Context: an optimization exercise on an open-source flow, tuned for small area, a short achievable clock period and few clock cycles. The choices shown serve that exercise and are no tape-out recipe.
At most, simulation tests tie the RTL to the original design; equivalence was not proved.
Some runs may be left out. An edit can pass the tests and still lose a function that they never use.
No functional check of the RTL was part of runs 4 to 8.

<file path="design/flow/design.v">
`timescale 1ns / 1ps
module add_sub #(parameter WIDTH = 15)(
input signed [WIDTH:0] a,b,
input sel, 
output signed [WIDTH:0] out
);
wire [WIDTH+1:0] sum;
assign sum = sel?a-b:a+b;
assign out = {sum[WIDTH+1],sum[WIDTH-1:0]};
endmodule
`timescale 1ns / 1ps
module mux #(parameter WIDTH = 15)(
input [WIDTH:0] a,b,
input sel,
output [WIDTH:0]out
);
assign out = sel?b:a;
endmodule
`timescale 1ns / 1ps
module shifter#(parameter WIDTH = 15)(
input signed [WIDTH:0] a,
output signed [WIDTH:0] b,
input m , 
input [3:0] i
);
assign b = m? (a)>>>i :((i!=0)?(a)>>>(i-1):a);
endmodule
`timescale 1ns / 1ps
module rom#(parameter WIDTH = 15)(
input clk,
input sel ,
input [3:0] i,
output [WIDTH:0] rom_out
    );
 reg [WIDTH:0] rom_mem [0:19] ;
 initial begin
 rom_mem[0] =  16'b0000010000000000;
 rom_mem[1] =  16'b0000001000000000;
 rom_mem[2] =  16'b0000000100000000;
 rom_mem[3] =  16'b0000000010000000;
 rom_mem[4] =  16'b0000000001000000;
 rom_mem[5] =  16'b0000000000100000;
 rom_mem[6] =  16'b0000000000010000;
 rom_mem[7] =  16'b0000000000001000;
 rom_mem[8] =  16'b0000000000000100;
 rom_mem[9] =  16'b0000000000000010;
 rom_mem[10] =  16'b0000001000110010;
 rom_mem[11] =  16'b0000000100000110;
 rom_mem[12] =  16'b0000000010000001;
 rom_mem[13] =  16'b0000000001000000;
 rom_mem[14] =  16'b0000000000100000;
 rom_mem[15] =  16'b0000000000010000;
 rom_mem[16] =  16'b0000000000001000;
 rom_mem[17] =  16'b0000000000000100;
 rom_mem[18] =  16'b0000000000000010;
 rom_mem[19] =  16'b0000000000000001;
 end   
 assign rom_out = sel?rom_mem[i+9]:rom_mem[i-1];
endmodule
`timescale 1ns / 1ps
module recon_controlpath(
input clk,reset,
output reg selmx,selmy,selmz,
output reg [3:0]  i
);
reg start;
always @ (posedge clk) begin
    if(reset) begin 
        i <= 0;
        selmx <= 0;
        selmy <= 0;
        selmz <= 0; 
        start <= 1;
    end
    else if(start) begin
        if(i!=0) begin
        selmx <= 1;
        selmy <= 1;
        selmz <= 1; 
        end
        if(i != 10) begin
         i <= i+1;
        end
        else if (i==10) begin
            start <= 0;
            i <= 0;
            selmx <= 0;
            selmy <= 0;
            selmz <= 0; 
        end
    end
end
endmodule
`timescale 1ns / 1ps
module recon_datapath#(parameter WIDTH = 15)(
input clk,
input m,div,
input [WIDTH:0] Xo,Yo,Zo ,
input selmx,selmy,selmz,
output reg [WIDTH:0] Xout,Yout, Zout,
input [WIDTH:0] z_rom,
input [3:0] i
);
wire [WIDTH:0] x_mux, y_mux , z_mux;
wire [WIDTH:0] x_asout, y_asout , z_asout; 
wire [WIDTH:0] x_fout;
mux m_x(Xo , Xout , selmx , x_mux);
mux m_y(Yo , Yout , selmy , y_mux);
mux m_z(Zo , Zout , selmz , z_mux);
reg [WIDTH:0] Xi , Yi , Zi;
wire di = div?(~y_mux[15]):z_mux[15];
always @ (posedge clk) begin 
if(i!=0) begin
    Xout <= x_fout;
    Yout <= y_asout;
    Zout <= z_asout;
end
end
wire [WIDTH:0] x_sft, y_sft; 
shifter shftx(x_mux ,x_sft ,m, i);
shifter shfty(y_mux ,y_sft,m, i);
add_sub X_as(x_mux , y_sft ,di, x_asout);
add_sub Y_as(y_mux , x_sft ,di, y_asout);
add_sub Z_as(z_mux , z_rom ,~(di), z_asout);
mux m_xout(x_mux, x_asout , m , x_fout);
endmodule
`timescale 1ns / 1ps
module recon#(parameter WIDTH = 15)(
input clk,reset,m,div,
input [WIDTH:0] Xo, Yo ,Zo,
output [WIDTH:0] Xout , Yout , Zout,
output [3:0] i
);
wire selmx,selmy,selmz;
wire [WIDTH:0] rom_out ;
recon_datapath dt(clk,m,div,Xo,Yo,Zo,selmx, selmy,selmz,Xout, Yout, Zout ,rom_out, i);
recon_controlpath ct(clk,reset,selmx,selmy,selmz,i);
rom rm(clk,m,i,rom_out);
endmodule
`timescale 1ns / 1ps
module latch#(parameter WIDTH=15)(
input [WIDTH:0] Xout,Yout,Zout,
input [3:0] i,
input clk,reset,
output reg [WIDTH:0] X_H,Y_H,Z_H,
input af_en);
always@(posedge clk) begin
    if(reset) begin
        X_H<=16'b0;
        Y_H<=16'b0;
        Z_H<=16'b0;
    end
    else if(i==10&af_en)begin
        X_H<=16'b0000010011010100;
        Y_H<=16'b0;
        Z_H<=Yout;
    end
end
endmodule
`timescale 1ns / 1ps
module ResetLogic#(parameter WIDTH=15 )(
input ext_reset,
input clk,
output reg reset1,reset2,reset3,complete
);
reg [5:0] counter;
always@(posedge clk)begin
    if(ext_reset) begin
        reset1<=1;
        reset2<=1;
        reset3 <=1;
        complete <= 0;
        counter<=0;
    end
    else if(counter==0)begin
        counter<=counter+1;
        reset1<=0;
    end
    else if(counter==11) begin
        reset2<=0;
        counter <= counter + 1;
    end
    else if (counter == 22) begin 
        reset3 <= 0;
        counter <= counter + 1;
    end
    else if(counter ==33) begin
        complete <= 1;
    end
    else if(counter <34) begin 
        counter <= counter + 1;
    end
end
endmodule
`timescale 1ns / 1ps
module Neuron#(parameter WIDTH=15)(
input [WIDTH:0] Xo,Yo,Zo,
input clk,reset,
output [WIDTH:0] Sin_H,Cos_H,Z, 
output reset3,complete,
output [WIDTH:0] Yout,
input af_en
);
wire reset1,reset2;
wire zz;
assign Z=Yout;
wire[WIDTH:0] Xout,Zout;
wire [3:0] i1,i2;
wire [WIDTH:0] X_H,Y_H,Z_H;
reg [3:0] i1_d;
ResetLogic RL(reset,clk,reset1,reset2,reset3,complete);
recon linear(clk,reset1,1'b0,1'b0,Xo, Yo ,Zo,Xout , Yout , Zout, i1);
always @(posedge clk) i1_d <= i1;
latch l1(Xout,Yout,Zout, i1_d,clk,reset1,X_H,Y_H,Z_H,af_en);
recon hyperbolic(clk,reset2,1'b1,1'b0,X_H,Y_H,Z_H,Cos_H,Sin_H,zz,i2);
endmodule
`timescale 1ns / 1ps
module recon_top_level#(parameter WIDTH = 15)( 
input [WIDTH:0] Xo, Zo , Yo,
input clk,
input ext_reset,
input [1:0] sel,
output [WIDTH:0] mac_out,
output [WIDTH:0] f,
input af_en,
output complete
);
wire [WIDTH:0] z, coshz, sinhz;
wire reset3;
Neuron #(WIDTH)inneuron(Xo,Yo,Zo,clk,ext_reset, sinhz,coshz,z,reset3,complete,mac_out,af_en);
wire sign_z=z[WIDTH];
wire [WIDTH:0]relu ;
assign relu=sign_z?0:z;
wire [WIDTH:0] ez, ez_1;
add_sub #(WIDTH) adder1(coshz, sinhz, sel[0], ez);
add_sub #(WIDTH) adder2(ez, 16'b0000010000000000, sel[0], ez_1);
wire [WIDTH:0] w2,w3;
wire [WIDTH:0] divisor , dividend;
mux  #(WIDTH)m1(ez, coshz, sel[0], w2);
mux #(WIDTH) m2(ez_1, sinhz, sel[0], w3);
wire [WIDTH:0] div_out;
assign divisor =  {w3[15], (w3[14:0]>>2) };
assign dividend = {w2[15], (w2[14:0]>>2) };
wire [WIDTH:0] X_divout,Y_divout;
recon #(WIDTH) r_div(
 clk,reset3,1'b0,1'b1,
divisor, dividend ,16'b0,
 X_divout , Y_divout , div_out
);
assign f=sel[1]?(sel[0]?mac_out:relu):div_out;  
endmodule
</file>
<file path="design/flow/run.sh">
#!/bin/bash
# synth_recipe.tcl (not shown) runs the flow's synth.tcl, then flattens the netlist and writes it again
# the make line also repeats each setting of config.mk as NAME=value (left out here)
make -C /OpenROAD-flow-scripts/flow DESIGN_CONFIG=/design/flow/config.mk WORK_HOME=/design/flow/orfs CLKGATE_MAP_FILE= SYNTH_SCRIPT=/design/flow/synth_recipe.tcl finish
</file>
<file path="design/flow/config.mk">
export PLATFORM = sky130hd
export DESIGN_NAME = recon_top_level
export DESIGN_NICKNAME = recon_top_level
export VERILOG_FILES = /design/flow/design.v
export SDC_FILE = /design/flow/constraint.sdc
export NUM_CORES = 4
export LEC_CHECK = 0
export CAP_MARGIN = 20
export CORE_MARGIN = 2
export CORE_UTILIZATION = 40
export SLEW_MARGIN = 20
</file>
<file path="design/flow/constraint.sdc">
create_clock -name core_clock -period 8.5 [get_ports {clk}]
set_input_delay 1.7000 -clock core_clock [delete_from_list [all_inputs] [get_ports {clk}]]
set_output_delay 1.7000 -clock core_clock [all_outputs]
set_load 0.01 [all_outputs]
</file>
run_1/port_nets.png
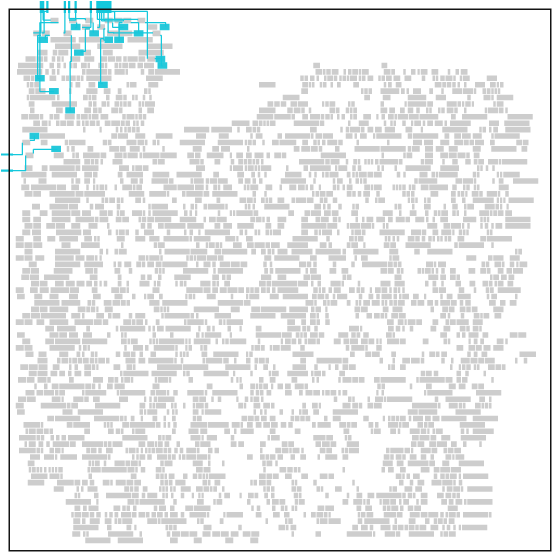
- Zo: cyan (bits 16; direction input; end cells 17; buffers 16; wire 426 um)

run_1/cell_classes.png
Bar = 50 um. Fill, decap, tap and diode cells in gray.
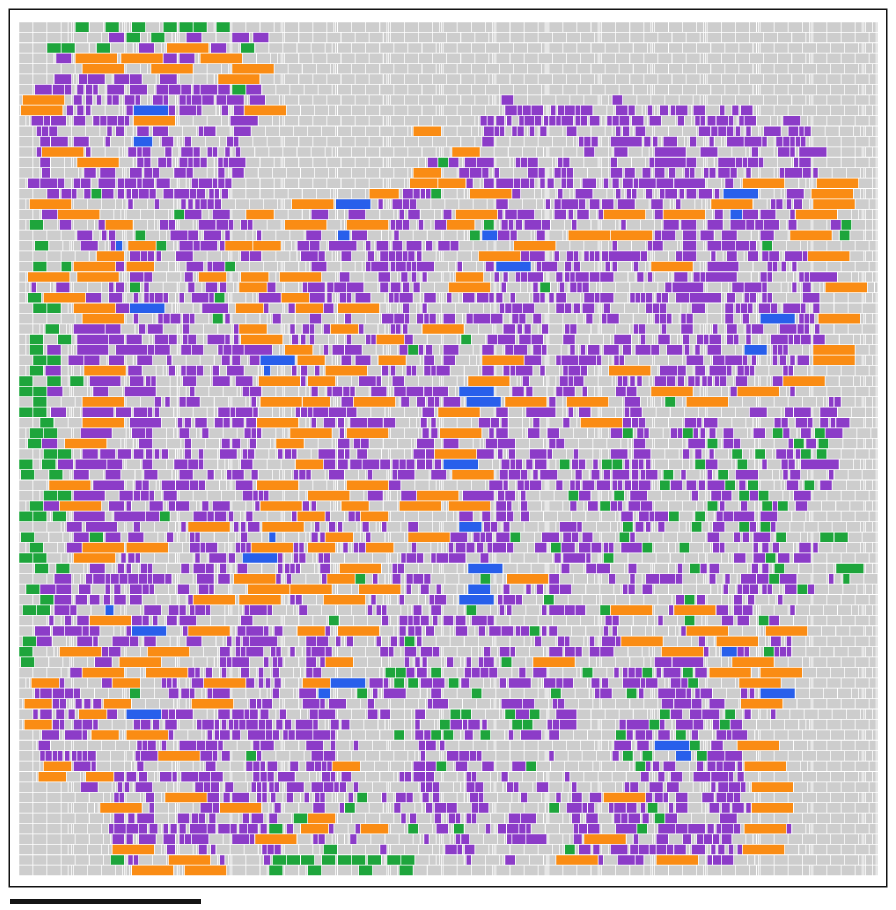
- other buffers and delay cells: green (cells 217)
- clock drivers and dummy loads: blue (cells 32)
- all other logic: purple (cells 2132)
- flip-flops: orange (cells 199)
core footprint: 50100 um2
register share of the cell area: 0.234
# rows: 82
post-route cell area: 23200 um2
fin util: 0.462

run_1/zoom.png
Bar = 10 um. Window x 45 to 70, y 159 to 184 um. Cells in gray, sequential cells in the stronger gray; small squares are vias.
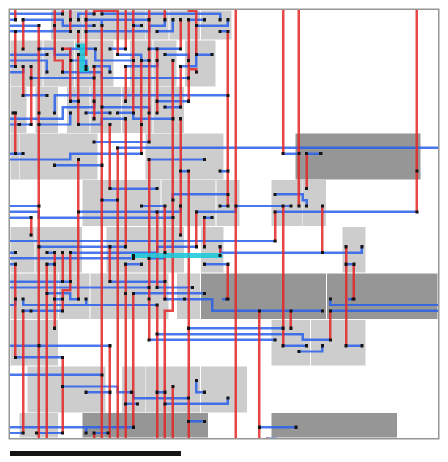
- met3: cyan
- met2: red
- met1: blue
- sequential cells in the window: 5
- netlist names of flops here include: inneuron.linear.ct.i (3)
- cells with their middle in the window: 44
- most frequent: ha_1 (7)

==> reports/summary.txt, run 1 <==
Drc violations -> 0
Sequential-to-total area share from yosys stat -> 0.268
Iteration-0 DRC Markers -> 1457
Path depth of the worst reg2reg path -> 35
Layout area overhead -> 14.5%
Die width -> 229 um
Chip Height -> 229 um
Synth warnings -> 7
Slowest Stage Delay on Critical Path -> 0.39 ns
Met2 usage -> 0.389
Met2 wire length -> 28.8 mm
Top-count cell post-synth -> nand2_1
Post-synthesis mux area share -> 0.106
Net Count, Synth -> 2664
Post-Syn Area -> 20200 um2
Status -> no timing/DRC/antenna violations
Max-Slew Margin vs Limit -> 0.282
Hold Path Stages -> 2
Data buffer area share -> 0.0799
Xor/xnor cell area share of the yosys netlist -> 0.0851
Count of different cell masters after synthesis -> 99
Routed len/inst -> 19.2 um
Hold path endpoint -> inneuron.l1.Z_H[3]
Final WS setup -> 0.407 ns
CTS Buf Count -> 17
Signal inverters -> 143
Largest family of logic cells by synthesized area -> compound AO/OA/AOI/OAI gates
Post-Layout Cell Count -> 3253
TritonCTS clock tree -> done
Setup Total Neg Slack -> 0 ns
Met1 Use GR -> 0.321
CP Max Fanout -> 14
Reg clk slew, reported paths -> 0.08 ns
Non-clk bufs -> 217
Met3 Use GR -> 0.0367
Compound-Gate Fraction of Synth Area -> 0.211
Min-delay src -> inneuron.l1.Z_H[3]
DRT antenna net count -> 0
Slew Limit Fails -> 0
GPL Wtd Cong -> 0.950
Routed WL -> 62.4 mm
Drt first pass iters -> 7
Sequential cells -> 199
Top cells by count, synth -> nand2_1, nor2_1, a21oi_1
Critical Path AT -> 8.34 ns
Top-level I/O count -> 86
Main area contributors after synthesis -> edfxtp_1, ha_1, xnor2_1, dfxtp_1, nand2_1
CTS Buffer Depth -> 2
Sequential cell area -> 5430 um2
Fmax -> 124 MHz
Final setup fails -> 0
Share of post-route cells with drive strength above 1 -> 0.130
Cts hold-fix bufs -> 0
Worst Hold Class -> flip-flop to flip-flop
Synthesized area per cell -> 8.27 um2
Tcrit/Tclk final -> 0.952
Clock Skews -> 0.0226 ns
Vias -> 18424
Most frequent cells in the layout -> nand2_1, nor2_1, a21oi_1, o21ai_0, ha_1
Worst reg2reg path startpoint -> inneuron.hyperbolic.dt.Yout[1]
# diodes -> 1
Multi-input gates -> 1989
Post-DP Area -> 22500 um2
Reg-to-reg setup timing slack -> 0.43 ns
Share of the synthesized area in the top cell type -> 0.214
CP Class -> primary input to flip-flop
Max cap viols -> 0
PortBufs -> 85
Detail Route met3 WL -> 3.44 mm
Testbench counts for the RTL of run 1, summed over its fixed seeds: cycles 84,000.
run_1/pdn.png
Pins as bars on the die edge.
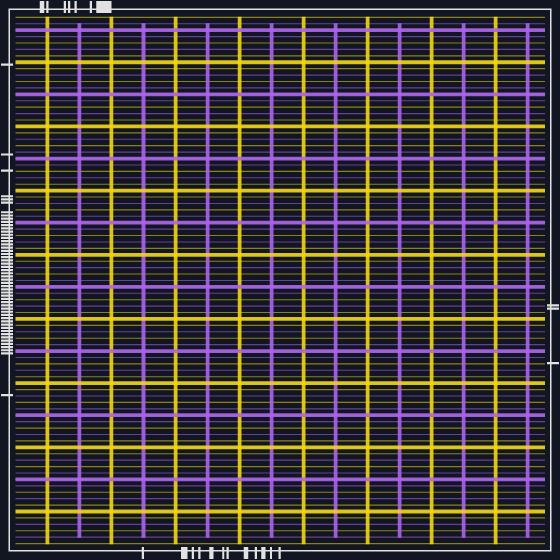

==> run 2, diff against run 1 <==
==> design/flow/design.v (replaced) <==
module recon_top_level #(parameter WIDTH = 15)(
  input  [WIDTH:0] Xo, Zo, Yo,
  input            clk,
  input            ext_reset,
  input  [1:0]     sel,
  output [WIDTH:0] mac_out,
  output [WIDTH:0] f,
  input            af_en,
  output           complete
);
  localparam [1:0] P_MAC = 2'd0, P_EXP = 2'd1, P_PREP = 2'd2, P_DIV = 2'd3;
  reg [15:0] X, Y, Z, M;
  reg [3:0]  cnt;
  reg [1:0]  ph;
  reg        busy, done;
  assign mac_out  = M;
  assign f        = Z;
  assign complete = done;
  function [15:0] addsub(input [15:0] a, input [15:0] b, input sub);
    reg [16:0] s;
    begin
      s = sub ? ({a[15], a} - {b[15], b}) : ({a[15], a} + {b[15], b});
      addsub = {s[16], s[14:0]};
    end
  endfunction
  function [15:0] divop(input [15:0] w);
    divop = {w[15], w[14:0] >> 2};
  endfunction
  wire start = ext_reset;
  wire [15:0] xa = start ? Xo : X;
  wire [15:0] ya = start ? Yo : Y;
  wire [15:0] za = start ? Zo : Z;
  wire [3:0]  s  = start ? 4'd0 : cnt;
  wire hyp  = !start && ph == P_EXP;
  wire prep = !start && ph == P_PREP;
  wire dv   = !start && ph == P_DIV;
  reg [15:0] rom;
  always @* begin
    if (hyp)
      case (s)
        4'd1:  rom = 16'h0232;
        4'd2:  rom = 16'h0106;
        4'd3:  rom = 16'h0081;
        4'd4:  rom = 16'h0040;
        4'd5:  rom = 16'h0020;
        4'd6:  rom = 16'h0010;
        4'd7:  rom = 16'h0008;
        4'd8:  rom = 16'h0004;
        4'd9:  rom = 16'h0002;
        default: rom = 16'h0001;
      endcase
    else
      rom = 16'h0400 >> s;
  end
  wire di = prep ? sel[0] : dv ? ~ya[15] : za[15];
  wire [31:0] ysx = {{16{ya[15]}}, ya} >> s;
  wire [15:0] ysh = ysx[15:0];
  wire [31:0] xsx = {{16{xa[15]}}, xa} >> s;
  wire [15:0] xsh = xsx[15:0];
  wire [15:0] x_n = addsub(xa, ysh, di);
  wire [15:0] y_n = addsub(ya, xsh, di);
  wire [15:0] z_n = addsub(za, rom, ~di);
  wire [15:0] ez1 = addsub(x_n, 16'h0400, sel[0]);
  wire [15:0] w2  = sel[0] ? X : x_n;
  wire [15:0] w3  = sel[0] ? Y : ez1;
  always @(posedge clk) begin
    if (start) begin
      X    <= Xo;
      Y    <= y_n;
      Z    <= z_n;
      cnt  <= 4'd1;
      ph   <= P_MAC;
      busy <= 1'b1;
      done <= 1'b0;
    end else if (busy) begin
      case (ph)
        P_MAC: begin
          Y   <= y_n;
          Z   <= z_n;
          cnt <= cnt + 4'd1;
          if (cnt == 4'd9) begin
            M <= y_n;
            if (sel[1]) begin
              Z    <= (sel[0] || !y_n[15]) ? y_n : 16'h0000;
              busy <= 1'b0;
              done <= 1'b1;
            end else if (!af_en) begin
              Z    <= sel[0] ? 16'h07fe : 16'h0002;
              busy <= 1'b0;
              done <= 1'b1;
            end else begin
              X   <= 16'h04d4;
              Y   <= 16'h0000;
              Z   <= y_n;
              cnt <= 4'd1;
              ph  <= P_EXP;
            end
          end
        end
        P_EXP: begin
          X   <= x_n;
          Y   <= y_n;
          Z   <= z_n;
          cnt <= cnt + 4'd1;
          if (cnt == 4'd10) begin
            cnt <= 4'd0;
            ph  <= P_PREP;
          end
        end
        P_PREP: begin
          X  <= divop(w3);
          Y  <= divop(w2);
          Z  <= 16'h0000;
          ph <= P_DIV;
        end
        default: begin
          Y   <= y_n;
          Z   <= z_n;
          cnt <= cnt + 4'd1;
          if (cnt == 4'd9) begin
            busy <= 1'b0;
            done <= 1'b1;
          end
        end
      endcase
    end
  end
endmodule
--- a/design/flow/config.mk
+++ b/design/flow/config.mk
@@ -9,3 +9,4 @@
 export CORE_MARGIN = 2
 export CORE_UTILIZATION = 40
+export SETUP_SLACK_MARGIN = 5
 export SLEW_MARGIN = 20
run_2/pdn.png
Pins as bars on the die edge.
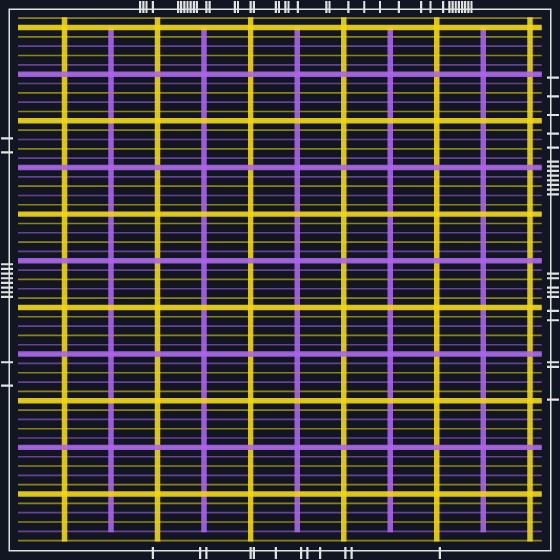
- VSS: yellow
- VDD: purple
- met4 straps: 11
- met1 rails: 57
- signal pins: 86
die width: 157 um
core footprint: 23300 um2
Chip Height: 157 um

run_2/registers.png
Bar = 50 um. Other sequential cells in the stronger gray, the rest of the logic in the fainter gray.
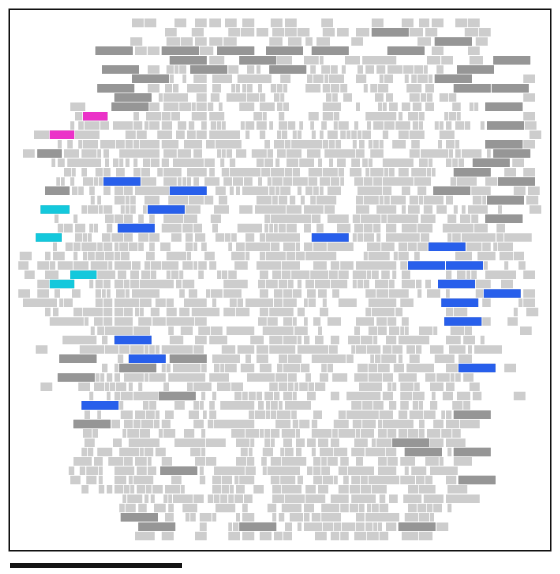
- Y: blue (flops 16)
- cnt: cyan (flops 4; where middle left)
- ph: magenta (flops 2)
- not colored: 50

==> run 2 against run 1 <==
Still clean on timing, DRC and antenna; die area is 53% lower; sequential share of layout area down 8.7 points; setup slack better by 2.2 ns; register-to-register slack better by 2.5 ns; via count fell by 40%; critical endpoint is now X[15]; highest routed layer unchanged.
==> reports/summary.txt, run 2 <==
Adder-cell share of the synthesized area -> 0.0927
Setup bufs post-CTS -> 97
Mapped Cells -> 1187
Multi-input gate area -> 8430 um2
Hold path endpoint -> done
Met2 wire length -> 18.6 mm (-35%)
DP HPWL -> 28.1 mm
Routed len/inst -> 25.0 um (+30%)
Post-DP Area -> 10600 um2 (-53%)
# rows -> 56 (-32%)
Place WS -> 1.20 ns
Met2 usage -> 0.506 (+0.117)
Layout fillers -> 1984
Die ar. -> 24800 um2
Share of post-route cells with drive strength above 1 -> 0.365 (+0.235)
Met1 Use GR -> 0.454 (+0.133)
FF-to-FF End -> X[15]
Routed WL -> 43.2 mm (-31%)
# diodes -> 0 (-1)
Global-route wire length before repair -> 61.3 mm
DRT antenna net count -> 0 (unchanged)
Critical path buffer and inverter count -> 3
Layout clock area frac -> 0.0210
CP required -> 8.62 ns
Top-count cell post-synth -> nand2_1
Met3 Use GR -> 0.0708 (+0.0341)
Synth warnings -> 1 (-6)
Synthesized area per cell -> 7.93 um2 (-4.0%)
Top layer in use -> met4
Max cap viols -> 0 (unchanged)
Sequential cell area -> 2090 um2 (-62%)
Max-Slew Margin vs Limit -> 0.314 (+0.0322)
Simple-gate share of the synthesized area -> 0.191
Post-synthesis register bit count -> 72
Tcrit/Tclk final -> 0.688 (-0.264)
Total GRT Usage -> 0.333
Clock Sinks -> 72
CTS Buffer Depth -> 2 (unchanged)
Cts hold-fix bufs -> 0 (unchanged)
Reg-to-reg setup timing slack -> 2.97 ns (+2.54 ns)
Final hold viol count -> 0
Startpoint Class -> primary input
Placed cell count -> 1542
Layout area overhead -> 50.7%
CTS Buf Count -> 9 (-8)
Compound-Gate Fraction of Synth Area -> 0.257 (+0.0454)
Final WS setup -> 2.65 ns (+2.24 ns)
Met1 Wirelength -> 17.1 mm
Multi-input gate share of the layout cell area -> 0.594
Fmax -> 171 MHz (+38%)
Signal inverters -> 66 (-54%)
Main area contributors after synthesis -> edfxtp_1, ha_1, a21oi_1, nand2_1, o21ai_0
Worst Tran Pin Value -> 1.03 ns
Count of different cell masters after synthesis -> 85 (-14%)
Status -> no timing/DRC/antenna violations
Path depth of the worst reg2reg path -> 20 (-43%)
Worst Hold Class -> flip-flop to flip-flop
Multi-input gates -> 984 (-51%)
Hold Path Stages -> 2 (unchanged)
Post-synthesis mux area share -> 0.112 (+0.00617)
Net Count, Synth -> 1308 (-51%)
Biggest Area Class -> multi-input gates
CP endpoint -> X[15]
TritonCTS clock tree -> done
GPL Wtd Cong -> 0.990 (+4.3%)
Clock Skews -> 0.0111 ns (-0.0115 ns)
Clock buffer count -> 10
Critical path depth in cells -> 19
Register share of the cell area -> 0.147 (-0.0873)
Xor/xnor cell area share of the yosys netlist -> 0.0698 (-0.0154)
CP startpoint -> ext_reset
Non-clk bufs -> 274 (+26%)
Most frequent cells in the layout -> buf_4, nand2_1, nor2_1, clkdlybuf4s50_1, a21oi_1
Post-synth top area cell -> edfxtp_1
Post-Syn Area -> 9420 um2 (-53%)
Share of the synthesized area in the top cell type -> 0.204 (-0.00969)
Critical-path cell with the highest stage delay -> or4_4
Vias/cell -> 6.37
PortBufs -> 85 (unchanged)
Min-delay src -> done
Critical Path AT -> 5.96 ns (-2.38 ns)
Cell family with most CP delay -> compound AO/OA/AOI/OAI gates
Sequential-to-total area share from yosys stat -> 0.221 (-0.0471)
Largest net degree at the start of global routing -> 38
RSZ-0062 raised after global routing -> true
Top FF cell, synth -> edfxtp_1
# H-tree levels -> 3
Iteration-0 DRC Markers -> 1315 (-9.7%)
Crit. End Element -> flip-flop
Slew Limit Fails -> 0 (unchanged)
Reg clk slew, reported paths -> 0.07 ns (about the same)
Vias -> 11030 (-40%)
Tmin final -> 5.85 ns
Slowest Stage Delay on Critical Path -> 0.54 ns (+0.15 ns)
Post-Layout Cell Count -> 1731 (-47%)
Drt first pass iters -> 6 (-1)
Top-level I/O count -> 86 (unchanged)
Sequential cells -> 72 (-64%)
Nets -> 1528
Ys async rst share -> 0
Clk Tree Root Cell -> clkbuf_16
Post-synth EDFFs -> 64
Vias in the first global route -> 9966
Initial Util -> 0.405
Commonest non-fill, non-tap cell in the layout -> buf_4
Most Used Layer, Global Route -> met2
CP Class -> primary input to flip-flop
Detail Route met3 WL -> 5.00 mm (+45%)
Data buffer area share -> 0.191 (+0.111)
Final setup fails -> 0 (unchanged)
CP Max Fanout -> 5 (-9)
Sequence of cells on the critical path -> buf_16, buf_12, or4b_4, o211ai_1, o22ai_2, o21ai_2, buf_6, nor4_4, a41oi_2, xnor2_1, ha_2, or4_4, nand3b_1, a41o_1, o41ai_2, xnor2_2, nor4bb_2, o21a_1, o21ai_1
Tap Cells -> 319
# resized after CTS -> 224
Largest family of logic cells by synthesized area -> compound AO/OA/AOI/OAI gates
Clock Latency Late Sink -> 0.37 ns
Initial antenna violation count -> 0
GRT Residual Overflow -> 0
Drc violations -> 0 (unchanged)
Worst reg2reg path startpoint -> cnt[2]
Top cells by count, synth -> nand2_1, nor2_1, a21oi_1
Setup Total Neg Slack -> 0 ns (unchanged)
Hold WS -> 0.490 ns
Testbench counts for the RTL of run 2, summed over its fixed seeds: cycles 36,243.
run_2/cell_classes.png
Bar = 50 um. Fill, decap, tap and diode cells in gray.
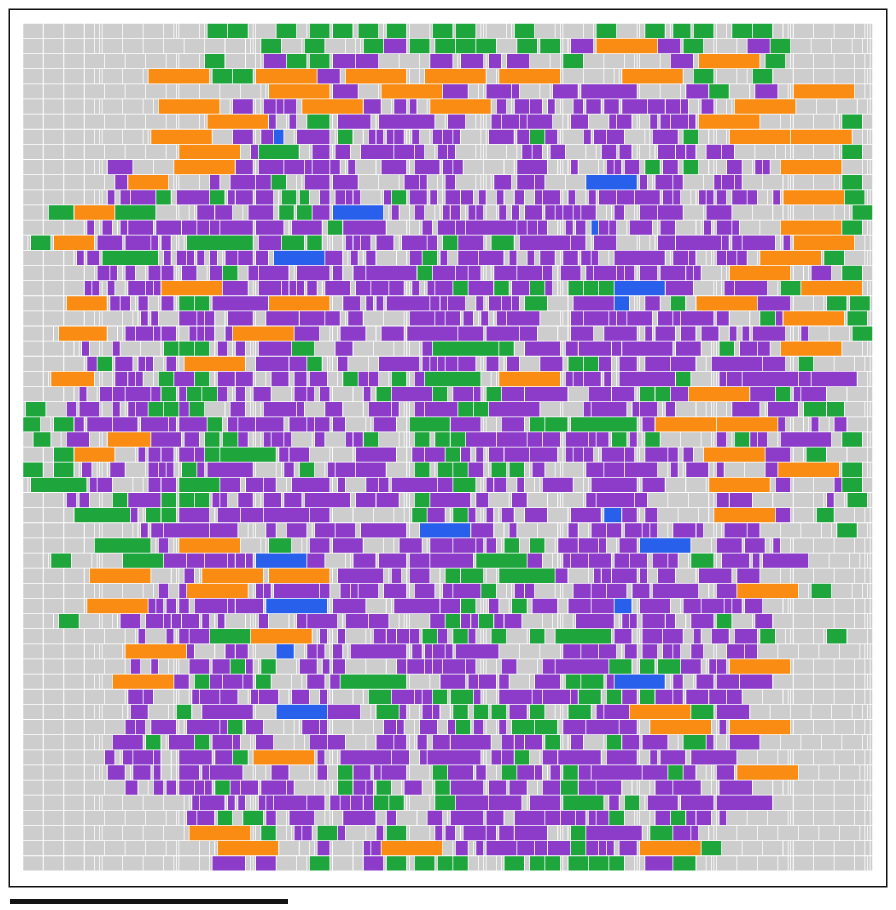
- flip-flops: orange (cells 72)
- other buffers and delay cells: green (cells 274)
- clock drivers and dummy loads: blue (cells 16)
- all other logic: purple (cells 1050)
post-route cell area: 14200 um2
fin util: 0.610

run_2/port_nets.png
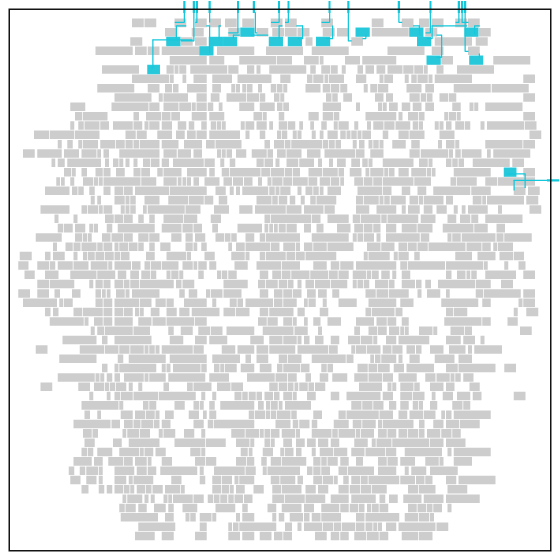

==> run 3, diff against run 2 <==
--- a/design/flow/config.mk
+++ b/design/flow/config.mk
@@ -9,4 +9,3 @@
 export CORE_MARGIN = 2
 export CORE_UTILIZATION = 40
-export SETUP_SLACK_MARGIN = 5
 export SLEW_MARGIN = 20
run_3/port_nets.png
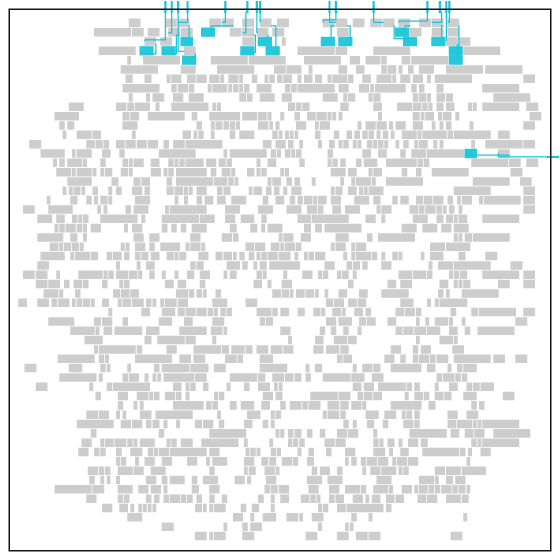
- Zo: cyan (bits 16; direction input; end cells 16; buffers 16; wire 226 um)

run_3/registers.png
Bar = 50 um. Other sequential cells in the stronger gray, the rest of the logic in the fainter gray.
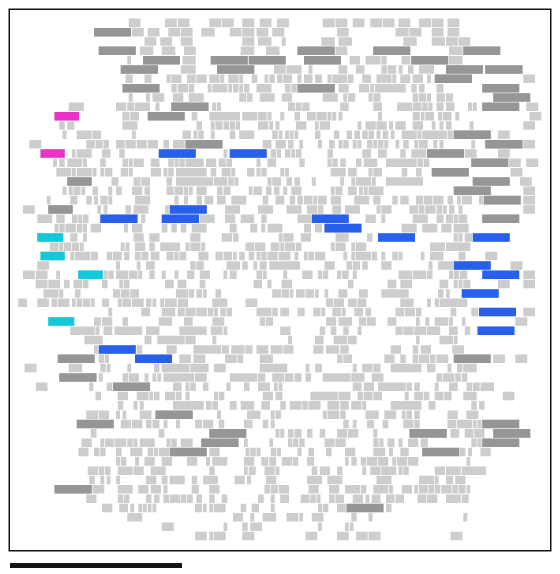
- cnt: cyan (flops 4; where middle left)
- ph: magenta (flops 2)
- Y: blue (flops 16)
- not colored: 50
fin util: 0.466
Sequential cell area: 2080 um2
register share of the cell area: 0.192

run_3/cell_classes.png
Bar = 50 um. Fill, decap, tap and diode cells in gray.
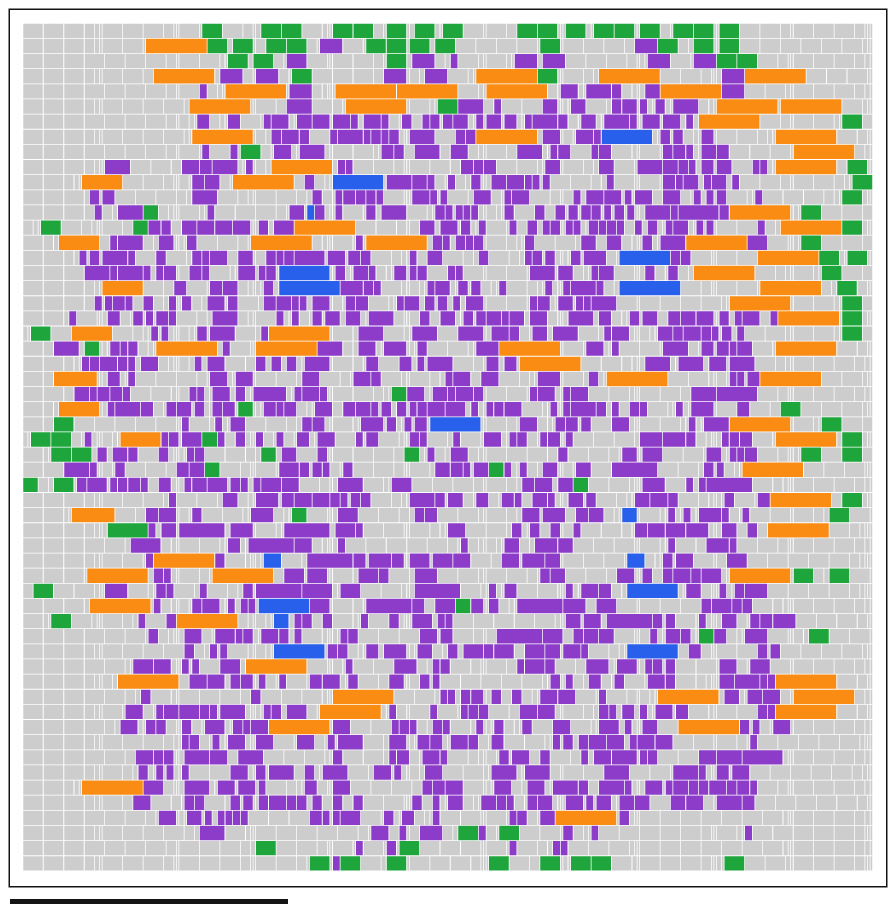
- other buffers and delay cells: green (cells 100)
- clock drivers and dummy loads: blue (cells 16)
- all other logic: purple (cells 1049)
- flip-flops: orange (cells 72)

==> run 3 against run 2 <==
Still clean; cell count down 10%; hold slack better by 0.0022 ns; maximum frequency down 21%; final area down 24%; non-clock buffer count down 174; flip-flop and latch count unchanged.
==> reports/summary.txt, run 3 <==
Sequence of cells on the critical path -> buf_4, nand2b_1, inv_2, a22o_1, a22oi_1, a21oi_1, o21ai_0, inv_1, ha_1, or3b_2, o21ai_0, xnor2_1, ha_1, or4_1, o21ai_0, a211o_1, nand3_1, nand2_1, and3b_1, a311oi_1, o211ai_1
Synth warnings -> 1 (unchanged)
Most frequent cells in the layout -> nand2_1, nor2_1, a21oi_1, o21ai_0, clkdlybuf4s50_1
CTS Buffer Depth -> 2 (unchanged)
Critical path buffer and inverter count -> 3 (unchanged)
# rows -> 56 (unchanged)
Initial Util -> 0.405 (unchanged)
Xor/xnor cell area share of the yosys netlist -> 0.0698 (unchanged)
Ys async rst share -> 0 (unchanged)
Reg clk slew, reported paths -> 0.06 ns (about the same)
Critical Path AT -> 7.47 ns (+1.51 ns)
CP endpoint -> Y[15]
Die ar. -> 24800 um2 (unchanged)
Simple-gate share of the synthesized area -> 0.191 (unchanged)
Slowest Stage Delay on Critical Path -> 0.58 ns (+0.04 ns)
Post-route cell area -> 10800 um2 (-24%)
Min-delay src -> done
Placed cell count -> 1540 (-0.13%)
Clock Skews -> 0.0113 ns (+0.000236 ns)
Met1 Use GR -> 0.417 (-0.0375)
CP startpoint -> ext_reset
Net Count, Synth -> 1308 (unchanged)
Initial antenna violation count -> 0 (unchanged)
Post-Syn Area -> 9420 um2 (unchanged)
Cts hold-fix bufs -> 0 (unchanged)
Commonest non-fill, non-tap cell in the layout -> nand2_1
Final setup fails -> 0 (unchanged)
Final WS setup -> 1.11 ns (-1.55 ns)
Worst Hold Class -> flip-flop to flip-flop
Detail Route met3 WL -> 3.21 mm (-36%)
CP Max Fanout -> 53 (+48)
Data buffer area share -> 0.0898 (-0.102)
Routed WL -> 35.8 mm (-17%)
Startpoint Class -> primary input
Compound-Gate Fraction of Synth Area -> 0.257 (unchanged)
Met3 Use GR -> 0.0396 (-0.0311)
Most Used Layer, Global Route -> met2
Tap Cells -> 319 (unchanged)
Critical-path cell with the highest stage delay -> a311oi_1
Post-DP Area -> 10500 um2 (-1.2%)
Crit. End Element -> flip-flop
Vias -> 9580 (-13%)
Hold WS -> 0.492 ns (+0.00219 ns)
CP required -> 8.57 ns (-0.05 ns)
Worst reg2reg path startpoint -> cnt[0]
# diodes -> 0 (unchanged)
Post-synth top area cell -> edfxtp_1
Sequential-to-total area share from yosys stat -> 0.221 (unchanged)
DP HPWL -> 27.7 mm (-1.5%)
Routed len/inst -> 23.0 um (-7.9%)
Multi-input gate share of the layout cell area -> 0.628 (+0.0348)
TritonCTS clock tree -> done
Layout clock area frac -> 0.0297 (+0.00870)
Global-route wire length before repair -> 53.4 mm (-13%)
CP Class -> primary input to flip-flop
Mapped Cells -> 1187 (unchanged)
Max cap viols -> 0 (unchanged)
Multi-input gates -> 983 (-0.10%)
Die width -> 157 um (unchanged)
FF-to-FF End -> Y[15]
Clock buffer count -> 10 (unchanged)
Top-count cell post-synth -> nand2_1
Biggest Area Class -> multi-input gates
Total GRT Usage -> 0.286 (-0.0463)
Place WS -> 0.899 ns (-0.300 ns)
Hold path endpoint -> done
# resized after CTS -> 0 (-100%)
Main area contributors after synthesis -> edfxtp_1, ha_1, a21oi_1, nand2_1, o21ai_0
GPL Wtd Cong -> 0.948 (-4.2%)
Multi-input gate area -> 6810 um2 (-19%)
Layout fillers -> 2392 (+21%)
Max-Slew Margin vs Limit -> 0.318 (+0.00420)
# H-tree levels -> 3 (unchanged)
Layout area overhead -> 15.1%
Clock Latency Late Sink -> 0.36 ns (about the same)
Fmax -> 135 MHz (-21%)
Clk Tree Root Cell -> clkbuf_16
Iteration-0 DRC Markers -> 1348 (+2.5%)
Slew Limit Fails -> 0 (unchanged)
Cell family with most CP delay -> compound AO/OA/AOI/OAI gates
Post-synth EDFFs -> 64 (unchanged)
Status -> no timing/DRC/antenna violations
Count of different cell masters after synthesis -> 85 (unchanged)
Top layer in use -> met4
Drc violations -> 0 (unchanged)
Vias in the first global route -> 8801 (-12%)
Hold Path Stages -> 2 (unchanged)
Core footprint -> 23300 um2 (unchanged)
Critical path depth in cells -> 21 (+2)
Non-clk bufs -> 100 (-64%)
GRT Residual Overflow -> 0 (unchanged)
CTS Buf Count -> 9 (unchanged)
Post-synthesis register bit count -> 72 (unchanged)
Synthesized area per cell -> 7.93 um2 (unchanged)
DRT antenna net count -> 0 (unchanged)
Post-Layout Cell Count -> 1556 (-10%)
Met1 Wirelength -> 16.0 mm (-6.6%)
Setup bufs post-CTS -> 0 (-100%)
PortBufs -> 85 (unchanged)
Top cells by count, synth -> nand2_1, nor2_1, a21oi_1
Final hold viol count -> 0 (unchanged)
Worst Tran Pin Value -> 1.02 ns (-0.00630 ns)
Met2 wire length -> 15.3 mm (-18%)
Chip Height -> 157 um (unchanged)
Tcrit/Tclk final -> 0.870 (+0.182)
Post-synthesis mux area share -> 0.112 (unchanged)
run_3/pdn.png
Pins as bars on the die edge.
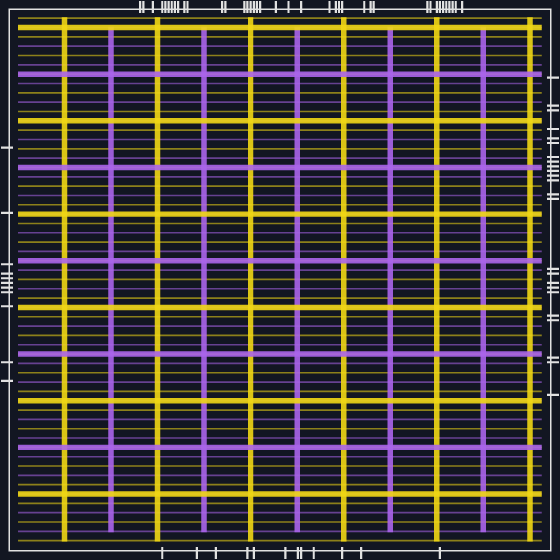

==> run 4: a larger rewrite; changed files in full <==
==> design/flow/design.v <==
module pfx_add15 (
  input  [14:0] a, b,
  input         cin,
  output [14:0] s,
  output        cout
);
  wire [15:0] g0 = {a & b, cin};
  wire [15:0] p0 = {a ^ b, 1'b0};
  wire [15:0] g1, p1, g2, p2, g3, p3, g4, p4;
  genvar i;
  generate
    for (i = 0; i < 16; i = i + 1) begin : l1
      if (i & 1) begin
        assign g1[i] = g0[i] | (p0[i] & g0[i-1]);
        assign p1[i] = p0[i] & p0[i-1];
      end else begin
        assign g1[i] = g0[i];
        assign p1[i] = p0[i];
      end
    end
    for (i = 0; i < 16; i = i + 1) begin : l2
      if (i & 2) begin
        assign g2[i] = g1[i] | (p1[i] & g1[(i & ~3) + 1]);
        assign p2[i] = p1[i] & p1[(i & ~3) + 1];
      end else begin
        assign g2[i] = g1[i];
        assign p2[i] = p1[i];
      end
    end
    for (i = 0; i < 16; i = i + 1) begin : l3
      if (i & 4) begin
        assign g3[i] = g2[i] | (p2[i] & g2[(i & ~7) + 3]);
        assign p3[i] = p2[i] & p2[(i & ~7) + 3];
      end else begin
        assign g3[i] = g2[i];
        assign p3[i] = p2[i];
      end
    end
    for (i = 0; i < 16; i = i + 1) begin : l4
      if (i & 8) begin
        assign g4[i] = g3[i] | (p3[i] & g3[7]);
        assign p4[i] = p3[i] & p3[7];
      end else begin
        assign g4[i] = g3[i];
        assign p4[i] = p3[i];
      end
    end
  endgenerate
  assign s    = p0[15:1] ^ g4[14:0];
  assign cout = g4[15];
endmodule
module wadd (
  input  [15:0] a, b,
  input         cin,
  output [15:0] r
);
  wire [14:0] lo;
  wire        c15;
  pfx_add15 u (.a(a[14:0]), .b(b[14:0]), .cin(cin), .s(lo), .cout(c15));
  assign r = {(a[15] == b[15]) ? a[15] : ~c15, lo};
endmodule
module wadd2 (
  input  [15:0] y, a, b,
  input         cin0, cin1,
  output [15:0] r
);
  wire [14:0] L = y[14:0];
  wire [14:0] ss = L ^ a[14:0] ^ b[14:0];
  wire [15:0] cc = {(L & a[14:0]) | (L & b[14:0]) | (a[14:0] & b[14:0]), cin0};
  wire [14:0] lo;
  wire        cpa_c;
  pfx_add15 u (.a(ss), .b(cc[14:0]), .cin(cin1), .s(lo), .cout(cpa_c));
  wire [14:0] lo0_unused;
  wire        c0;
  pfx_add15 u0 (.a(L), .b(a[14:0]), .cin(cin0), .s(lo0_unused), .cout(c0));
  wire csa_c = cc[15];
  wire c1 = (csa_c & cpa_c) | ((csa_c ^ cpa_c) & ~c0);
  wire s1 = (y[15] == a[15]) ? y[15] : ~c0;
  wire s2 = (s1 == b[15]) ? s1 : ~c1;
  assign r = {s2, lo};
endmodule
module recon_top_level #(parameter WIDTH = 15)(
  input  [WIDTH:0] Xo, Zo, Yo,
  input            clk,
  input            ext_reset,
  input  [1:0]     sel,
  output [WIDTH:0] mac_out,
  output [WIDTH:0] f,
  input            af_en,
  output           complete
);
  localparam [2:0] P_MAC = 3'd0, P_EXP = 3'd1, P_PRE1 = 3'd2, P_PRE2 = 3'd3,
                   P_DIV = 3'd4, P_IDLE = 3'd5;
  reg [15:0] X, Y, Z, M;
  reg [3:0]  cnt;
  reg [2:0]  ph;
  reg        D0, D1;           
  reg        s0, s1, af;       
  reg        done;
  assign mac_out  = M;
  assign f        = Z;
  assign complete = done;
  function [15:0] divop(input [15:0] w);
    divop = {w[15], w[14:0] >> 2};
  endfunction
  wire mac  = ph == P_MAC;
  wire hyp  = ph == P_EXP;
  wire pre1 = ph == P_PRE1;
  wire pre2 = ph == P_PRE2;
  wire dv   = ph == P_DIV;
  wire [31:0] xsx = {{16{X[15]}}, X} >> cnt;
  wire [31:0] ysx = {{16{Y[15]}}, Y} >> cnt;
  wire [15:0] xs = xsx[15:0];
  wire [15:0] ys = ysx[15:0];
  wire dy0 = mac ? D0 : dv ? ~Y[15] : Z[15];
  wire dy1 = mac & D1;
  wire [15:0] ya = xs ^ {16{dy0}};
  wire [15:0] yb = mac ? ({xs[15], xs[15:1]} ^ {16{dy1}}) : 16'h0000;
  wire [15:0] y_n;
  wadd2 yadd (.y(Y), .a(ya), .b(yb), .cin0(dy0), .cin1(dy1), .r(y_n));
  wire dx = hyp & Z[15];
  wire [15:0] x_n;
  wadd xadd (.a(X), .b(ys ^ {16{dx}}), .cin(dx), .r(x_n));
  reg [15:0] r0, r1;
  always @* begin
    r1 = 16'h0000;
    if (mac) begin
      r0 = 16'h0400 >> (cnt + 4'd2);
      r1 = 16'h0400 >> (cnt + 4'd3);
    end else if (hyp)
      case (cnt)
        4'd1:  r0 = 16'h0232;
        4'd2:  r0 = 16'h0106;
        4'd3:  r0 = 16'h0081;
        4'd4:  r0 = 16'h0040;
        4'd5:  r0 = 16'h0020;
        4'd6:  r0 = 16'h0010;
        4'd7:  r0 = 16'h0008;
        4'd8:  r0 = 16'h0004;
        4'd9:  r0 = 16'h0002;
        default: r0 = 16'h0001;
      endcase
    else
      r0 = 16'h0400 >> cnt;
  end
  wire dz0 = pre2 ? 1'b1 : dv ? ~Y[15] : Z[15];
  wire [15:0] z1;
  wadd zadd0 (.a(Z), .b(dz0 ? r0 : ~r0), .cin(~dz0), .r(z1));
  wire dz1 = z1[15];
  wire [15:0] z_n = z1 + (dz1 ? r1 : -r1);
  wire        i_d0 = Zo[15];
  wire [15:0] i_z1 = Zo + (i_d0 ? 16'h0400 : 16'hfc00);
  wire        i_d1 = i_z1[15];
  wire [15:0] i_z2 = i_z1 + (i_d1 ? 16'h0200 : 16'hfe00);
  always @(posedge clk) begin
    if (ext_reset) begin
      X    <= Xo;
      Y    <= Yo;
      Z    <= i_z2;
      D0   <= i_d0;
      D1   <= i_d1;
      s0   <= sel[0];
      s1   <= sel[1];
      af   <= af_en;
      cnt  <= 4'd0;
      ph   <= P_MAC;
      done <= 1'b0;
    end else begin
      case (ph)
        P_MAC: begin
          Y   <= y_n;
          Z   <= z_n;
          D0  <= Z[15];
          D1  <= dz1;
          cnt <= cnt + 4'd2;
          if (cnt == 4'd8) begin
            M <= y_n;
            if (s1) begin
              Z    <= (s0 || !y_n[15]) ? y_n : 16'h0000;
              ph   <= P_IDLE;
              done <= 1'b1;
            end else if (!af) begin
              Z    <= s0 ? 16'h07fe : 16'h0002;
              ph   <= P_IDLE;
              done <= 1'b1;
            end else begin
              X   <= 16'h04d4;
              Y   <= 16'h0000;
              Z   <= y_n;
              cnt <= 4'd1;
              ph  <= P_EXP;
            end
          end
        end
        P_EXP: begin
          X   <= x_n;
          Y   <= y_n;
          Z   <= z1;
          cnt <= cnt + 4'd1;
          if (cnt == 4'd10) begin
            cnt <= 4'd0;
            if (s0) begin
              X  <= divop(y_n);
              Y  <= divop(x_n);
              Z  <= 16'h0000;
              ph <= P_DIV;
            end else
              ph <= P_PRE1;
          end
        end
        P_PRE1: begin
          X  <= x_n;
          Z  <= x_n;
          ph <= P_PRE2;
        end
        P_PRE2: begin
          X  <= divop(z1);
          Y  <= divop(Z);
          Z  <= 16'h0000;
          ph <= P_DIV;
        end
        P_DIV: begin
          Y   <= y_n;
          Z   <= z1;
          cnt <= cnt + 4'd1;
          if (cnt == 4'd9) begin
            ph   <= P_IDLE;
            done <= 1'b1;
          end
        end
        default: ;
      endcase
    end
  end
endmodule
run_4/pdn.png
Pins as bars on the die edge.
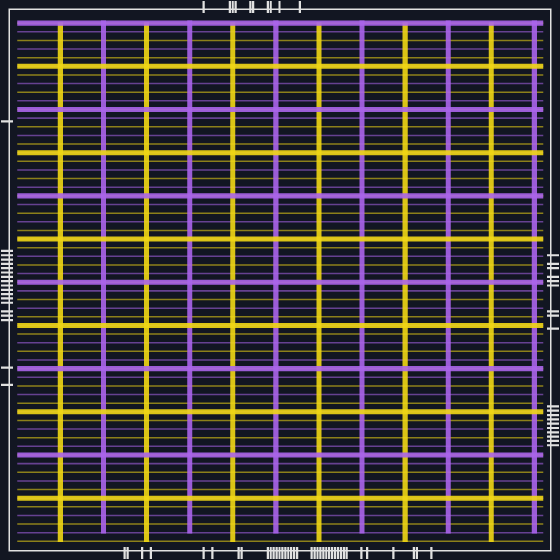
- VDD: purple
- VSS: yellow
- met1 rails: 61
- rows: 60
Chip Height: 170 um
core footprint: 27000 um2
die width: 170 um

run_4/cell_classes.png
Bar = 50 um. Fill, decap, tap and diode cells in gray.
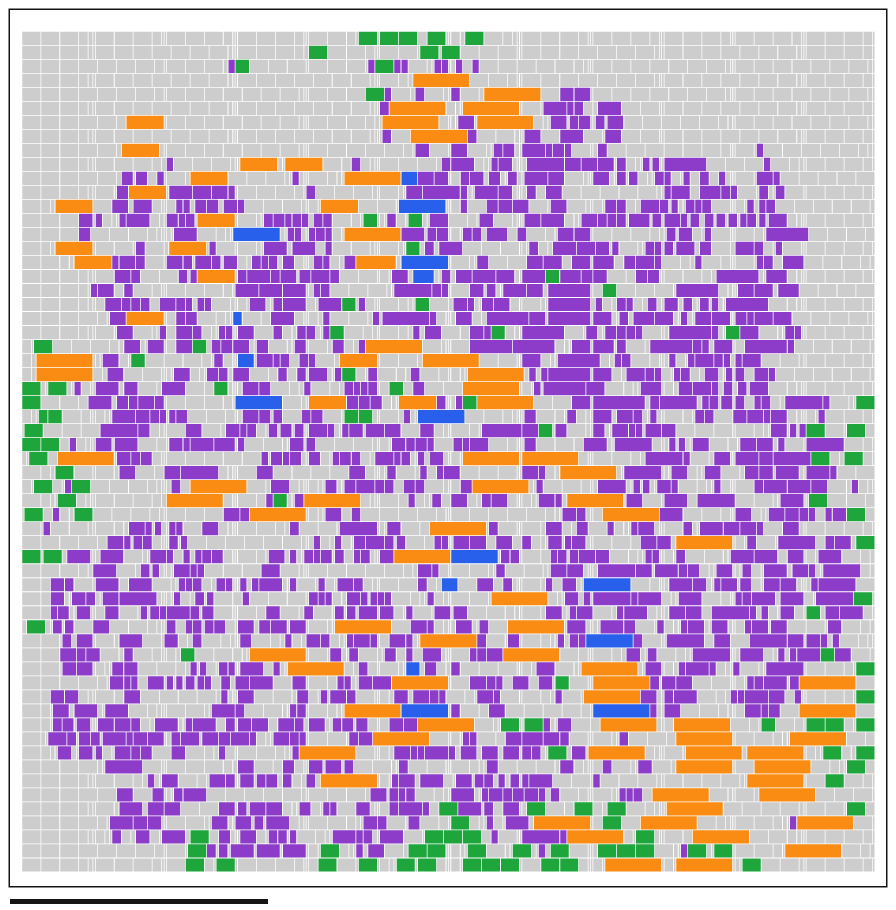
- all other logic: purple (cells 1150)
- flip-flops: orange (cells 87)
- other buffers and delay cells: green (cells 112)
- clock drivers and dummy loads: blue (cells 16)

run_4/port_nets.png
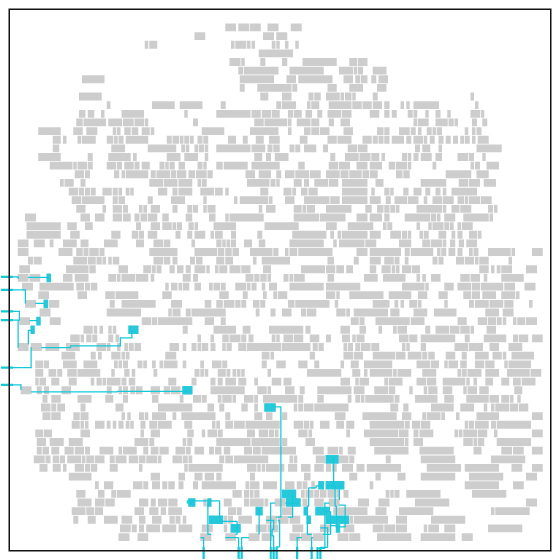
- Zo: cyan (bits 16; direction input; end cells 23; buffers 16; wire 417 um)

==> run 4 against run 3 <==
Synthesized cell count up 11%; setup slack lost 0.12 ns; critical path depth rose by 3; hold slack got worse by 0.0010 ns; first-iteration DRC count is 16% lower; flip-flop and latch count grew 15; maximum frequency shrank 1.6%; critical endpoint is now Z[14]; highest routed layer unchanged.
==> reports/summary.txt, run 4 <==
DRT antenna net count -> 0 (unchanged)
Compound-Gate Fraction of Synth Area -> 0.256 (-0.000329)
Status -> no timing/DRC/antenna violations
Post-synth top area cell -> edfxtp_1
# resized after CTS -> 0 (unchanged)
CP required -> 8.58 ns (about the same)
PortBufs -> 85 (unchanged)
Final WS setup -> 0.988 ns (-0.117 ns)
Hold Path Stages -> 2 (unchanged)
Hold WS -> 0.491 ns (-0.00100 ns)
FF-to-FF End -> Z[14]
Count of different cell masters after synthesis -> 78 (-8.2%)
Drc violations -> 0 (unchanged)
Place WS -> 1.12 ns (+0.221 ns)
Routed WL -> 41.3 mm (+15%)
Post-synth EDFFs -> 69 (+7.8%)
Biggest Area Class -> multi-input gates
Layout area overhead -> 13.6%
Most Used Layer, Global Route -> met2
Die ar. -> 28900 um2 (+17%)
CTS Buffer Depth -> 2 (unchanged)
Slew Limit Fails -> 0 (unchanged)
Initial antenna violation count -> 0 (unchanged)
Worst Tran Pin Value -> 1.08 ns (+0.0546 ns)
Post-route cell area -> 12500 um2 (+16%)
Multi-input gate area -> 8040 um2 (+18%)
Initial Util -> 0.408 (+0.00330)
CP startpoint -> cnt[1]
# diodes -> 0 (unchanged)
Routed len/inst -> 24.2 um (+5.2%)
Met1 Wirelength -> 17.7 mm (+11%)
Global-route wire length before repair -> 61.6 mm (+15%)
Cts hold-fix bufs -> 0 (unchanged)
Final hold viol count -> 0 (unchanged)
Net Count, Synth -> 1487 (+14%)
Layout clock area frac -> 0.0244 (-0.00532)
Vias in the first global route -> 10074 (+14%)
CP Max Fanout -> 22 (-58%)
Hold path endpoint -> done
Sequential-to-total area share from yosys stat -> 0.221 (-0.000567)
Clock Latency Late Sink -> 0.37 ns (about the same)
Clock Skews -> 0.0159 ns (+0.00457 ns)
Critical path buffer and inverter count -> 1 (-2)
Layout fillers -> 2659 (+11%)
DP HPWL -> 32.5 mm (+17%)
Met1 Use GR -> 0.390 (-0.0265)
Multi-input gate share of the layout cell area -> 0.641 (+0.0129)
Fmax -> 133 MHz (-1.6%)
Post-DP Area -> 12200 um2 (+16%)
Min-delay src -> done
Crit. End Element -> flip-flop
Slowest Stage Delay on Critical Path -> 0.63 ns (+0.05 ns)
Total GRT Usage -> 0.284 (-0.00279)
Startpoint Class -> flip-flop
Met2 wire length -> 18.3 mm (+19%)
Setup bufs post-CTS -> 0 (unchanged)
# H-tree levels -> 3 (unchanged)
Clk Tree Root Cell -> clkbuf_16
Worst Hold Class -> flip-flop to flip-flop
TritonCTS clock tree -> done
Worst reg2reg path startpoint -> cnt[1]
Sequential cell area -> 2430 um2 (+17%)
Clock buffer count -> 9 (-1)
CTS Buf Count -> 9 (unchanged)
Iteration-0 DRC Markers -> 1135 (-16%)
Tcrit/Tclk final -> 0.884 (+0.0138)
Xor/xnor cell area share of the yosys netlist -> 0.0913 (+0.0216)
# rows -> 60 (+7.1%)
Simple-gate share of the synthesized area -> 0.148 (-0.0437)
Non-clk bufs -> 112 (+12%)
Met3 Use GR -> 0.0412 (+0.00152)
Critical-path cell with the highest stage delay -> a2111oi_0
run_4/registers.png
Bar = 50 um. Other sequential cells in the stronger gray, the rest of the logic in the fainter gray.
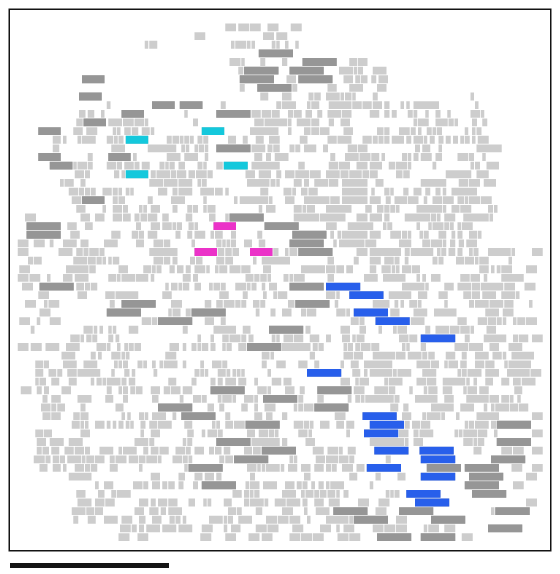

==> run 5, diff against run 4 <==
--- a/design/flow/config.mk
+++ b/design/flow/config.mk
@@ -9,3 +9,4 @@
 export CORE_MARGIN = 2
 export CORE_UTILIZATION = 40
+export SETUP_SLACK_MARGIN = 2.5
 export SLEW_MARGIN = 20
run_5/registers.png
Bar = 50 um. Other sequential cells in the stronger gray, the rest of the logic in the fainter gray.
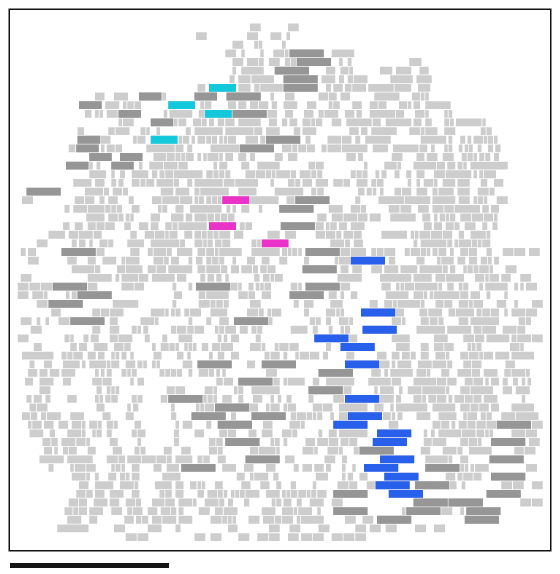
- Y: blue (flops 16)
- ph: magenta (flops 3)
- cnt: cyan (flops 4)
- not colored: 64

run_5/port_nets.png
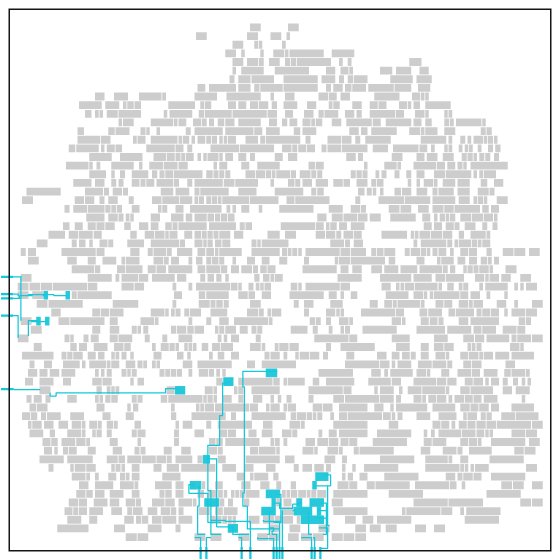
- Zo: cyan (bits 16; direction input; end cells 23; buffers 16; wire 513 um)
PortBufs: 85
top-level I/O count: 86

==> run 5 against run 4 <==
Global-route usage up 0.95 points; cell count rose by 5.6%; routed wire length rose by 5.0%; synthesized area stayed put; synthesized cell count did not move; critical path depth is 4 higher; utilization is 5.6 points higher; flip-flop and latch count unchanged; critical path type unchanged.
==> reports/summary.txt, run 5 <==
Hold WS -> 0.502 ns (+0.0112 ns)
Largest family of logic cells by synthesized area -> compound AO/OA/AOI/OAI gates
Final WS setup -> 2.40 ns (+1.42 ns)
TritonCTS clock tree -> done
Initial antenna violation count -> 0 (unchanged)
Multi-input gate share of the layout cell area -> 0.615 (-0.0265)
Reg-to-reg setup timing slack -> 2.40 ns
Max cap viols -> 0
Global-route wire length before repair -> 63.9 mm (+3.7%)
Main area contributors after synthesis -> edfxtp_1, ha_1, xnor2_1, a21oi_1, fa_1
Clock Skews -> 0.0132 ns (-0.00262 ns)
Simple-gate share of the synthesized area -> 0.148 (unchanged)
Post-synth EDFFs -> 69 (unchanged)
Worst Hold Class -> flip-flop to flip-flop
Crit. End Element -> flip-flop
Most Used Layer, Global Route -> met2
Slew Limit Fails -> 0 (unchanged)
Slowest Stage Delay on Critical Path -> 0.47 ns (-0.16 ns)
Status -> no timing/DRC/antenna violations
Met1 Wirelength -> 17.6 mm (-0.69%)
Commonest non-fill, non-tap cell in the layout -> a21oi_1
FF-to-FF End -> Z[5]
DP HPWL -> 32.3 mm (-0.71%)
Share of the synthesized area in the top cell type -> 0.188
Fmax -> 164 MHz (+23%)
Setup bufs post-CTS -> 59 (+59)
Net Count, Synth -> 1487 (unchanged)
CP required -> 8.62 ns (+0.04 ns)
Vias/cell -> 6.22
Clk Tree Root Cell -> clkbuf_16
Startpoint Class -> flip-flop
# rows -> 60 (unchanged)
Iteration-0 DRC Markers -> 1409 (+24%)
Compound-Gate Fraction of Synth Area -> 0.256 (unchanged)
Top FF cell, synth -> edfxtp_1
Post-synthesis mux area share -> 0.0749
Sequential-to-total area share from yosys stat -> 0.221 (unchanged)
Post-DP Area -> 12200 um2 (+0.10%)
Post-synth top area cell -> edfxtp_1
Critical path buffer and inverter count -> 3 (+2)
Multi-input gates -> 1075
DRT antenna net count -> 0 (unchanged)
Routed len/inst -> 24.1 um (-0.60%)
Vias in the first global route -> 10411 (+3.3%)
Met3 Use GR -> 0.0393 (-0.00186)
Min-delay src -> done
Total GRT Usage -> 0.293 (+0.00950)
Largest net degree at the start of global routing -> 63
Sequential cell area -> 2460 um2 (+1.0%)
Clock Latency Late Sink -> 0.36 ns (about the same)
Place WS -> 1.06 ns (-0.0634 ns)
Cell family with most CP delay -> compound AO/OA/AOI/OAI gates
Worst Tran Pin Value -> 1.20 ns (+0.123 ns)
Hold path endpoint -> done
Synthesized area per cell -> 8.40 um2
Xor/xnor cell area share of the yosys netlist -> 0.0913 (unchanged)
Core footprint -> 27000 um2 (unchanged)
Non-clk bufs -> 208 (+86%)
Path depth of the worst reg2reg path -> 28
Chip Height -> 170 um (unchanged)
Count of different cell masters after synthesis -> 78 (unchanged)
Routed WL -> 43.3 mm (+5.0%)
# H-tree levels -> 3 (unchanged)
CP Max Fanout -> 5 (-77%)
Die width -> 170 um (unchanged)
Worst reg2reg path startpoint -> cnt[1]
Biggest Area Class -> multi-input gates
CP startpoint -> cnt[1]
Share of post-route cells with drive strength above 1 -> 0.192
Reg clk slew, reported paths -> 0.08 ns
# resized after CTS -> 82 (+82)
Nets -> 1630
CP endpoint -> Z[5]
CTS Buffer Depth -> 2 (unchanged)
Drc violations -> 0 (unchanged)
Clock buffer count -> 9 (unchanged)
Final hold viol count -> 0 (unchanged)
Adder-cell share of the synthesized area -> 0.157
Layout clock area frac -> 0.0199 (-0.00449)
Hold Path Stages -> 2 (unchanged)
GRT Residual Overflow -> 0
Multi-input gate area -> 8630 um2 (+7.4%)
Clock Sinks -> 87
Met2 wire length -> 19.8 mm (+8.5%)
# diodes -> 0 (unchanged)
Tcrit/Tclk final -> 0.717 (-0.167)
Die ar. -> 28900 um2 (unchanged)
CTS Buf Count -> 9 (unchanged)
Setup Total Neg Slack -> 0 ns
Cts hold-fix bufs -> 0 (unchanged)
Met1 Use GR -> 0.395 (+0.00437)
Layout fillers -> 2527 (-5.0%)
Vias -> 11215
Layout area overhead -> 27.3%
Critical-path cell with the highest stage delay -> fa_1
Initial Util -> 0.408 (unchanged)
run_5/cell_classes.png
Bar = 50 um. Fill, decap, tap and diode cells in gray.
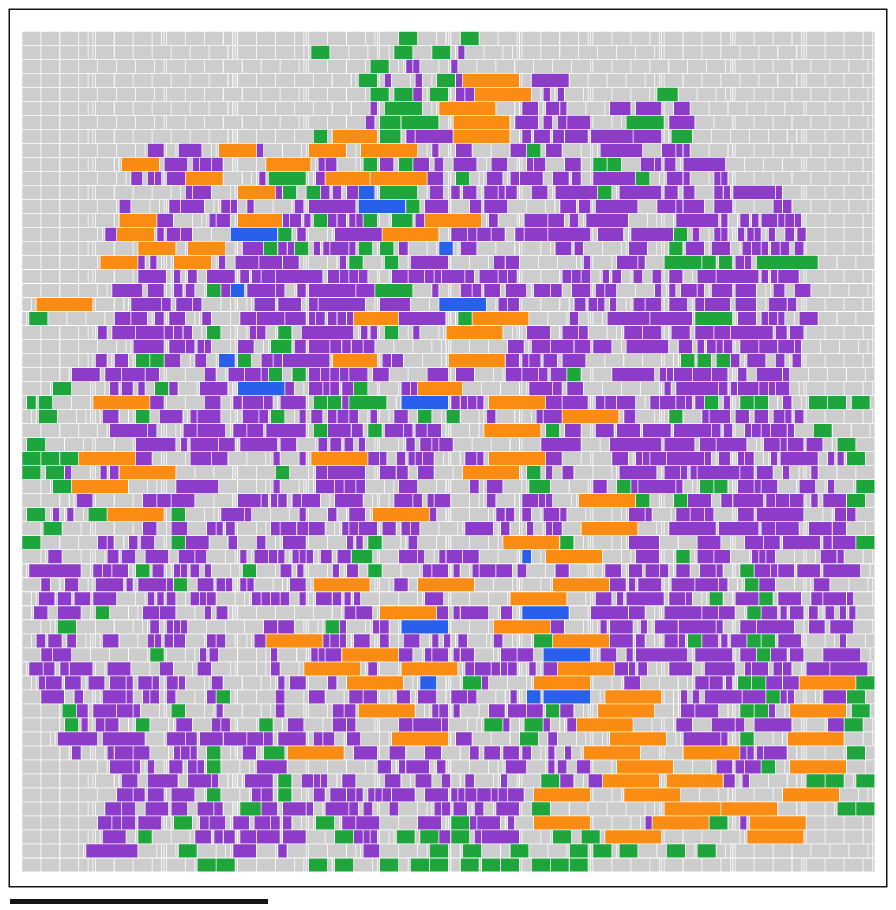
- all other logic: purple (cells 1150)
- clock drivers and dummy loads: blue (cells 16)
- other buffers and delay cells: green (cells 208)
- flip-flops: orange (cells 87)
fin util: 0.519
post-route cell area: 14000 um2

run_5/pdn.png
Pins as bars on the die edge.
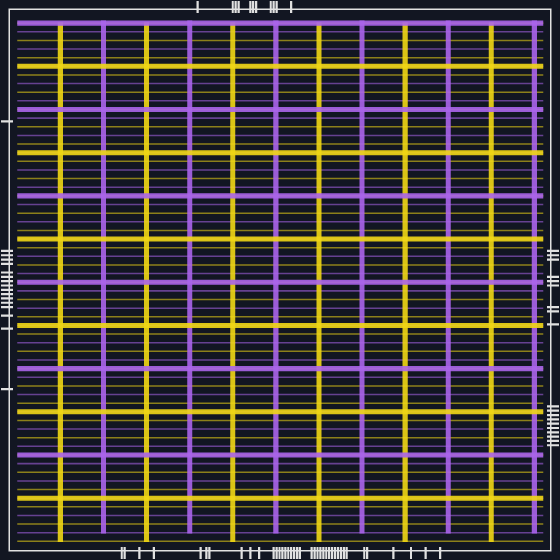

==> run 6: a larger rewrite; changed files in full <==
==> design/flow/design.v <==
module pfx_add15 (
  input  [14:0] a, b,
  input         cin,
  output [14:0] s,
  output        cout
);
  wire [15:0] g0 = {a & b, cin};
  wire [15:0] p0 = {a ^ b, 1'b0};
  wire [15:0] g1, p1, g2, p2, g3, p3, g4, p4;
  genvar i;
  generate
    for (i = 0; i < 16; i = i + 1) begin : l1
      if (i & 1) begin
        assign g1[i] = g0[i] | (p0[i] & g0[i-1]);
        assign p1[i] = p0[i] & p0[i-1];
      end else begin
        assign g1[i] = g0[i];
        assign p1[i] = p0[i];
      end
    end
    for (i = 0; i < 16; i = i + 1) begin : l2
      if (i & 2) begin
        assign g2[i] = g1[i] | (p1[i] & g1[(i & ~3) + 1]);
        assign p2[i] = p1[i] & p1[(i & ~3) + 1];
      end else begin
        assign g2[i] = g1[i];
        assign p2[i] = p1[i];
      end
    end
    for (i = 0; i < 16; i = i + 1) begin : l3
      if (i & 4) begin
        assign g3[i] = g2[i] | (p2[i] & g2[(i & ~7) + 3]);
        assign p3[i] = p2[i] & p2[(i & ~7) + 3];
      end else begin
        assign g3[i] = g2[i];
        assign p3[i] = p2[i];
      end
    end
    for (i = 0; i < 16; i = i + 1) begin : l4
      if (i & 8) begin
        assign g4[i] = g3[i] | (p3[i] & g3[7]);
        assign p4[i] = p3[i] & p3[7];
      end else begin
        assign g4[i] = g3[i];
        assign p4[i] = p3[i];
      end
    end
  endgenerate
  assign s    = p0[15:1] ^ g4[14:0];
  assign cout = g4[15];
endmodule
module wadd (
  input  [15:0] a, b,
  input         cin,
  output [15:0] r
);
  wire [14:0] lo;
  wire        c15;
  pfx_add15 u (.a(a[14:0]), .b(b[14:0]), .cin(cin), .s(lo), .cout(c15));
  assign r = {(a[15] == b[15]) ? a[15] : ~c15, lo};
endmodule
module wadd3 (
  input  [15:0] y, t0, t1, t2,
  input         cin0, cin1, cin2,
  input         three,
  output [15:0] r
);
  wire [14:0] L = y[14:0];
  wire [14:0] a = t0[14:0], b = t1[14:0], c = t2[14:0];
  wire [14:0] s1 = L ^ a ^ b;
  wire [15:0] k1 = {(L & a) | (L & b) | (a & b), cin0};
  wire [14:0] s2 = s1 ^ k1[14:0] ^ c;
  wire [15:0] k2 = {(s1 & k1[14:0]) | (s1 & c) | (k1[14:0] & c), cin1};
  wire [14:0] lo;
  wire        cpa_c;
  pfx_add15 u (.a(three ? s2 : L), .b(three ? k2[14:0] : a),
               .cin(three ? cin2 : cin0), .s(lo), .cout(cpa_c));
  wire [14:0] u0s, u1s;
  wire        c0, co2;
  pfx_add15 u0 (.a(L), .b(a), .cin(cin0), .s(u0s), .cout(c0));
  pfx_add15 u1 (.a(s1), .b(k1[14:0]), .cin(cin1), .s(u1s), .cout(co2));
  wire c1 = k1[15] ^ co2 ^ c0;
  wire c2 = k2[15] ^ cpa_c ^ co2;
  wire S1 = (y[15] == t0[15]) ? y[15] : ~c0;
  wire S2 = (S1 == t1[15]) ? S1 : ~c1;
  wire S3 = (S2 == t2[15]) ? S2 : ~c2;
  assign r = {three ? S3 : S1, lo};
endmodule
module recon_top_level #(parameter WIDTH = 15)(
  input  [WIDTH:0] Xo, Zo, Yo,
  input            clk,
  input            ext_reset,
  input  [1:0]     sel,
  output [WIDTH:0] mac_out,
  output [WIDTH:0] f,
  input            af_en,
  output           complete
);
  localparam [2:0] P_MAC = 3'd0, P_EXP = 3'd1, P_PRE1 = 3'd2, P_PRE2 = 3'd3,
                   P_DIV = 3'd4, P_IDLE = 3'd5;
  reg [15:0] X, Y, Z, M;
  reg [3:0]  cnt;
  reg [2:0]  ph;
  reg        s0, s1, af;       
  reg        done;
  assign mac_out  = M;
  assign f        = Z;
  assign complete = done;
  function [15:0] divop(input [15:0] w);
    divop = {w[15], w[14:0] >> 2};
  endfunction
  wire mac  = ph == P_MAC;
  wire hyp  = ph == P_EXP;
  wire dv   = ph == P_DIV;
  wire mac3 = mac && cnt != 4'd9;
  wire dy0 = mac ? Z[0] : dv ? ~Y[15] : Z[15];
  wire dy1 = mac3 & Z[1];
  wire dy2 = mac3 & Z[2];
  wire [31:0] xsx = {{16{X[15]}}, X} >> cnt;
  wire [31:0] ysx = {{16{Y[15]}}, Y} >> cnt;
  wire [15:0] xs = hyp ? xsx[15:0] : X;
  wire [15:0] ys = ysx[15:0];
  wire [15:0] t0 = xs ^ {16{dy0}};
  wire [15:0] t1 = mac3 ? ({X[15], X[15:1]} ^ {16{dy1}}) : 16'h0000;
  wire [15:0] t2 = mac3 ? ({{2{X[15]}}, X[15:2]} ^ {16{dy2}}) : 16'h0000;
  wire [15:0] y_n;
  wadd3 yadd (.y(Y), .t0(t0), .t1(t1), .t2(t2), .cin0(dy0), .cin1(dy1),
              .cin2(dy2), .three(mac3), .r(y_n));
  wire dx = hyp & Z[15];
  wire [15:0] x_n;
  wadd xadd (.a(X), .b(ys ^ {16{dx}}), .cin(dx), .r(x_n));
  reg [15:0] rz;
  always @*
    case (cnt)
      4'd1:  rz = 16'h0232;
      4'd2:  rz = 16'h0106;
      4'd3:  rz = 16'h0081;
      4'd4:  rz = 16'h0040;
      4'd5:  rz = 16'h0020;
      4'd6:  rz = 16'h0010;
      4'd7:  rz = 16'h0008;
      4'd8:  rz = 16'h0004;
      4'd9:  rz = 16'h0002;
      default: rz = 16'h0001;
    endcase
  wire [15:0] z_n;
  wadd zadd (.a(Z), .b(Z[15] ? rz : ~rz), .cin(~Z[15]), .r(z_n));
  wire       zin = Zo[15:11] == 5'b00000 || Zo[15:11] == 5'b11111;
  wire [9:0] dvec = zin ? {~Zo[2], ~Zo[3], ~Zo[4], ~Zo[5], ~Zo[6], ~Zo[7],
                           ~Zo[8], ~Zo[9], ~Zo[10], Zo[11]}
                        : {10{Zo[15]}};
  wire q = ~Y[15];
  always @(posedge clk) begin
    if (ext_reset) begin
      X    <= Xo;
      Y    <= Yo;
      Z    <= {6'b000000, dvec};
      s0   <= sel[0];
      s1   <= sel[1];
      af   <= af_en;
      cnt  <= 4'd0;
      ph   <= P_MAC;
      done <= 1'b0;
    end else begin
      case (ph)
        P_MAC: begin
          Y   <= y_n;
          X   <= {{3{X[15]}}, X[15:3]};
          Z   <= {3'b000, Z[15:3]};
          cnt <= cnt + 4'd3;
          if (cnt == 4'd9) begin
            M <= y_n;
            if (s1) begin
              Z    <= (s0 || !y_n[15]) ? y_n : 16'h0000;
              ph   <= P_IDLE;
              done <= 1'b1;
            end else if (!af) begin
              Z    <= s0 ? 16'h07fe : 16'h0002;
              ph   <= P_IDLE;
              done <= 1'b1;
            end else begin
              X   <= 16'h04d4;
              Y   <= 16'h0000;
              Z   <= y_n;
              cnt <= 4'd1;
              ph  <= P_EXP;
            end
          end
        end
        P_EXP: begin
          X   <= x_n;
          Y   <= y_n;
          Z   <= z_n;
          cnt <= cnt + 4'd1;
          if (cnt == 4'd10) begin
            cnt <= 4'd0;
            if (s0) begin
              X  <= divop(y_n);
              Y  <= divop(x_n);
              ph <= P_DIV;
            end else
              ph <= P_PRE1;
          end
        end
        P_PRE1: begin
          X  <= x_n;
          Y  <= 16'h0400;
          ph <= P_PRE2;
        end
        P_PRE2: begin
          X  <= divop(x_n);
          Y  <= divop(X);
          ph <= P_DIV;
        end
        P_DIV: begin
          Y   <= y_n;
          X   <= {X[15], X[15:1]};
          Z   <= {Z[14:0], q};
          cnt <= cnt + 4'd1;
          if (cnt == 4'd9) begin
            Z    <= {{5{~Z[8]}}, Z[7:0], q, 2'b10};
            ph   <= P_IDLE;
            done <= 1'b1;
          end
        end
        default: ;
      endcase
    end
  end
endmodule
==> design/flow/config.mk <==
export PLATFORM = sky130hd
export DESIGN_NAME = recon_top_level
export DESIGN_NICKNAME = recon_top_level
export VERILOG_FILES = /design/flow/design.v
export SDC_FILE = /design/flow/constraint.sdc
export NUM_CORES = 4
export LEC_CHECK = 0
export CAP_MARGIN = 20
export CORE_MARGIN = 2
export CORE_UTILIZATION = 40
export SETUP_SLACK_MARGIN = 3
export SLEW_MARGIN = 20
run_6/pdn.png
Pins as bars on the die edge.
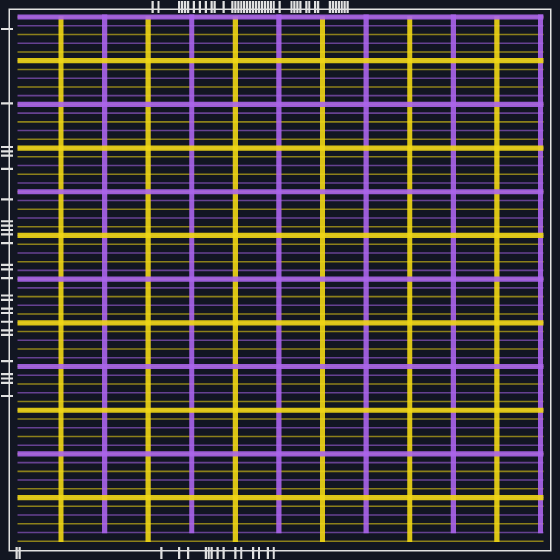
- VDD: purple
- VSS: yellow
- met1 rails: 61
- signal pins: 86
- rows: 60
- met4 straps: 12
- met5 straps: 12

run_6/registers.png
Bar = 50 um. Other sequential cells in the stronger gray, the rest of the logic in the fainter gray.
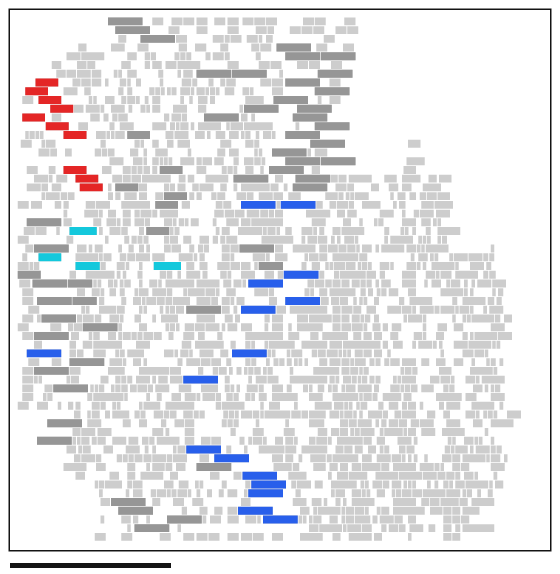
- rz: red (flops 10; where upper left)
- Y: blue (flops 16)
- cnt: cyan (flops 4; where middle left)
- not colored: 55
register share of the cell area: 0.169
fin util: 0.516
Sequential cell area: 2320 um2

run_6/port_nets.png
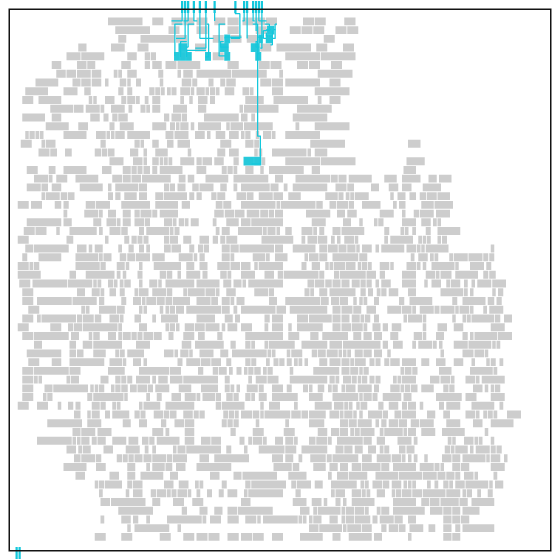
- Zo: cyan (bits 16; direction input; end cells 15; buffers 14; wire 255 um)
PortBufs: 83

==> run 6 against run 5 <==
Final area down 1.8%; setup slack better by 0.14 ns; still clean; flip-flop and latch count down 2; register-to-register slack better by 0.14 ns; die area down 2.3%; clock-buffer cell count unchanged.
==> reports/summary.txt, run 6 <==
Met1 Wirelength -> 16.9 mm (-4.2%)
CTS Buf Count -> 9 (unchanged)
Xor/xnor cell area share of the yosys netlist -> 0.0878 (-0.00351)
Startpoint Class -> flip-flop
Ys async rst share -> 0
Initial antenna violation count -> 1 (+1)
Max cap viols -> 0 (unchanged)
Final WS setup -> 2.54 ns (+0.137 ns)
Cts hold-fix bufs -> 0 (unchanged)
Biggest Area Class -> multi-input gates
# rows -> 60 (unchanged)
Most Used Layer, Global Route -> met2
Multi-input gates -> 1071 (-0.37%)
Compound-Gate Fraction of Synth Area -> 0.250 (-0.00676)
Post-synthesis mux area share -> 0.0591 (-0.0157)
Reg clk slew, reported paths -> 0.08 ns (about the same)
Crit. End Element -> flip-flop
Critical path depth in cells -> 22
Largest family of logic cells by synthesized area -> compound AO/OA/AOI/OAI gates
Detail Route met3 WL -> 4.43 mm
Share of the synthesized area in the top cell type -> 0.170 (-0.0178)
Sequence of cells on the critical path -> buf_4, bufbuf_16, o311ai_1, o21ai_2, a211oi_2, a21oi_2, xnor2_2, fa_1, inv_1, fa_1, o21ai_1, ha_1, o21a_1, o31a_1, o41ai_4, a2111o_1, a21oi_2, nor2_2, xnor2_2, maj3_2, or2_4, a221o_1
Clock Sinks -> 85 (-2.3%)
RSZ-0062 raised after global routing -> true
TritonCTS clock tree -> done
Multi-input gate share of the layout cell area -> 0.599 (-0.0162)
CTS Buffer Depth -> 2 (unchanged)
Post-synth top area cell -> edfxtp_1
Fmax -> 168 MHz (+2.3%)
Vias/cell -> 6.22 (-0.11%)
Hold WS -> 0.449 ns (-0.0533 ns)
Clock buffer count -> 9 (unchanged)
Cell family with most CP delay -> compound AO/OA/AOI/OAI gates
Top-count cell post-synth -> nand2_1
Hold Path Stages -> 2 (unchanged)
Slowest Stage Delay on Critical Path -> 0.52 ns (+0.05 ns)
Vias -> 11358 (+1.3%)
Drc violations -> 0 (unchanged)
Synth warnings -> 1
Met3 Use GR -> 0.0484 (+0.00912)
Global-route wire length before repair -> 62.9 mm (-1.5%)
Sequential-to-total area share from yosys stat -> 0.215 (-0.00587)
CP endpoint -> X[15]
Die ar. -> 28300 um2 (-2.3%)
Largest net degree at the start of global routing -> 44 (-30%)
Post-synth EDFFs -> 61 (-12%)
Setup bufs post-CTS -> 91 (+54%)
Top-level I/O count -> 86 (unchanged)
Layout fillers -> 2547 (+0.79%)
Multi-input gate area -> 8250 um2 (-4.4%)
Status -> no timing/DRC/antenna violations
Critical-path cell with the highest stage delay -> fa_1
Main area contributors after synthesis -> edfxtp_1, ha_1, fa_1, xnor2_1, nand2_1
Commonest non-fill, non-tap cell in the layout -> nand2_1
Chip Height -> 168 um (-1.1%)
CP Max Fanout -> 6 (+1)
Final hold viol count -> 0 (unchanged)
CP required -> 8.61 ns (about the same)
GRT Residual Overflow -> 0 (unchanged)
Post-route cell area -> 13800 um2 (-1.8%)
Layout clock area frac -> 0.0219 (+0.00199)
Initial Util -> 0.403 (-0.00506)
Min-delay src -> done
Tap Cells -> 341
Non-clk bufs -> 228 (+9.6%)
Worst Tran Pin Value -> 1.03 ns (-0.167 ns)
Met2 usage -> 0.448
Nets -> 1652 (+1.3%)
Slew Limit Fails -> 0 (unchanged)
FF-to-FF End -> X[15]
Sequential cells -> 85
# diodes -> 0 (unchanged)
Clk Tree Root Cell -> clkbuf_16
Reg-to-reg setup timing slack -> 2.54 ns (+0.14 ns)
Hold path endpoint -> done
Data buffer area share -> 0.156
Drt first pass iters -> 8
Top FF cell, synth -> edfxtp_1
Path depth of the worst reg2reg path -> 22 (-21%)
Critical path buffer and inverter count -> 3 (unchanged)
Vias in the first global route -> 10662 (+2.4%)
Tcrit/Tclk final -> 0.701 (-0.0161)
Placed cell count -> 1692
Clock Skews -> 0.0107 ns (-0.00258 ns)
DP HPWL -> 29.5 mm (-8.7%)
Synthesized area per cell -> 8.08 um2 (-3.8%)
Post-DP Area -> 11900 um2 (-2.9%)
Simple-gate share of the synthesized area -> 0.157 (+0.00980)
Place WS -> 1.74 ns (+0.681 ns)
Die width -> 168 um (-1.1%)
Worst reg2reg path startpoint -> cnt[0]
# H-tree levels -> 3 (unchanged)
Met1 Use GR -> 0.399 (+0.00401)
Layout area overhead -> 28.0%
Iteration-0 DRC Markers -> 1515 (+7.5%)
Setup Total Neg Slack -> 0 ns (unchanged)
Adder-cell share of the synthesized area -> 0.167 (+0.0104)
Met2 wire length -> 18.6 mm (-6.1%)
Net Count, Synth -> 1504 (+1.1%)
Share of post-route cells with drive strength above 1 -> 0.192 (about the same)
Count of different cell masters after synthesis -> 81 (+3.8%)
Total GRT Usage -> 0.290 (-0.00344)
Clock Latency Late Sink -> 0.36 ns (about the same)
Core footprint -> 26700 um2 (-1.1%)
# resized after CTS -> 79 (-3.7%)
Routed len/inst -> 22.9 um (-4.9%)
Routed WL -> 41.8 mm (-3.6%)
Worst Hold Class -> flip-flop to flip-flop
DRT antenna net count -> 0 (unchanged)
CP startpoint -> cnt[0]
Top layer in use -> met5
run_6/cell_classes.png
Bar = 50 um. Fill, decap, tap and diode cells in gray.
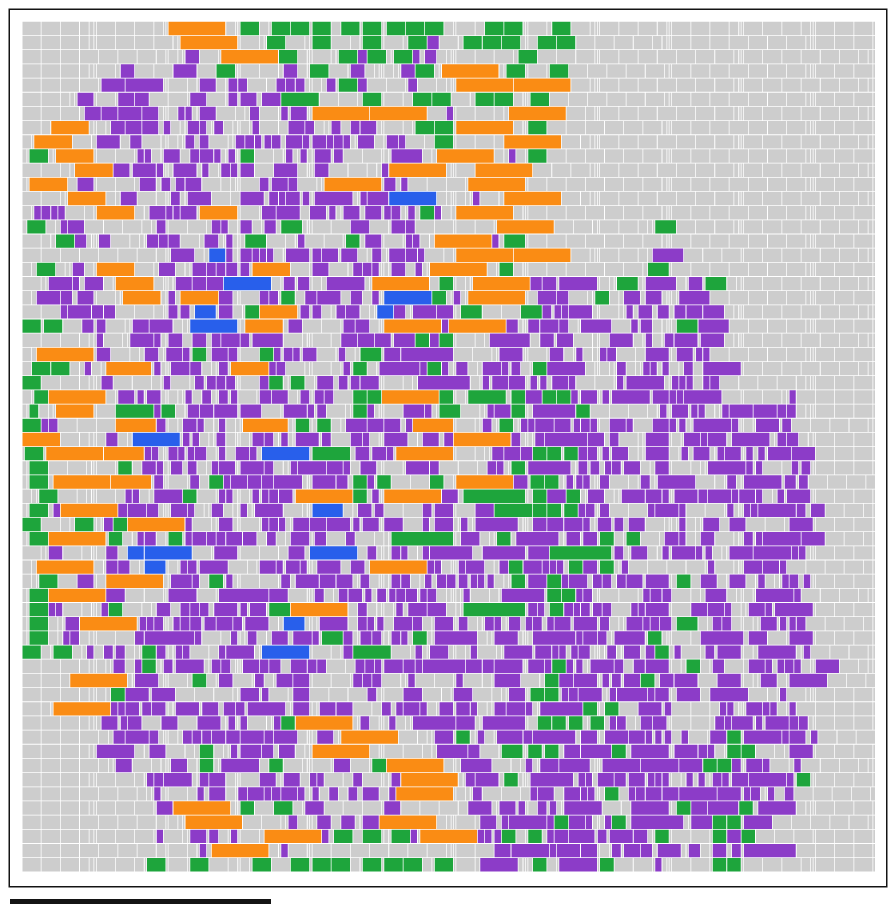

==> run 7, diff against run 6 <==
--- a/design/flow/config.mk
+++ b/design/flow/config.mk
@@ -9,4 +9,3 @@
 export CORE_MARGIN = 2
 export CORE_UTILIZATION = 40
-export SETUP_SLACK_MARGIN = 3
 export SLEW_MARGIN = 20
run_7/cell_classes.png
Bar = 50 um. Fill, decap, tap and diode cells in gray.
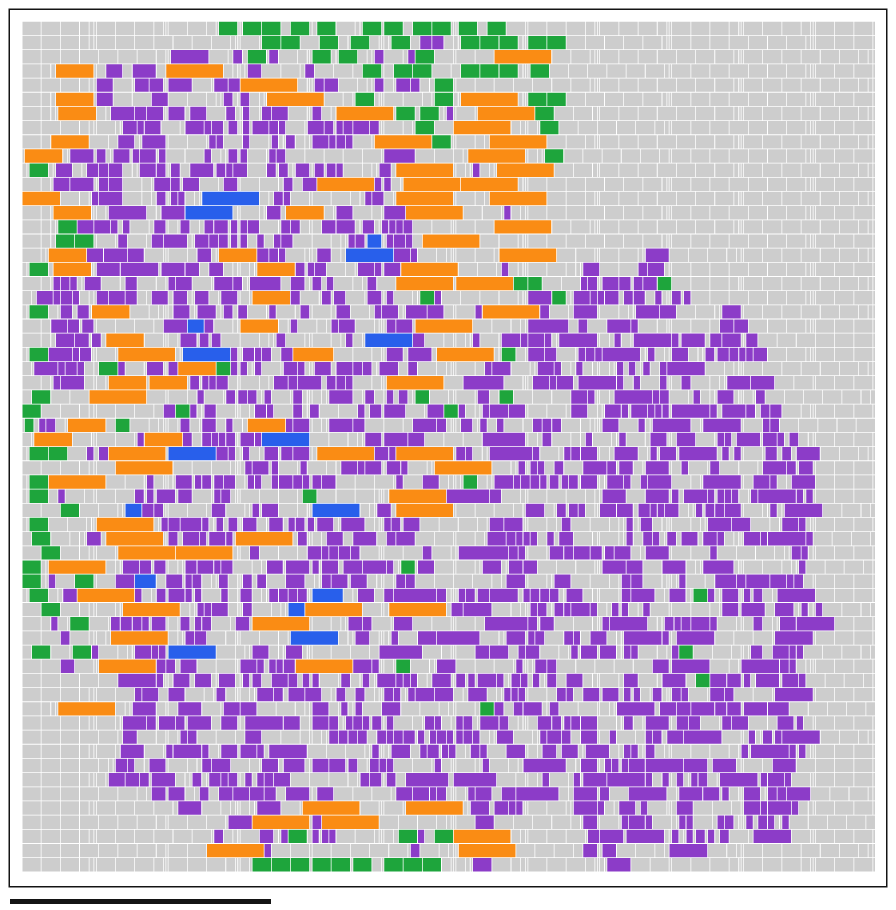
- all other logic: purple (cells 1155)
- flip-flops: orange (cells 85)
- other buffers and delay cells: green (cells 103)
- clock drivers and dummy loads: blue (cells 16)

run_7/registers.png
Bar = 50 um. Other sequential cells in the stronger gray, the rest of the logic in the fainter gray.
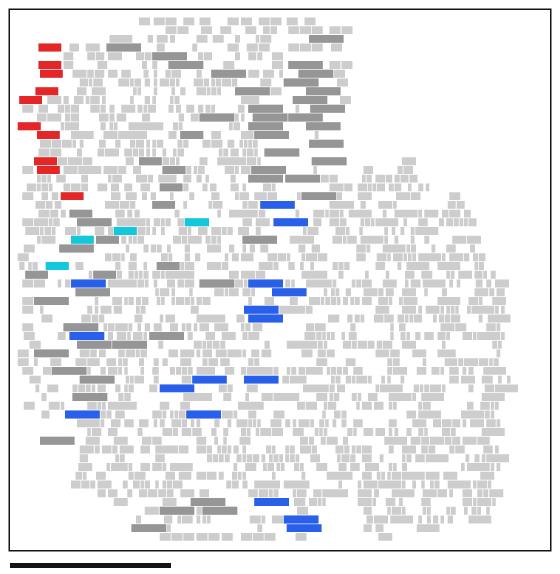
- rz: red (flops 10; where upper left)
- Y: blue (flops 16)
- cnt: cyan (flops 4; where middle left)
- not colored: 55

==> run 7 against run 6 <==
Register-to-register slack got worse by 1.2 ns; synthesized cell count unchanged; clock skew increased by 0.0057 ns; critical path depth decreased by 2; maximum frequency decreased by 17%; cell count decreased by 7.0%; hold slack improved by 0.0016 ns; critical endpoint is now Y[10].
==> reports/summary.txt, run 7 <==
Total GRT Usage -> 0.273 (-0.0170)
Tmin final -> 7.14 ns
Initial antenna violation count -> 0 (-1)
Slowest Stage Delay on Critical Path -> 0.88 ns (+0.36 ns)
GRT Residual Overflow -> 0 (unchanged)
Cell family with most CP delay -> compound AO/OA/AOI/OAI gates
Ys async rst share -> 0 (unchanged)
Reg-to-reg setup timing slack -> 1.36 ns (-1.19 ns)
Worst Hold Class -> flip-flop to flip-flop
Clock buffer count -> 9 (unchanged)
Biggest Area Class -> multi-input gates
Status -> no timing/DRC/antenna violations
Met2 usage -> 0.426 (-0.0226)
Count of different cell masters after synthesis -> 81 (unchanged)
Share of post-route cells with drive strength above 1 -> 0.0574 (-0.135)
Post-Layout Cell Count -> 1700
Clock Skews -> 0.0164 ns (+0.00569 ns)
Simple-gate share of the synthesized area -> 0.157 (unchanged)
CP endpoint -> Y[10]
Cts hold-fix bufs -> 0 (unchanged)
CP Max Fanout -> 44 (+38)
Met1 Wirelength -> 16.3 mm (-3.0%)
Commonest non-fill, non-tap cell in the layout -> nand2_1
# H-tree levels -> 3 (unchanged)
Clk Tree Root Cell -> clkbuf_16
Hold path endpoint -> done
TritonCTS clock tree -> done
Clock Sinks -> 85 (unchanged)
Critical-path cell with the highest stage delay -> dfxtp_2
Critical path depth in cells -> 20 (-9.1%)
Post-route cell area -> 12100 um2 (-12%)
Core footprint -> 26700 um2 (unchanged)
Signal inverters -> 84
Max cap viols -> 0 (unchanged)
Post-synth top area cell -> edfxtp_1
Nets -> 1525 (-7.7%)
Final hold viol count -> 0 (unchanged)
Xor/xnor cell area share of the yosys netlist -> 0.0878 (unchanged)
Share of the synthesized area in the top cell type -> 0.170 (unchanged)
Sequential cells -> 85 (unchanged)
Startpoint Class -> flip-flop
Place WS -> 1.46 ns (-0.273 ns)
Worst reg2reg path startpoint -> cnt[1]
Crit. End Element -> flip-flop
Final setup fails -> 0
Worst Tran Pin Value -> 1.27 ns (+0.233 ns)
Global-route wire length before repair -> 59.4 mm (-5.6%)
Tcrit/Tclk final -> 0.840 (+0.139)
Met3 Use GR -> 0.0393 (-0.00917)
Most frequent cells in the layout -> nand2_1, nor2_1, a21oi_1, o21ai_0
Post-Syn Area -> 10800 um2
Setup bufs post-CTS -> 0 (-100%)
Met1 Use GR -> 0.382 (-0.0163)
Top layer in use -> met4
GPL Wtd Cong -> 0.967
CP required -> 8.58 ns (-0.03 ns)
# diodes -> 0 (unchanged)
Non-clk bufs -> 103 (-55%)
Initial Util -> 0.403 (unchanged)
Routed WL -> 38.5 mm (-7.7%)
Met2 wire length -> 17.0 mm (-8.5%)
Placed cell count -> 1684 (-0.47%)
PortBufs -> 83 (unchanged)
Detail Route met3 WL -> 3.70 mm (-16%)
Chip Height -> 168 um (unchanged)
Layout fillers -> 2640 (+3.7%)
CTS Buffer Depth -> 2 (unchanged)
CTS Buf Count -> 9 (unchanged)
Post-DP Area -> 11800 um2 (-0.58%)
Drc violations -> 0 (unchanged)
FF-to-FF End -> Y[10]
Top-count cell post-synth -> nand2_1
Adder-cell share of the synthesized area -> 0.167 (unchanged)
Drt first pass iters -> 6 (-2)
Top cells by count, synth -> nand2_1, nor2_1, a21oi_1
Vias -> 10498 (-7.6%)
Post-synthesis mux area share -> 0.0591 (unchanged)
Vias in the first global route -> 9858 (-7.5%)
Post-synth EDFFs -> 61 (unchanged)
Fmax -> 140 MHz (-17%)
Sequential cell area -> 2310 um2 (-0.48%)
DP HPWL -> 29.1 mm (-1.3%)
CP Class -> flip-flop to flip-flop
Critical path buffer and inverter count -> 3 (unchanged)
Compound-Gate Fraction of Synth Area -> 0.250 (unchanged)
Hold Path Stages -> 2 (unchanged)
Synth warnings -> 1 (unchanged)
Setup Total Neg Slack -> 0 ns (unchanged)
Largest family of logic cells by synthesized area -> compound AO/OA/AOI/OAI gates
Data buffer area share -> 0.0804 (-0.0755)
Multi-input gate share of the layout cell area -> 0.642 (+0.0432)
Post-synthesis register bit count -> 85
Routed len/inst -> 22.7 um (-0.86%)
Mapped Cells -> 1333
Net Count, Synth -> 1504 (unchanged)
Register share of the cell area -> 0.191 (+0.0220)
Multi-input gates -> 1071 (unchanged)
Top-level I/O count -> 86 (unchanged)
Most Used Layer, Global Route -> met2
Clock Latency Late Sink -> 0.36 ns (about the same)
Sequential-to-total area share from yosys stat -> 0.215 (unchanged)
CP startpoint -> cnt[1]
Min-delay src -> done
Synthesized area per cell -> 8.08 um2 (unchanged)
Layout area overhead -> 12.7%
# rows -> 60 (unchanged)
Fin util -> 0.454 (-0.0619)
Slew Limit Fails -> 0 (unchanged)
DRT antenna net count -> 0 (unchanged)
Reg clk slew, reported paths -> 0.08 ns (about the same)
Multi-input gate area -> 7790 um2 (-5.6%)
Sequence of cells on the critical path -> inv_1, ha_1, and3b_1, buf_4, nor3_2, buf_4, nand2_1, fa_1, fa_1, a21oi_1, ha_1, nor2b_1, o31a_1, o41ai_1, a211o_1, o21bai_1, xnor2_1, o21ai_0, a211oi_1, a21oi_1
Hold WS -> 0.451 ns (+0.00161 ns)
RSZ-0062 raised after global routing -> false
Main area contributors after synthesis -> edfxtp_1, ha_1, fa_1, xnor2_1, nand2_1
Iteration-0 DRC Markers -> 1437 (-5.1%)
Tap Cells -> 341 (unchanged)
Largest net degree at the start of global routing -> 49 (+11%)
Top FF cell, synth -> edfxtp_1
Final WS setup -> 1.36 ns (-1.19 ns)
Max-Slew Margin vs Limit -> 0.149
Path depth of the worst reg2reg path -> 20 (-9.1%)
Die ar. -> 28300 um2 (unchanged)
Layout clock area frac -> 0.0261 (+0.00422)
Critical Path AT -> 7.22 ns
# resized after CTS -> 0 (-100%)
Die width -> 168 um (unchanged)
Vias/cell -> 6.18 (-0.67%)
run_7/pdn.png
Pins as bars on the die edge.
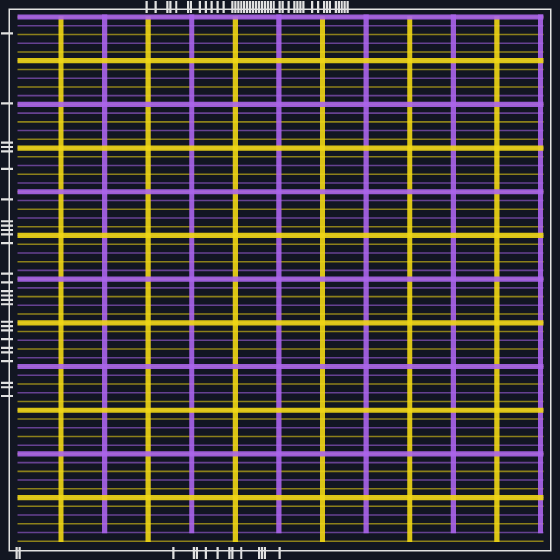
- VSS: yellow
- VDD: purple
- met5 straps: 12
- rows: 60
- signal pins: 86
- met1 rails: 61

run_7/port_nets.png
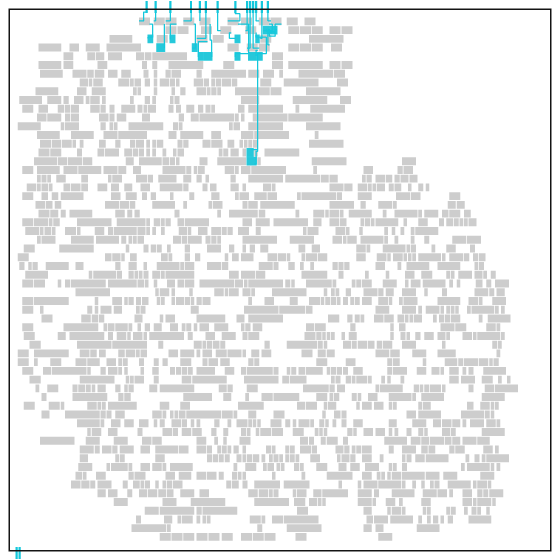

## Run 8: files that changed since run 7, shown whole
==> design/flow/design.v <==
module pfx_add15 (
  input  [14:0] a, b,
  input         cin,
  output [14:0] s,
  output        cout
);
  wire [15:0] g0 = {a & b, cin};
  wire [15:0] p0 = {a ^ b, 1'b0};
  wire [15:0] g1, p1, g2, p2, g3, p3, g4, p4;
  genvar i;
  generate
    for (i = 0; i < 16; i = i + 1) begin : l1
      if (i & 1) begin
        assign g1[i] = g0[i] | (p0[i] & g0[i-1]);
        assign p1[i] = p0[i] & p0[i-1];
      end else begin
        assign g1[i] = g0[i];
        assign p1[i] = p0[i];
      end
    end
    for (i = 0; i < 16; i = i + 1) begin : l2
      if (i & 2) begin
        assign g2[i] = g1[i] | (p1[i] & g1[(i & ~3) + 1]);
        assign p2[i] = p1[i] & p1[(i & ~3) + 1];
      end else begin
        assign g2[i] = g1[i];
        assign p2[i] = p1[i];
      end
    end
    for (i = 0; i < 16; i = i + 1) begin : l3
      if (i & 4) begin
        assign g3[i] = g2[i] | (p2[i] & g2[(i & ~7) + 3]);
        assign p3[i] = p2[i] & p2[(i & ~7) + 3];
      end else begin
        assign g3[i] = g2[i];
        assign p3[i] = p2[i];
      end
    end
    for (i = 0; i < 16; i = i + 1) begin : l4
      if (i & 8) begin
        assign g4[i] = g3[i] | (p3[i] & g3[7]);
        assign p4[i] = p3[i] & p3[7];
      end else begin
        assign g4[i] = g3[i];
        assign p4[i] = p3[i];
      end
    end
  endgenerate
  assign s    = p0[15:1] ^ g4[14:0];
  assign cout = g4[15];
endmodule
module wadd (
  input  [15:0] a, b,
  input         cin,
  output [15:0] r
);
  wire [14:0] lo;
  wire        c15;
  pfx_add15 u (.a(a[14:0]), .b(b[14:0]), .cin(cin), .s(lo), .cout(c15));
  assign r = {(a[15] == b[15]) ? a[15] : ~c15, lo};
endmodule
module wadd3 (
  input  [15:0] y, t0, t1, t2, e0,
  input         cin0, cin1, cin2,
  input         three,
  output [15:0] r
);
  wire [14:0] L = y[14:0];
  wire [14:0] a = t0[14:0], b = t1[14:0], c = t2[14:0];
  wire [14:0] s1 = L ^ a ^ b;
  wire [15:0] k1 = {(L & a) | (L & b) | (a & b), cin0};
  wire [14:0] s2 = s1 ^ k1[14:0] ^ c;
  wire [15:0] k2 = {(s1 & k1[14:0]) | (s1 & c) | (k1[14:0] & c), cin1};
  wire [14:0] lo;
  wire        cpa_c;
  pfx_add15 u (.a(three ? s2 : L), .b(three ? k2[14:0] : e0[14:0]),
               .cin(three ? cin2 : cin0), .s(lo), .cout(cpa_c));
  wire [14:0] u0s, u1s;
  wire        c0, co2;
  pfx_add15 u0 (.a(L), .b(a), .cin(cin0), .s(u0s), .cout(c0));
  pfx_add15 u1 (.a(s1), .b(k1[14:0]), .cin(cin1), .s(u1s), .cout(co2));
  wire c1 = k1[15] ^ co2 ^ c0;
  wire c2 = k2[15] ^ cpa_c ^ co2;
  wire S1 = (y[15] == t0[15]) ? y[15] : ~c0;
  wire S2 = (S1 == t1[15]) ? S1 : ~c1;
  wire S3 = (S2 == t2[15]) ? S2 : ~c2;
  wire E1 = (y[15] == e0[15]) ? y[15] : ~cpa_c;
  assign r = {three ? S3 : E1, lo};
endmodule
module recon_top_level #(parameter WIDTH = 15)(
  input  [WIDTH:0] Xo, Zo, Yo,
  input            clk,
  input            ext_reset,
  input  [1:0]     sel,
  output [WIDTH:0] mac_out,
  output [WIDTH:0] f,
  input            af_en,
  output           complete
);
  reg [15:0] X, Y, Z, M;
  reg [3:0]  cnt;
  reg        mac, hyp, pre1, pre2, dv;
  reg        three;            
  reg        last;             
  reg        s0, s1, af;       
  reg        done;
  assign mac_out  = M;
  assign f        = Z;
  assign complete = done;
  function [15:0] divop(input [15:0] w);
    divop = {w[15], w[14:0] >> 2};
  endfunction
  wire dy0 = mac ? Z[0] : dv ? ~Y[15] : Z[15];
  wire dy1 = three & Z[1];
  wire dy2 = three & Z[2];
  wire [31:0] xsx = {{16{X[15]}}, X} >> cnt;
  wire [31:0] ysx = {{16{Y[15]}}, Y} >> cnt;
  wire [15:0] xs = hyp ? xsx[15:0] : X;
  wire [15:0] ys = ysx[15:0];
  wire [15:0] e0 = xs ^ {16{dy0}};
  wire [15:0] t0 = X ^ {16{dy0}};
  wire [15:0] t1 = three ? ({X[15], X[15:1]} ^ {16{dy1}}) : 16'h0000;
  wire [15:0] t2 = three ? ({{2{X[15]}}, X[15:2]} ^ {16{dy2}}) : 16'h0000;
  wire [15:0] y_n;
  wadd3 yadd (.y(Y), .t0(t0), .t1(t1), .t2(t2), .e0(e0), .cin0(dy0),
              .cin1(dy1), .cin2(dy2), .three(three), .r(y_n));
  wire dx = hyp & Z[15];
  wire [15:0] x_n;
  wadd xadd (.a(X), .b(ys ^ {16{dx}}), .cin(dx), .r(x_n));
  reg [15:0] rz;
  always @*
    case (cnt)
      4'd1:  rz = 16'h0232;
      4'd2:  rz = 16'h0106;
      4'd3:  rz = 16'h0081;
      4'd4:  rz = 16'h0040;
      4'd5:  rz = 16'h0020;
      4'd6:  rz = 16'h0010;
      4'd7:  rz = 16'h0008;
      4'd8:  rz = 16'h0004;
      4'd9:  rz = 16'h0002;
      default: rz = 16'h0001;
    endcase
  wire [15:0] z_n;
  wadd zadd (.a(Z), .b(Z[15] ? rz : ~rz), .cin(~Z[15]), .r(z_n));
  wire       zin = Zo[15:11] == 5'b00000 || Zo[15:11] == 5'b11111;
  wire [9:0] dvec = zin ? {~Zo[2], ~Zo[3], ~Zo[4], ~Zo[5], ~Zo[6], ~Zo[7],
                           ~Zo[8], ~Zo[9], ~Zo[10], Zo[11]}
                        : {10{Zo[15]}};
  wire q = ~Y[15];
  wire go_exp = !s1 && af;
  wire [15:0] zmac = (s1 && !s0 && y_n[15]) ? 16'h0000 : y_n;
  always @(posedge clk) begin
    if (ext_reset) begin
      X     <= Xo;
      Y     <= Yo;
      Z     <= {6'b000000, dvec};
      s0    <= sel[0];
      s1    <= sel[1];
      af    <= af_en;
      cnt   <= 4'd0;
      mac   <= 1'b1;
      hyp   <= 1'b0;
      pre1  <= 1'b0;
      pre2  <= 1'b0;
      dv    <= 1'b0;
      three <= 1'b1;
      last  <= 1'b0;
      done  <= 1'b0;
    end else begin
      if (mac) begin
        Y     <= y_n;
        X     <= {{3{X[15]}}, X[15:3]};
        Z     <= {3'b000, Z[15:3]};
        cnt   <= cnt + 4'd3;
        three <= cnt != 4'd6;
        last  <= cnt == 4'd6;
        if (last) begin
          M     <= y_n;
          mac   <= 1'b0;
          three <= 1'b0;
          last  <= 1'b0;
          if (go_exp) begin
            X   <= 16'h04d4;
            Y   <= 16'h0000;
            Z   <= y_n;
            cnt <= 4'd1;
            hyp <= 1'b1;
          end else begin
            Z    <= s1 ? zmac : s0 ? 16'h07fe : 16'h0002;
            done <= 1'b1;
          end
        end
      end
      if (hyp) begin
        X    <= x_n;
        Y    <= y_n;
        Z    <= z_n;
        cnt  <= cnt + 4'd1;
        last <= cnt == 4'd9;
        if (last) begin
          cnt  <= 4'd0;
          hyp  <= 1'b0;
          last <= 1'b0;
          if (s0) begin
            X  <= divop(y_n);
            Y  <= divop(x_n);
            dv <= 1'b1;
          end else
            pre1 <= 1'b1;
        end
      end
      if (pre1) begin
        X    <= x_n;
        Y    <= 16'h0400;
        pre1 <= 1'b0;
        pre2 <= 1'b1;
      end
      if (pre2) begin
        X    <= divop(x_n);
        Y    <= divop(X);
        pre2 <= 1'b0;
        dv   <= 1'b1;
      end
      if (dv) begin
        Y    <= y_n;
        X    <= {X[15], X[15:1]};
        Z    <= {Z[14:0], q};
        cnt  <= cnt + 4'd1;
        last <= cnt == 4'd8;
        if (last) begin
          Z    <= {{5{~Z[8]}}, Z[7:0], q, 2'b10};
          dv   <= 1'b0;
          last <= 1'b0;
          done <= 1'b1;
        end
      end
    end
  end
endmodule
run_8/port_nets.png
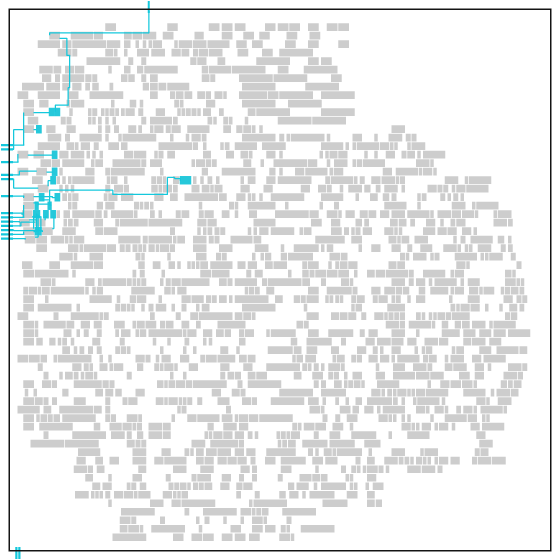
- Zo: cyan (bits 16; direction input; end cells 15; buffers 14; wire 291 um)

run_8/cell_classes.png
Bar = 50 um. Fill, decap, tap and diode cells in gray.
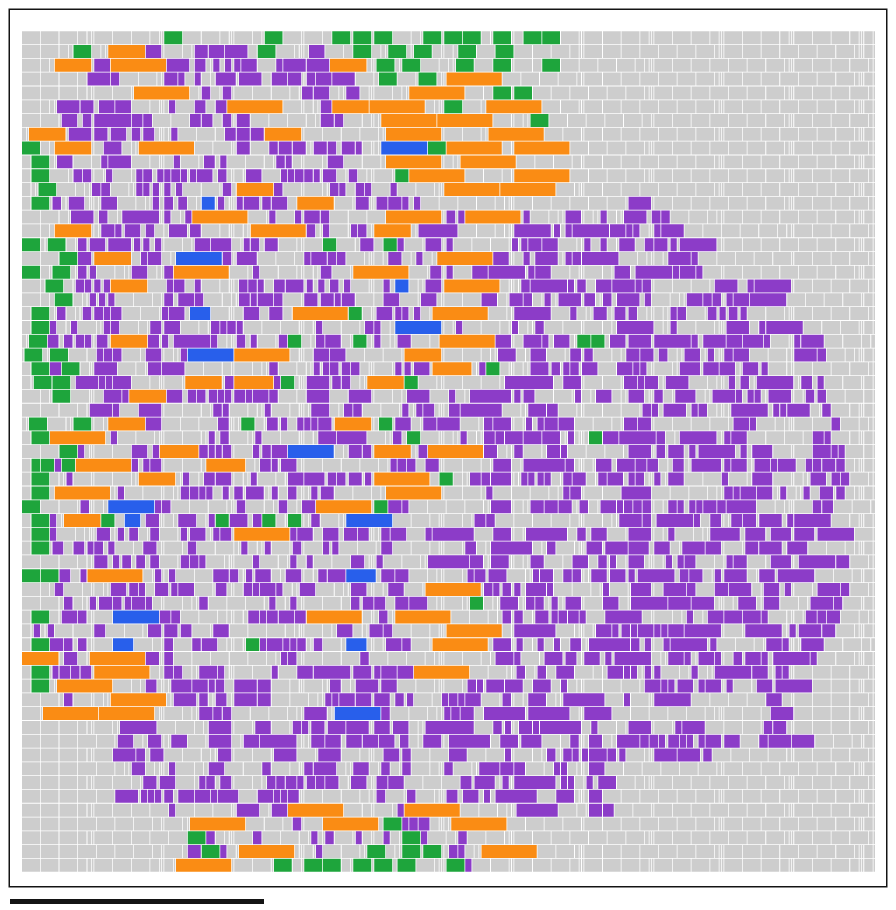
- clock drivers and dummy loads: blue (cells 16)
- other buffers and delay cells: green (cells 108)
- all other logic: purple (cells 1206)
- flip-flops: orange (cells 89)
core footprint: 27900 um2
fin util: 0.458
register share of the cell area: 0.187
post-route cell area: 12800 um2
# rows: 61

run_8/pdn.png
Pins as bars on the die edge.
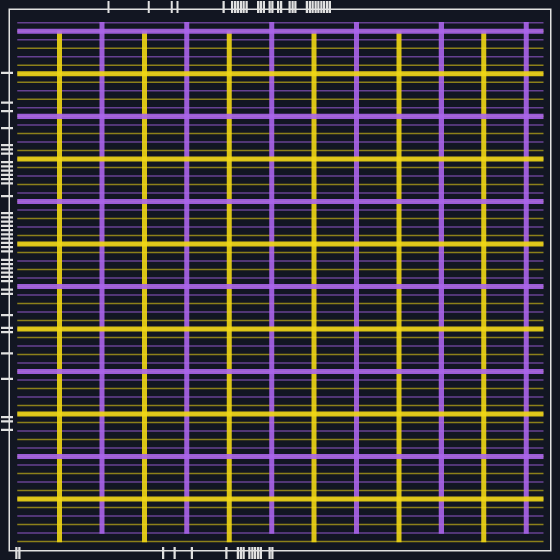
- VDD: purple
- VSS: yellow
- met5 straps: 12
- met1 rails: 62
- signal pins: 86

==> run 8 against run 7 <==
Synthesized cell count rose by 4.7%; global-route usage barely moved; clock skew fell by 0.0070 ns; critical endpoint is now Z[4].
==> reports/summary.txt, run 8 <==
PortBufs -> 83 (unchanged)
Die ar. -> 29800 um2 (+5.6%)
Tap Cells -> 378 (+11%)
Final WS setup -> 2.08 ns (+0.726 ns)
Count of different cell masters after synthesis -> 84 (+3.7%)
Critical path buffer and inverter count -> 5 (+2)
CP required -> 8.58 ns (about the same)
Post-Syn Area -> 11400 um2 (+5.7%)
Signal inverters -> 96 (+14%)
Most Used Layer, Global Route -> met2
Clock Latency Late Sink -> 0.37 ns (about the same)
Clk Tree Root Cell -> clkbuf_16
Vias/cell -> 6.12 (-0.86%)
Simple-gate share of the synthesized area -> 0.151 (-0.00647)
Top layer in use -> met4
Multi-input gate area -> 8260 um2 (+6.0%)
DRT antenna net count -> 0 (unchanged)
Min-delay src -> done
# diodes -> 0 (unchanged)
Routed WL -> 41.3 mm (+7.1%)
Worst reg2reg path startpoint -> dv
Drt first pass iters -> 6 (unchanged)
Routed len/inst -> 23.0 um (+1.3%)
Status -> no timing/DRC/antenna violations
Most frequent cells in the layout -> nand2_1, nor2_1, a21oi_1, o21ai_0, inv_1
Met3 Use GR -> 0.0558 (+0.0166)
Largest net degree at the start of global routing -> 69 (+41%)
Iteration-0 DRC Markers -> 1284 (-11%)
Setup bufs post-CTS -> 0 (unchanged)
Compound-Gate Fraction of Synth Area -> 0.237 (-0.0130)
CP startpoint -> dv
# H-tree levels -> 3 (unchanged)
Global-route wire length before repair -> 62.9 mm (+6.0%)
Hold path endpoint -> done
Nets -> 1586 (+4.0%)
Layout fillers -> 2807 (+6.3%)
Share of post-route cells with drive strength above 1 -> 0.0733 (+0.0159)
Met1 Wirelength -> 17.4 mm (+6.4%)
Non-clk bufs -> 108 (+4.9%)
Biggest Area Class -> multi-input gates
Worst Tran Pin Value -> 1.16 ns (-0.107 ns)
CTS Buf Count -> 9 (unchanged)
Drc violations -> 0 (unchanged)
Initial antenna violation count -> 0 (unchanged)
Ys async rst share -> 0 (unchanged)
Post-Layout Cell Count -> 1797 (+5.7%)
Cts hold-fix bufs -> 0 (unchanged)
Data buffer area share -> 0.0792 (-0.00123)
Clock Skews -> 0.00934 ns (-0.00702 ns)
Initial Util -> 0.408 (+0.00473)
Synthesized area per cell -> 8.16 um2 (+0.98%)
Place WS -> 2.23 ns (+0.762 ns)
Met1 Use GR -> 0.368 (-0.0144)
Layout clock area frac -> 0.0234 (-0.00272)
Critical-path cell with the highest stage delay -> o31ai_4
RSZ-0062 raised after global routing -> false
Hold WS -> 0.480 ns (+0.0289 ns)
Path depth of the worst reg2reg path -> 21 (+5.0%)

separate check: timing with driven ports:
No port has a modelled driver above. Below, the same layouts with a new extraction and two added sets of constraints. Step 1 (the two cells are an assumption about what drives the block):
set clk [get_ports {clk}]
set_driving_cell -lib_cell sky130_fd_sc_hd__clkbuf_16 $clk
set_driving_cell -lib_cell sky130_fd_sc_hd__buf_2 [delete_from_list [all_inputs] $clk]
Step 2, shift: input delay + t, output delay - t, t = (earliest + latest rising clock arrival at the registers) / 2. This alone moves slack from input paths to output paths. Three values: ideal ports, drivers, drivers and shift; two values: the first two.
| run | t (ns) | slack for setup (ns) | worst setup path at the end | worst register clock-pin slew, ns | worst slew at a driven data input, ns |
|---|---|---|---|---|---|
| run 1 | 0.550 | 0.407 / 0.431 / -0.108 | input to register | 0.09 / 0.09 | 0.04 |
| run 2 | 0.410 | 2.652 / 2.537 / 2.127 | input to register | 0.07 / 0.07 | 0.19 |
| run 3 | 0.404 | 1.106 / 1.131 / 0.727 | input to register | 0.07 / 0.07 | 0.04 |
| run 4 | 0.404 | 0.988 / 0.988 / 0.988 | register to register | 0.08 / 0.08 | 0.04 |
| run 5 | 0.396 | 2.405 / 2.405 / 2.405 | register to register | 0.08 / 0.08 | 0.06 |
| run 6 | 0.399 | 2.541 / 2.541 / 2.541 | register to register | 0.08 / 0.08 | 0.05 |
| run 7 | 0.397 | 1.356 / 1.356 / 1.356 | register to register | 0.08 / 0.08 | 0.04 |
| run 8 | 0.410 | 2.082 / 2.082 / 2.082 | register to register | 0.08 / 0.08 | 0.05 |
Met with ideal ports but missed after step 2: setup timing in run 1. The setup slack of run 2, which loses most, moves by -0.115 ns with the drivers and by -0.525 ns with both steps.
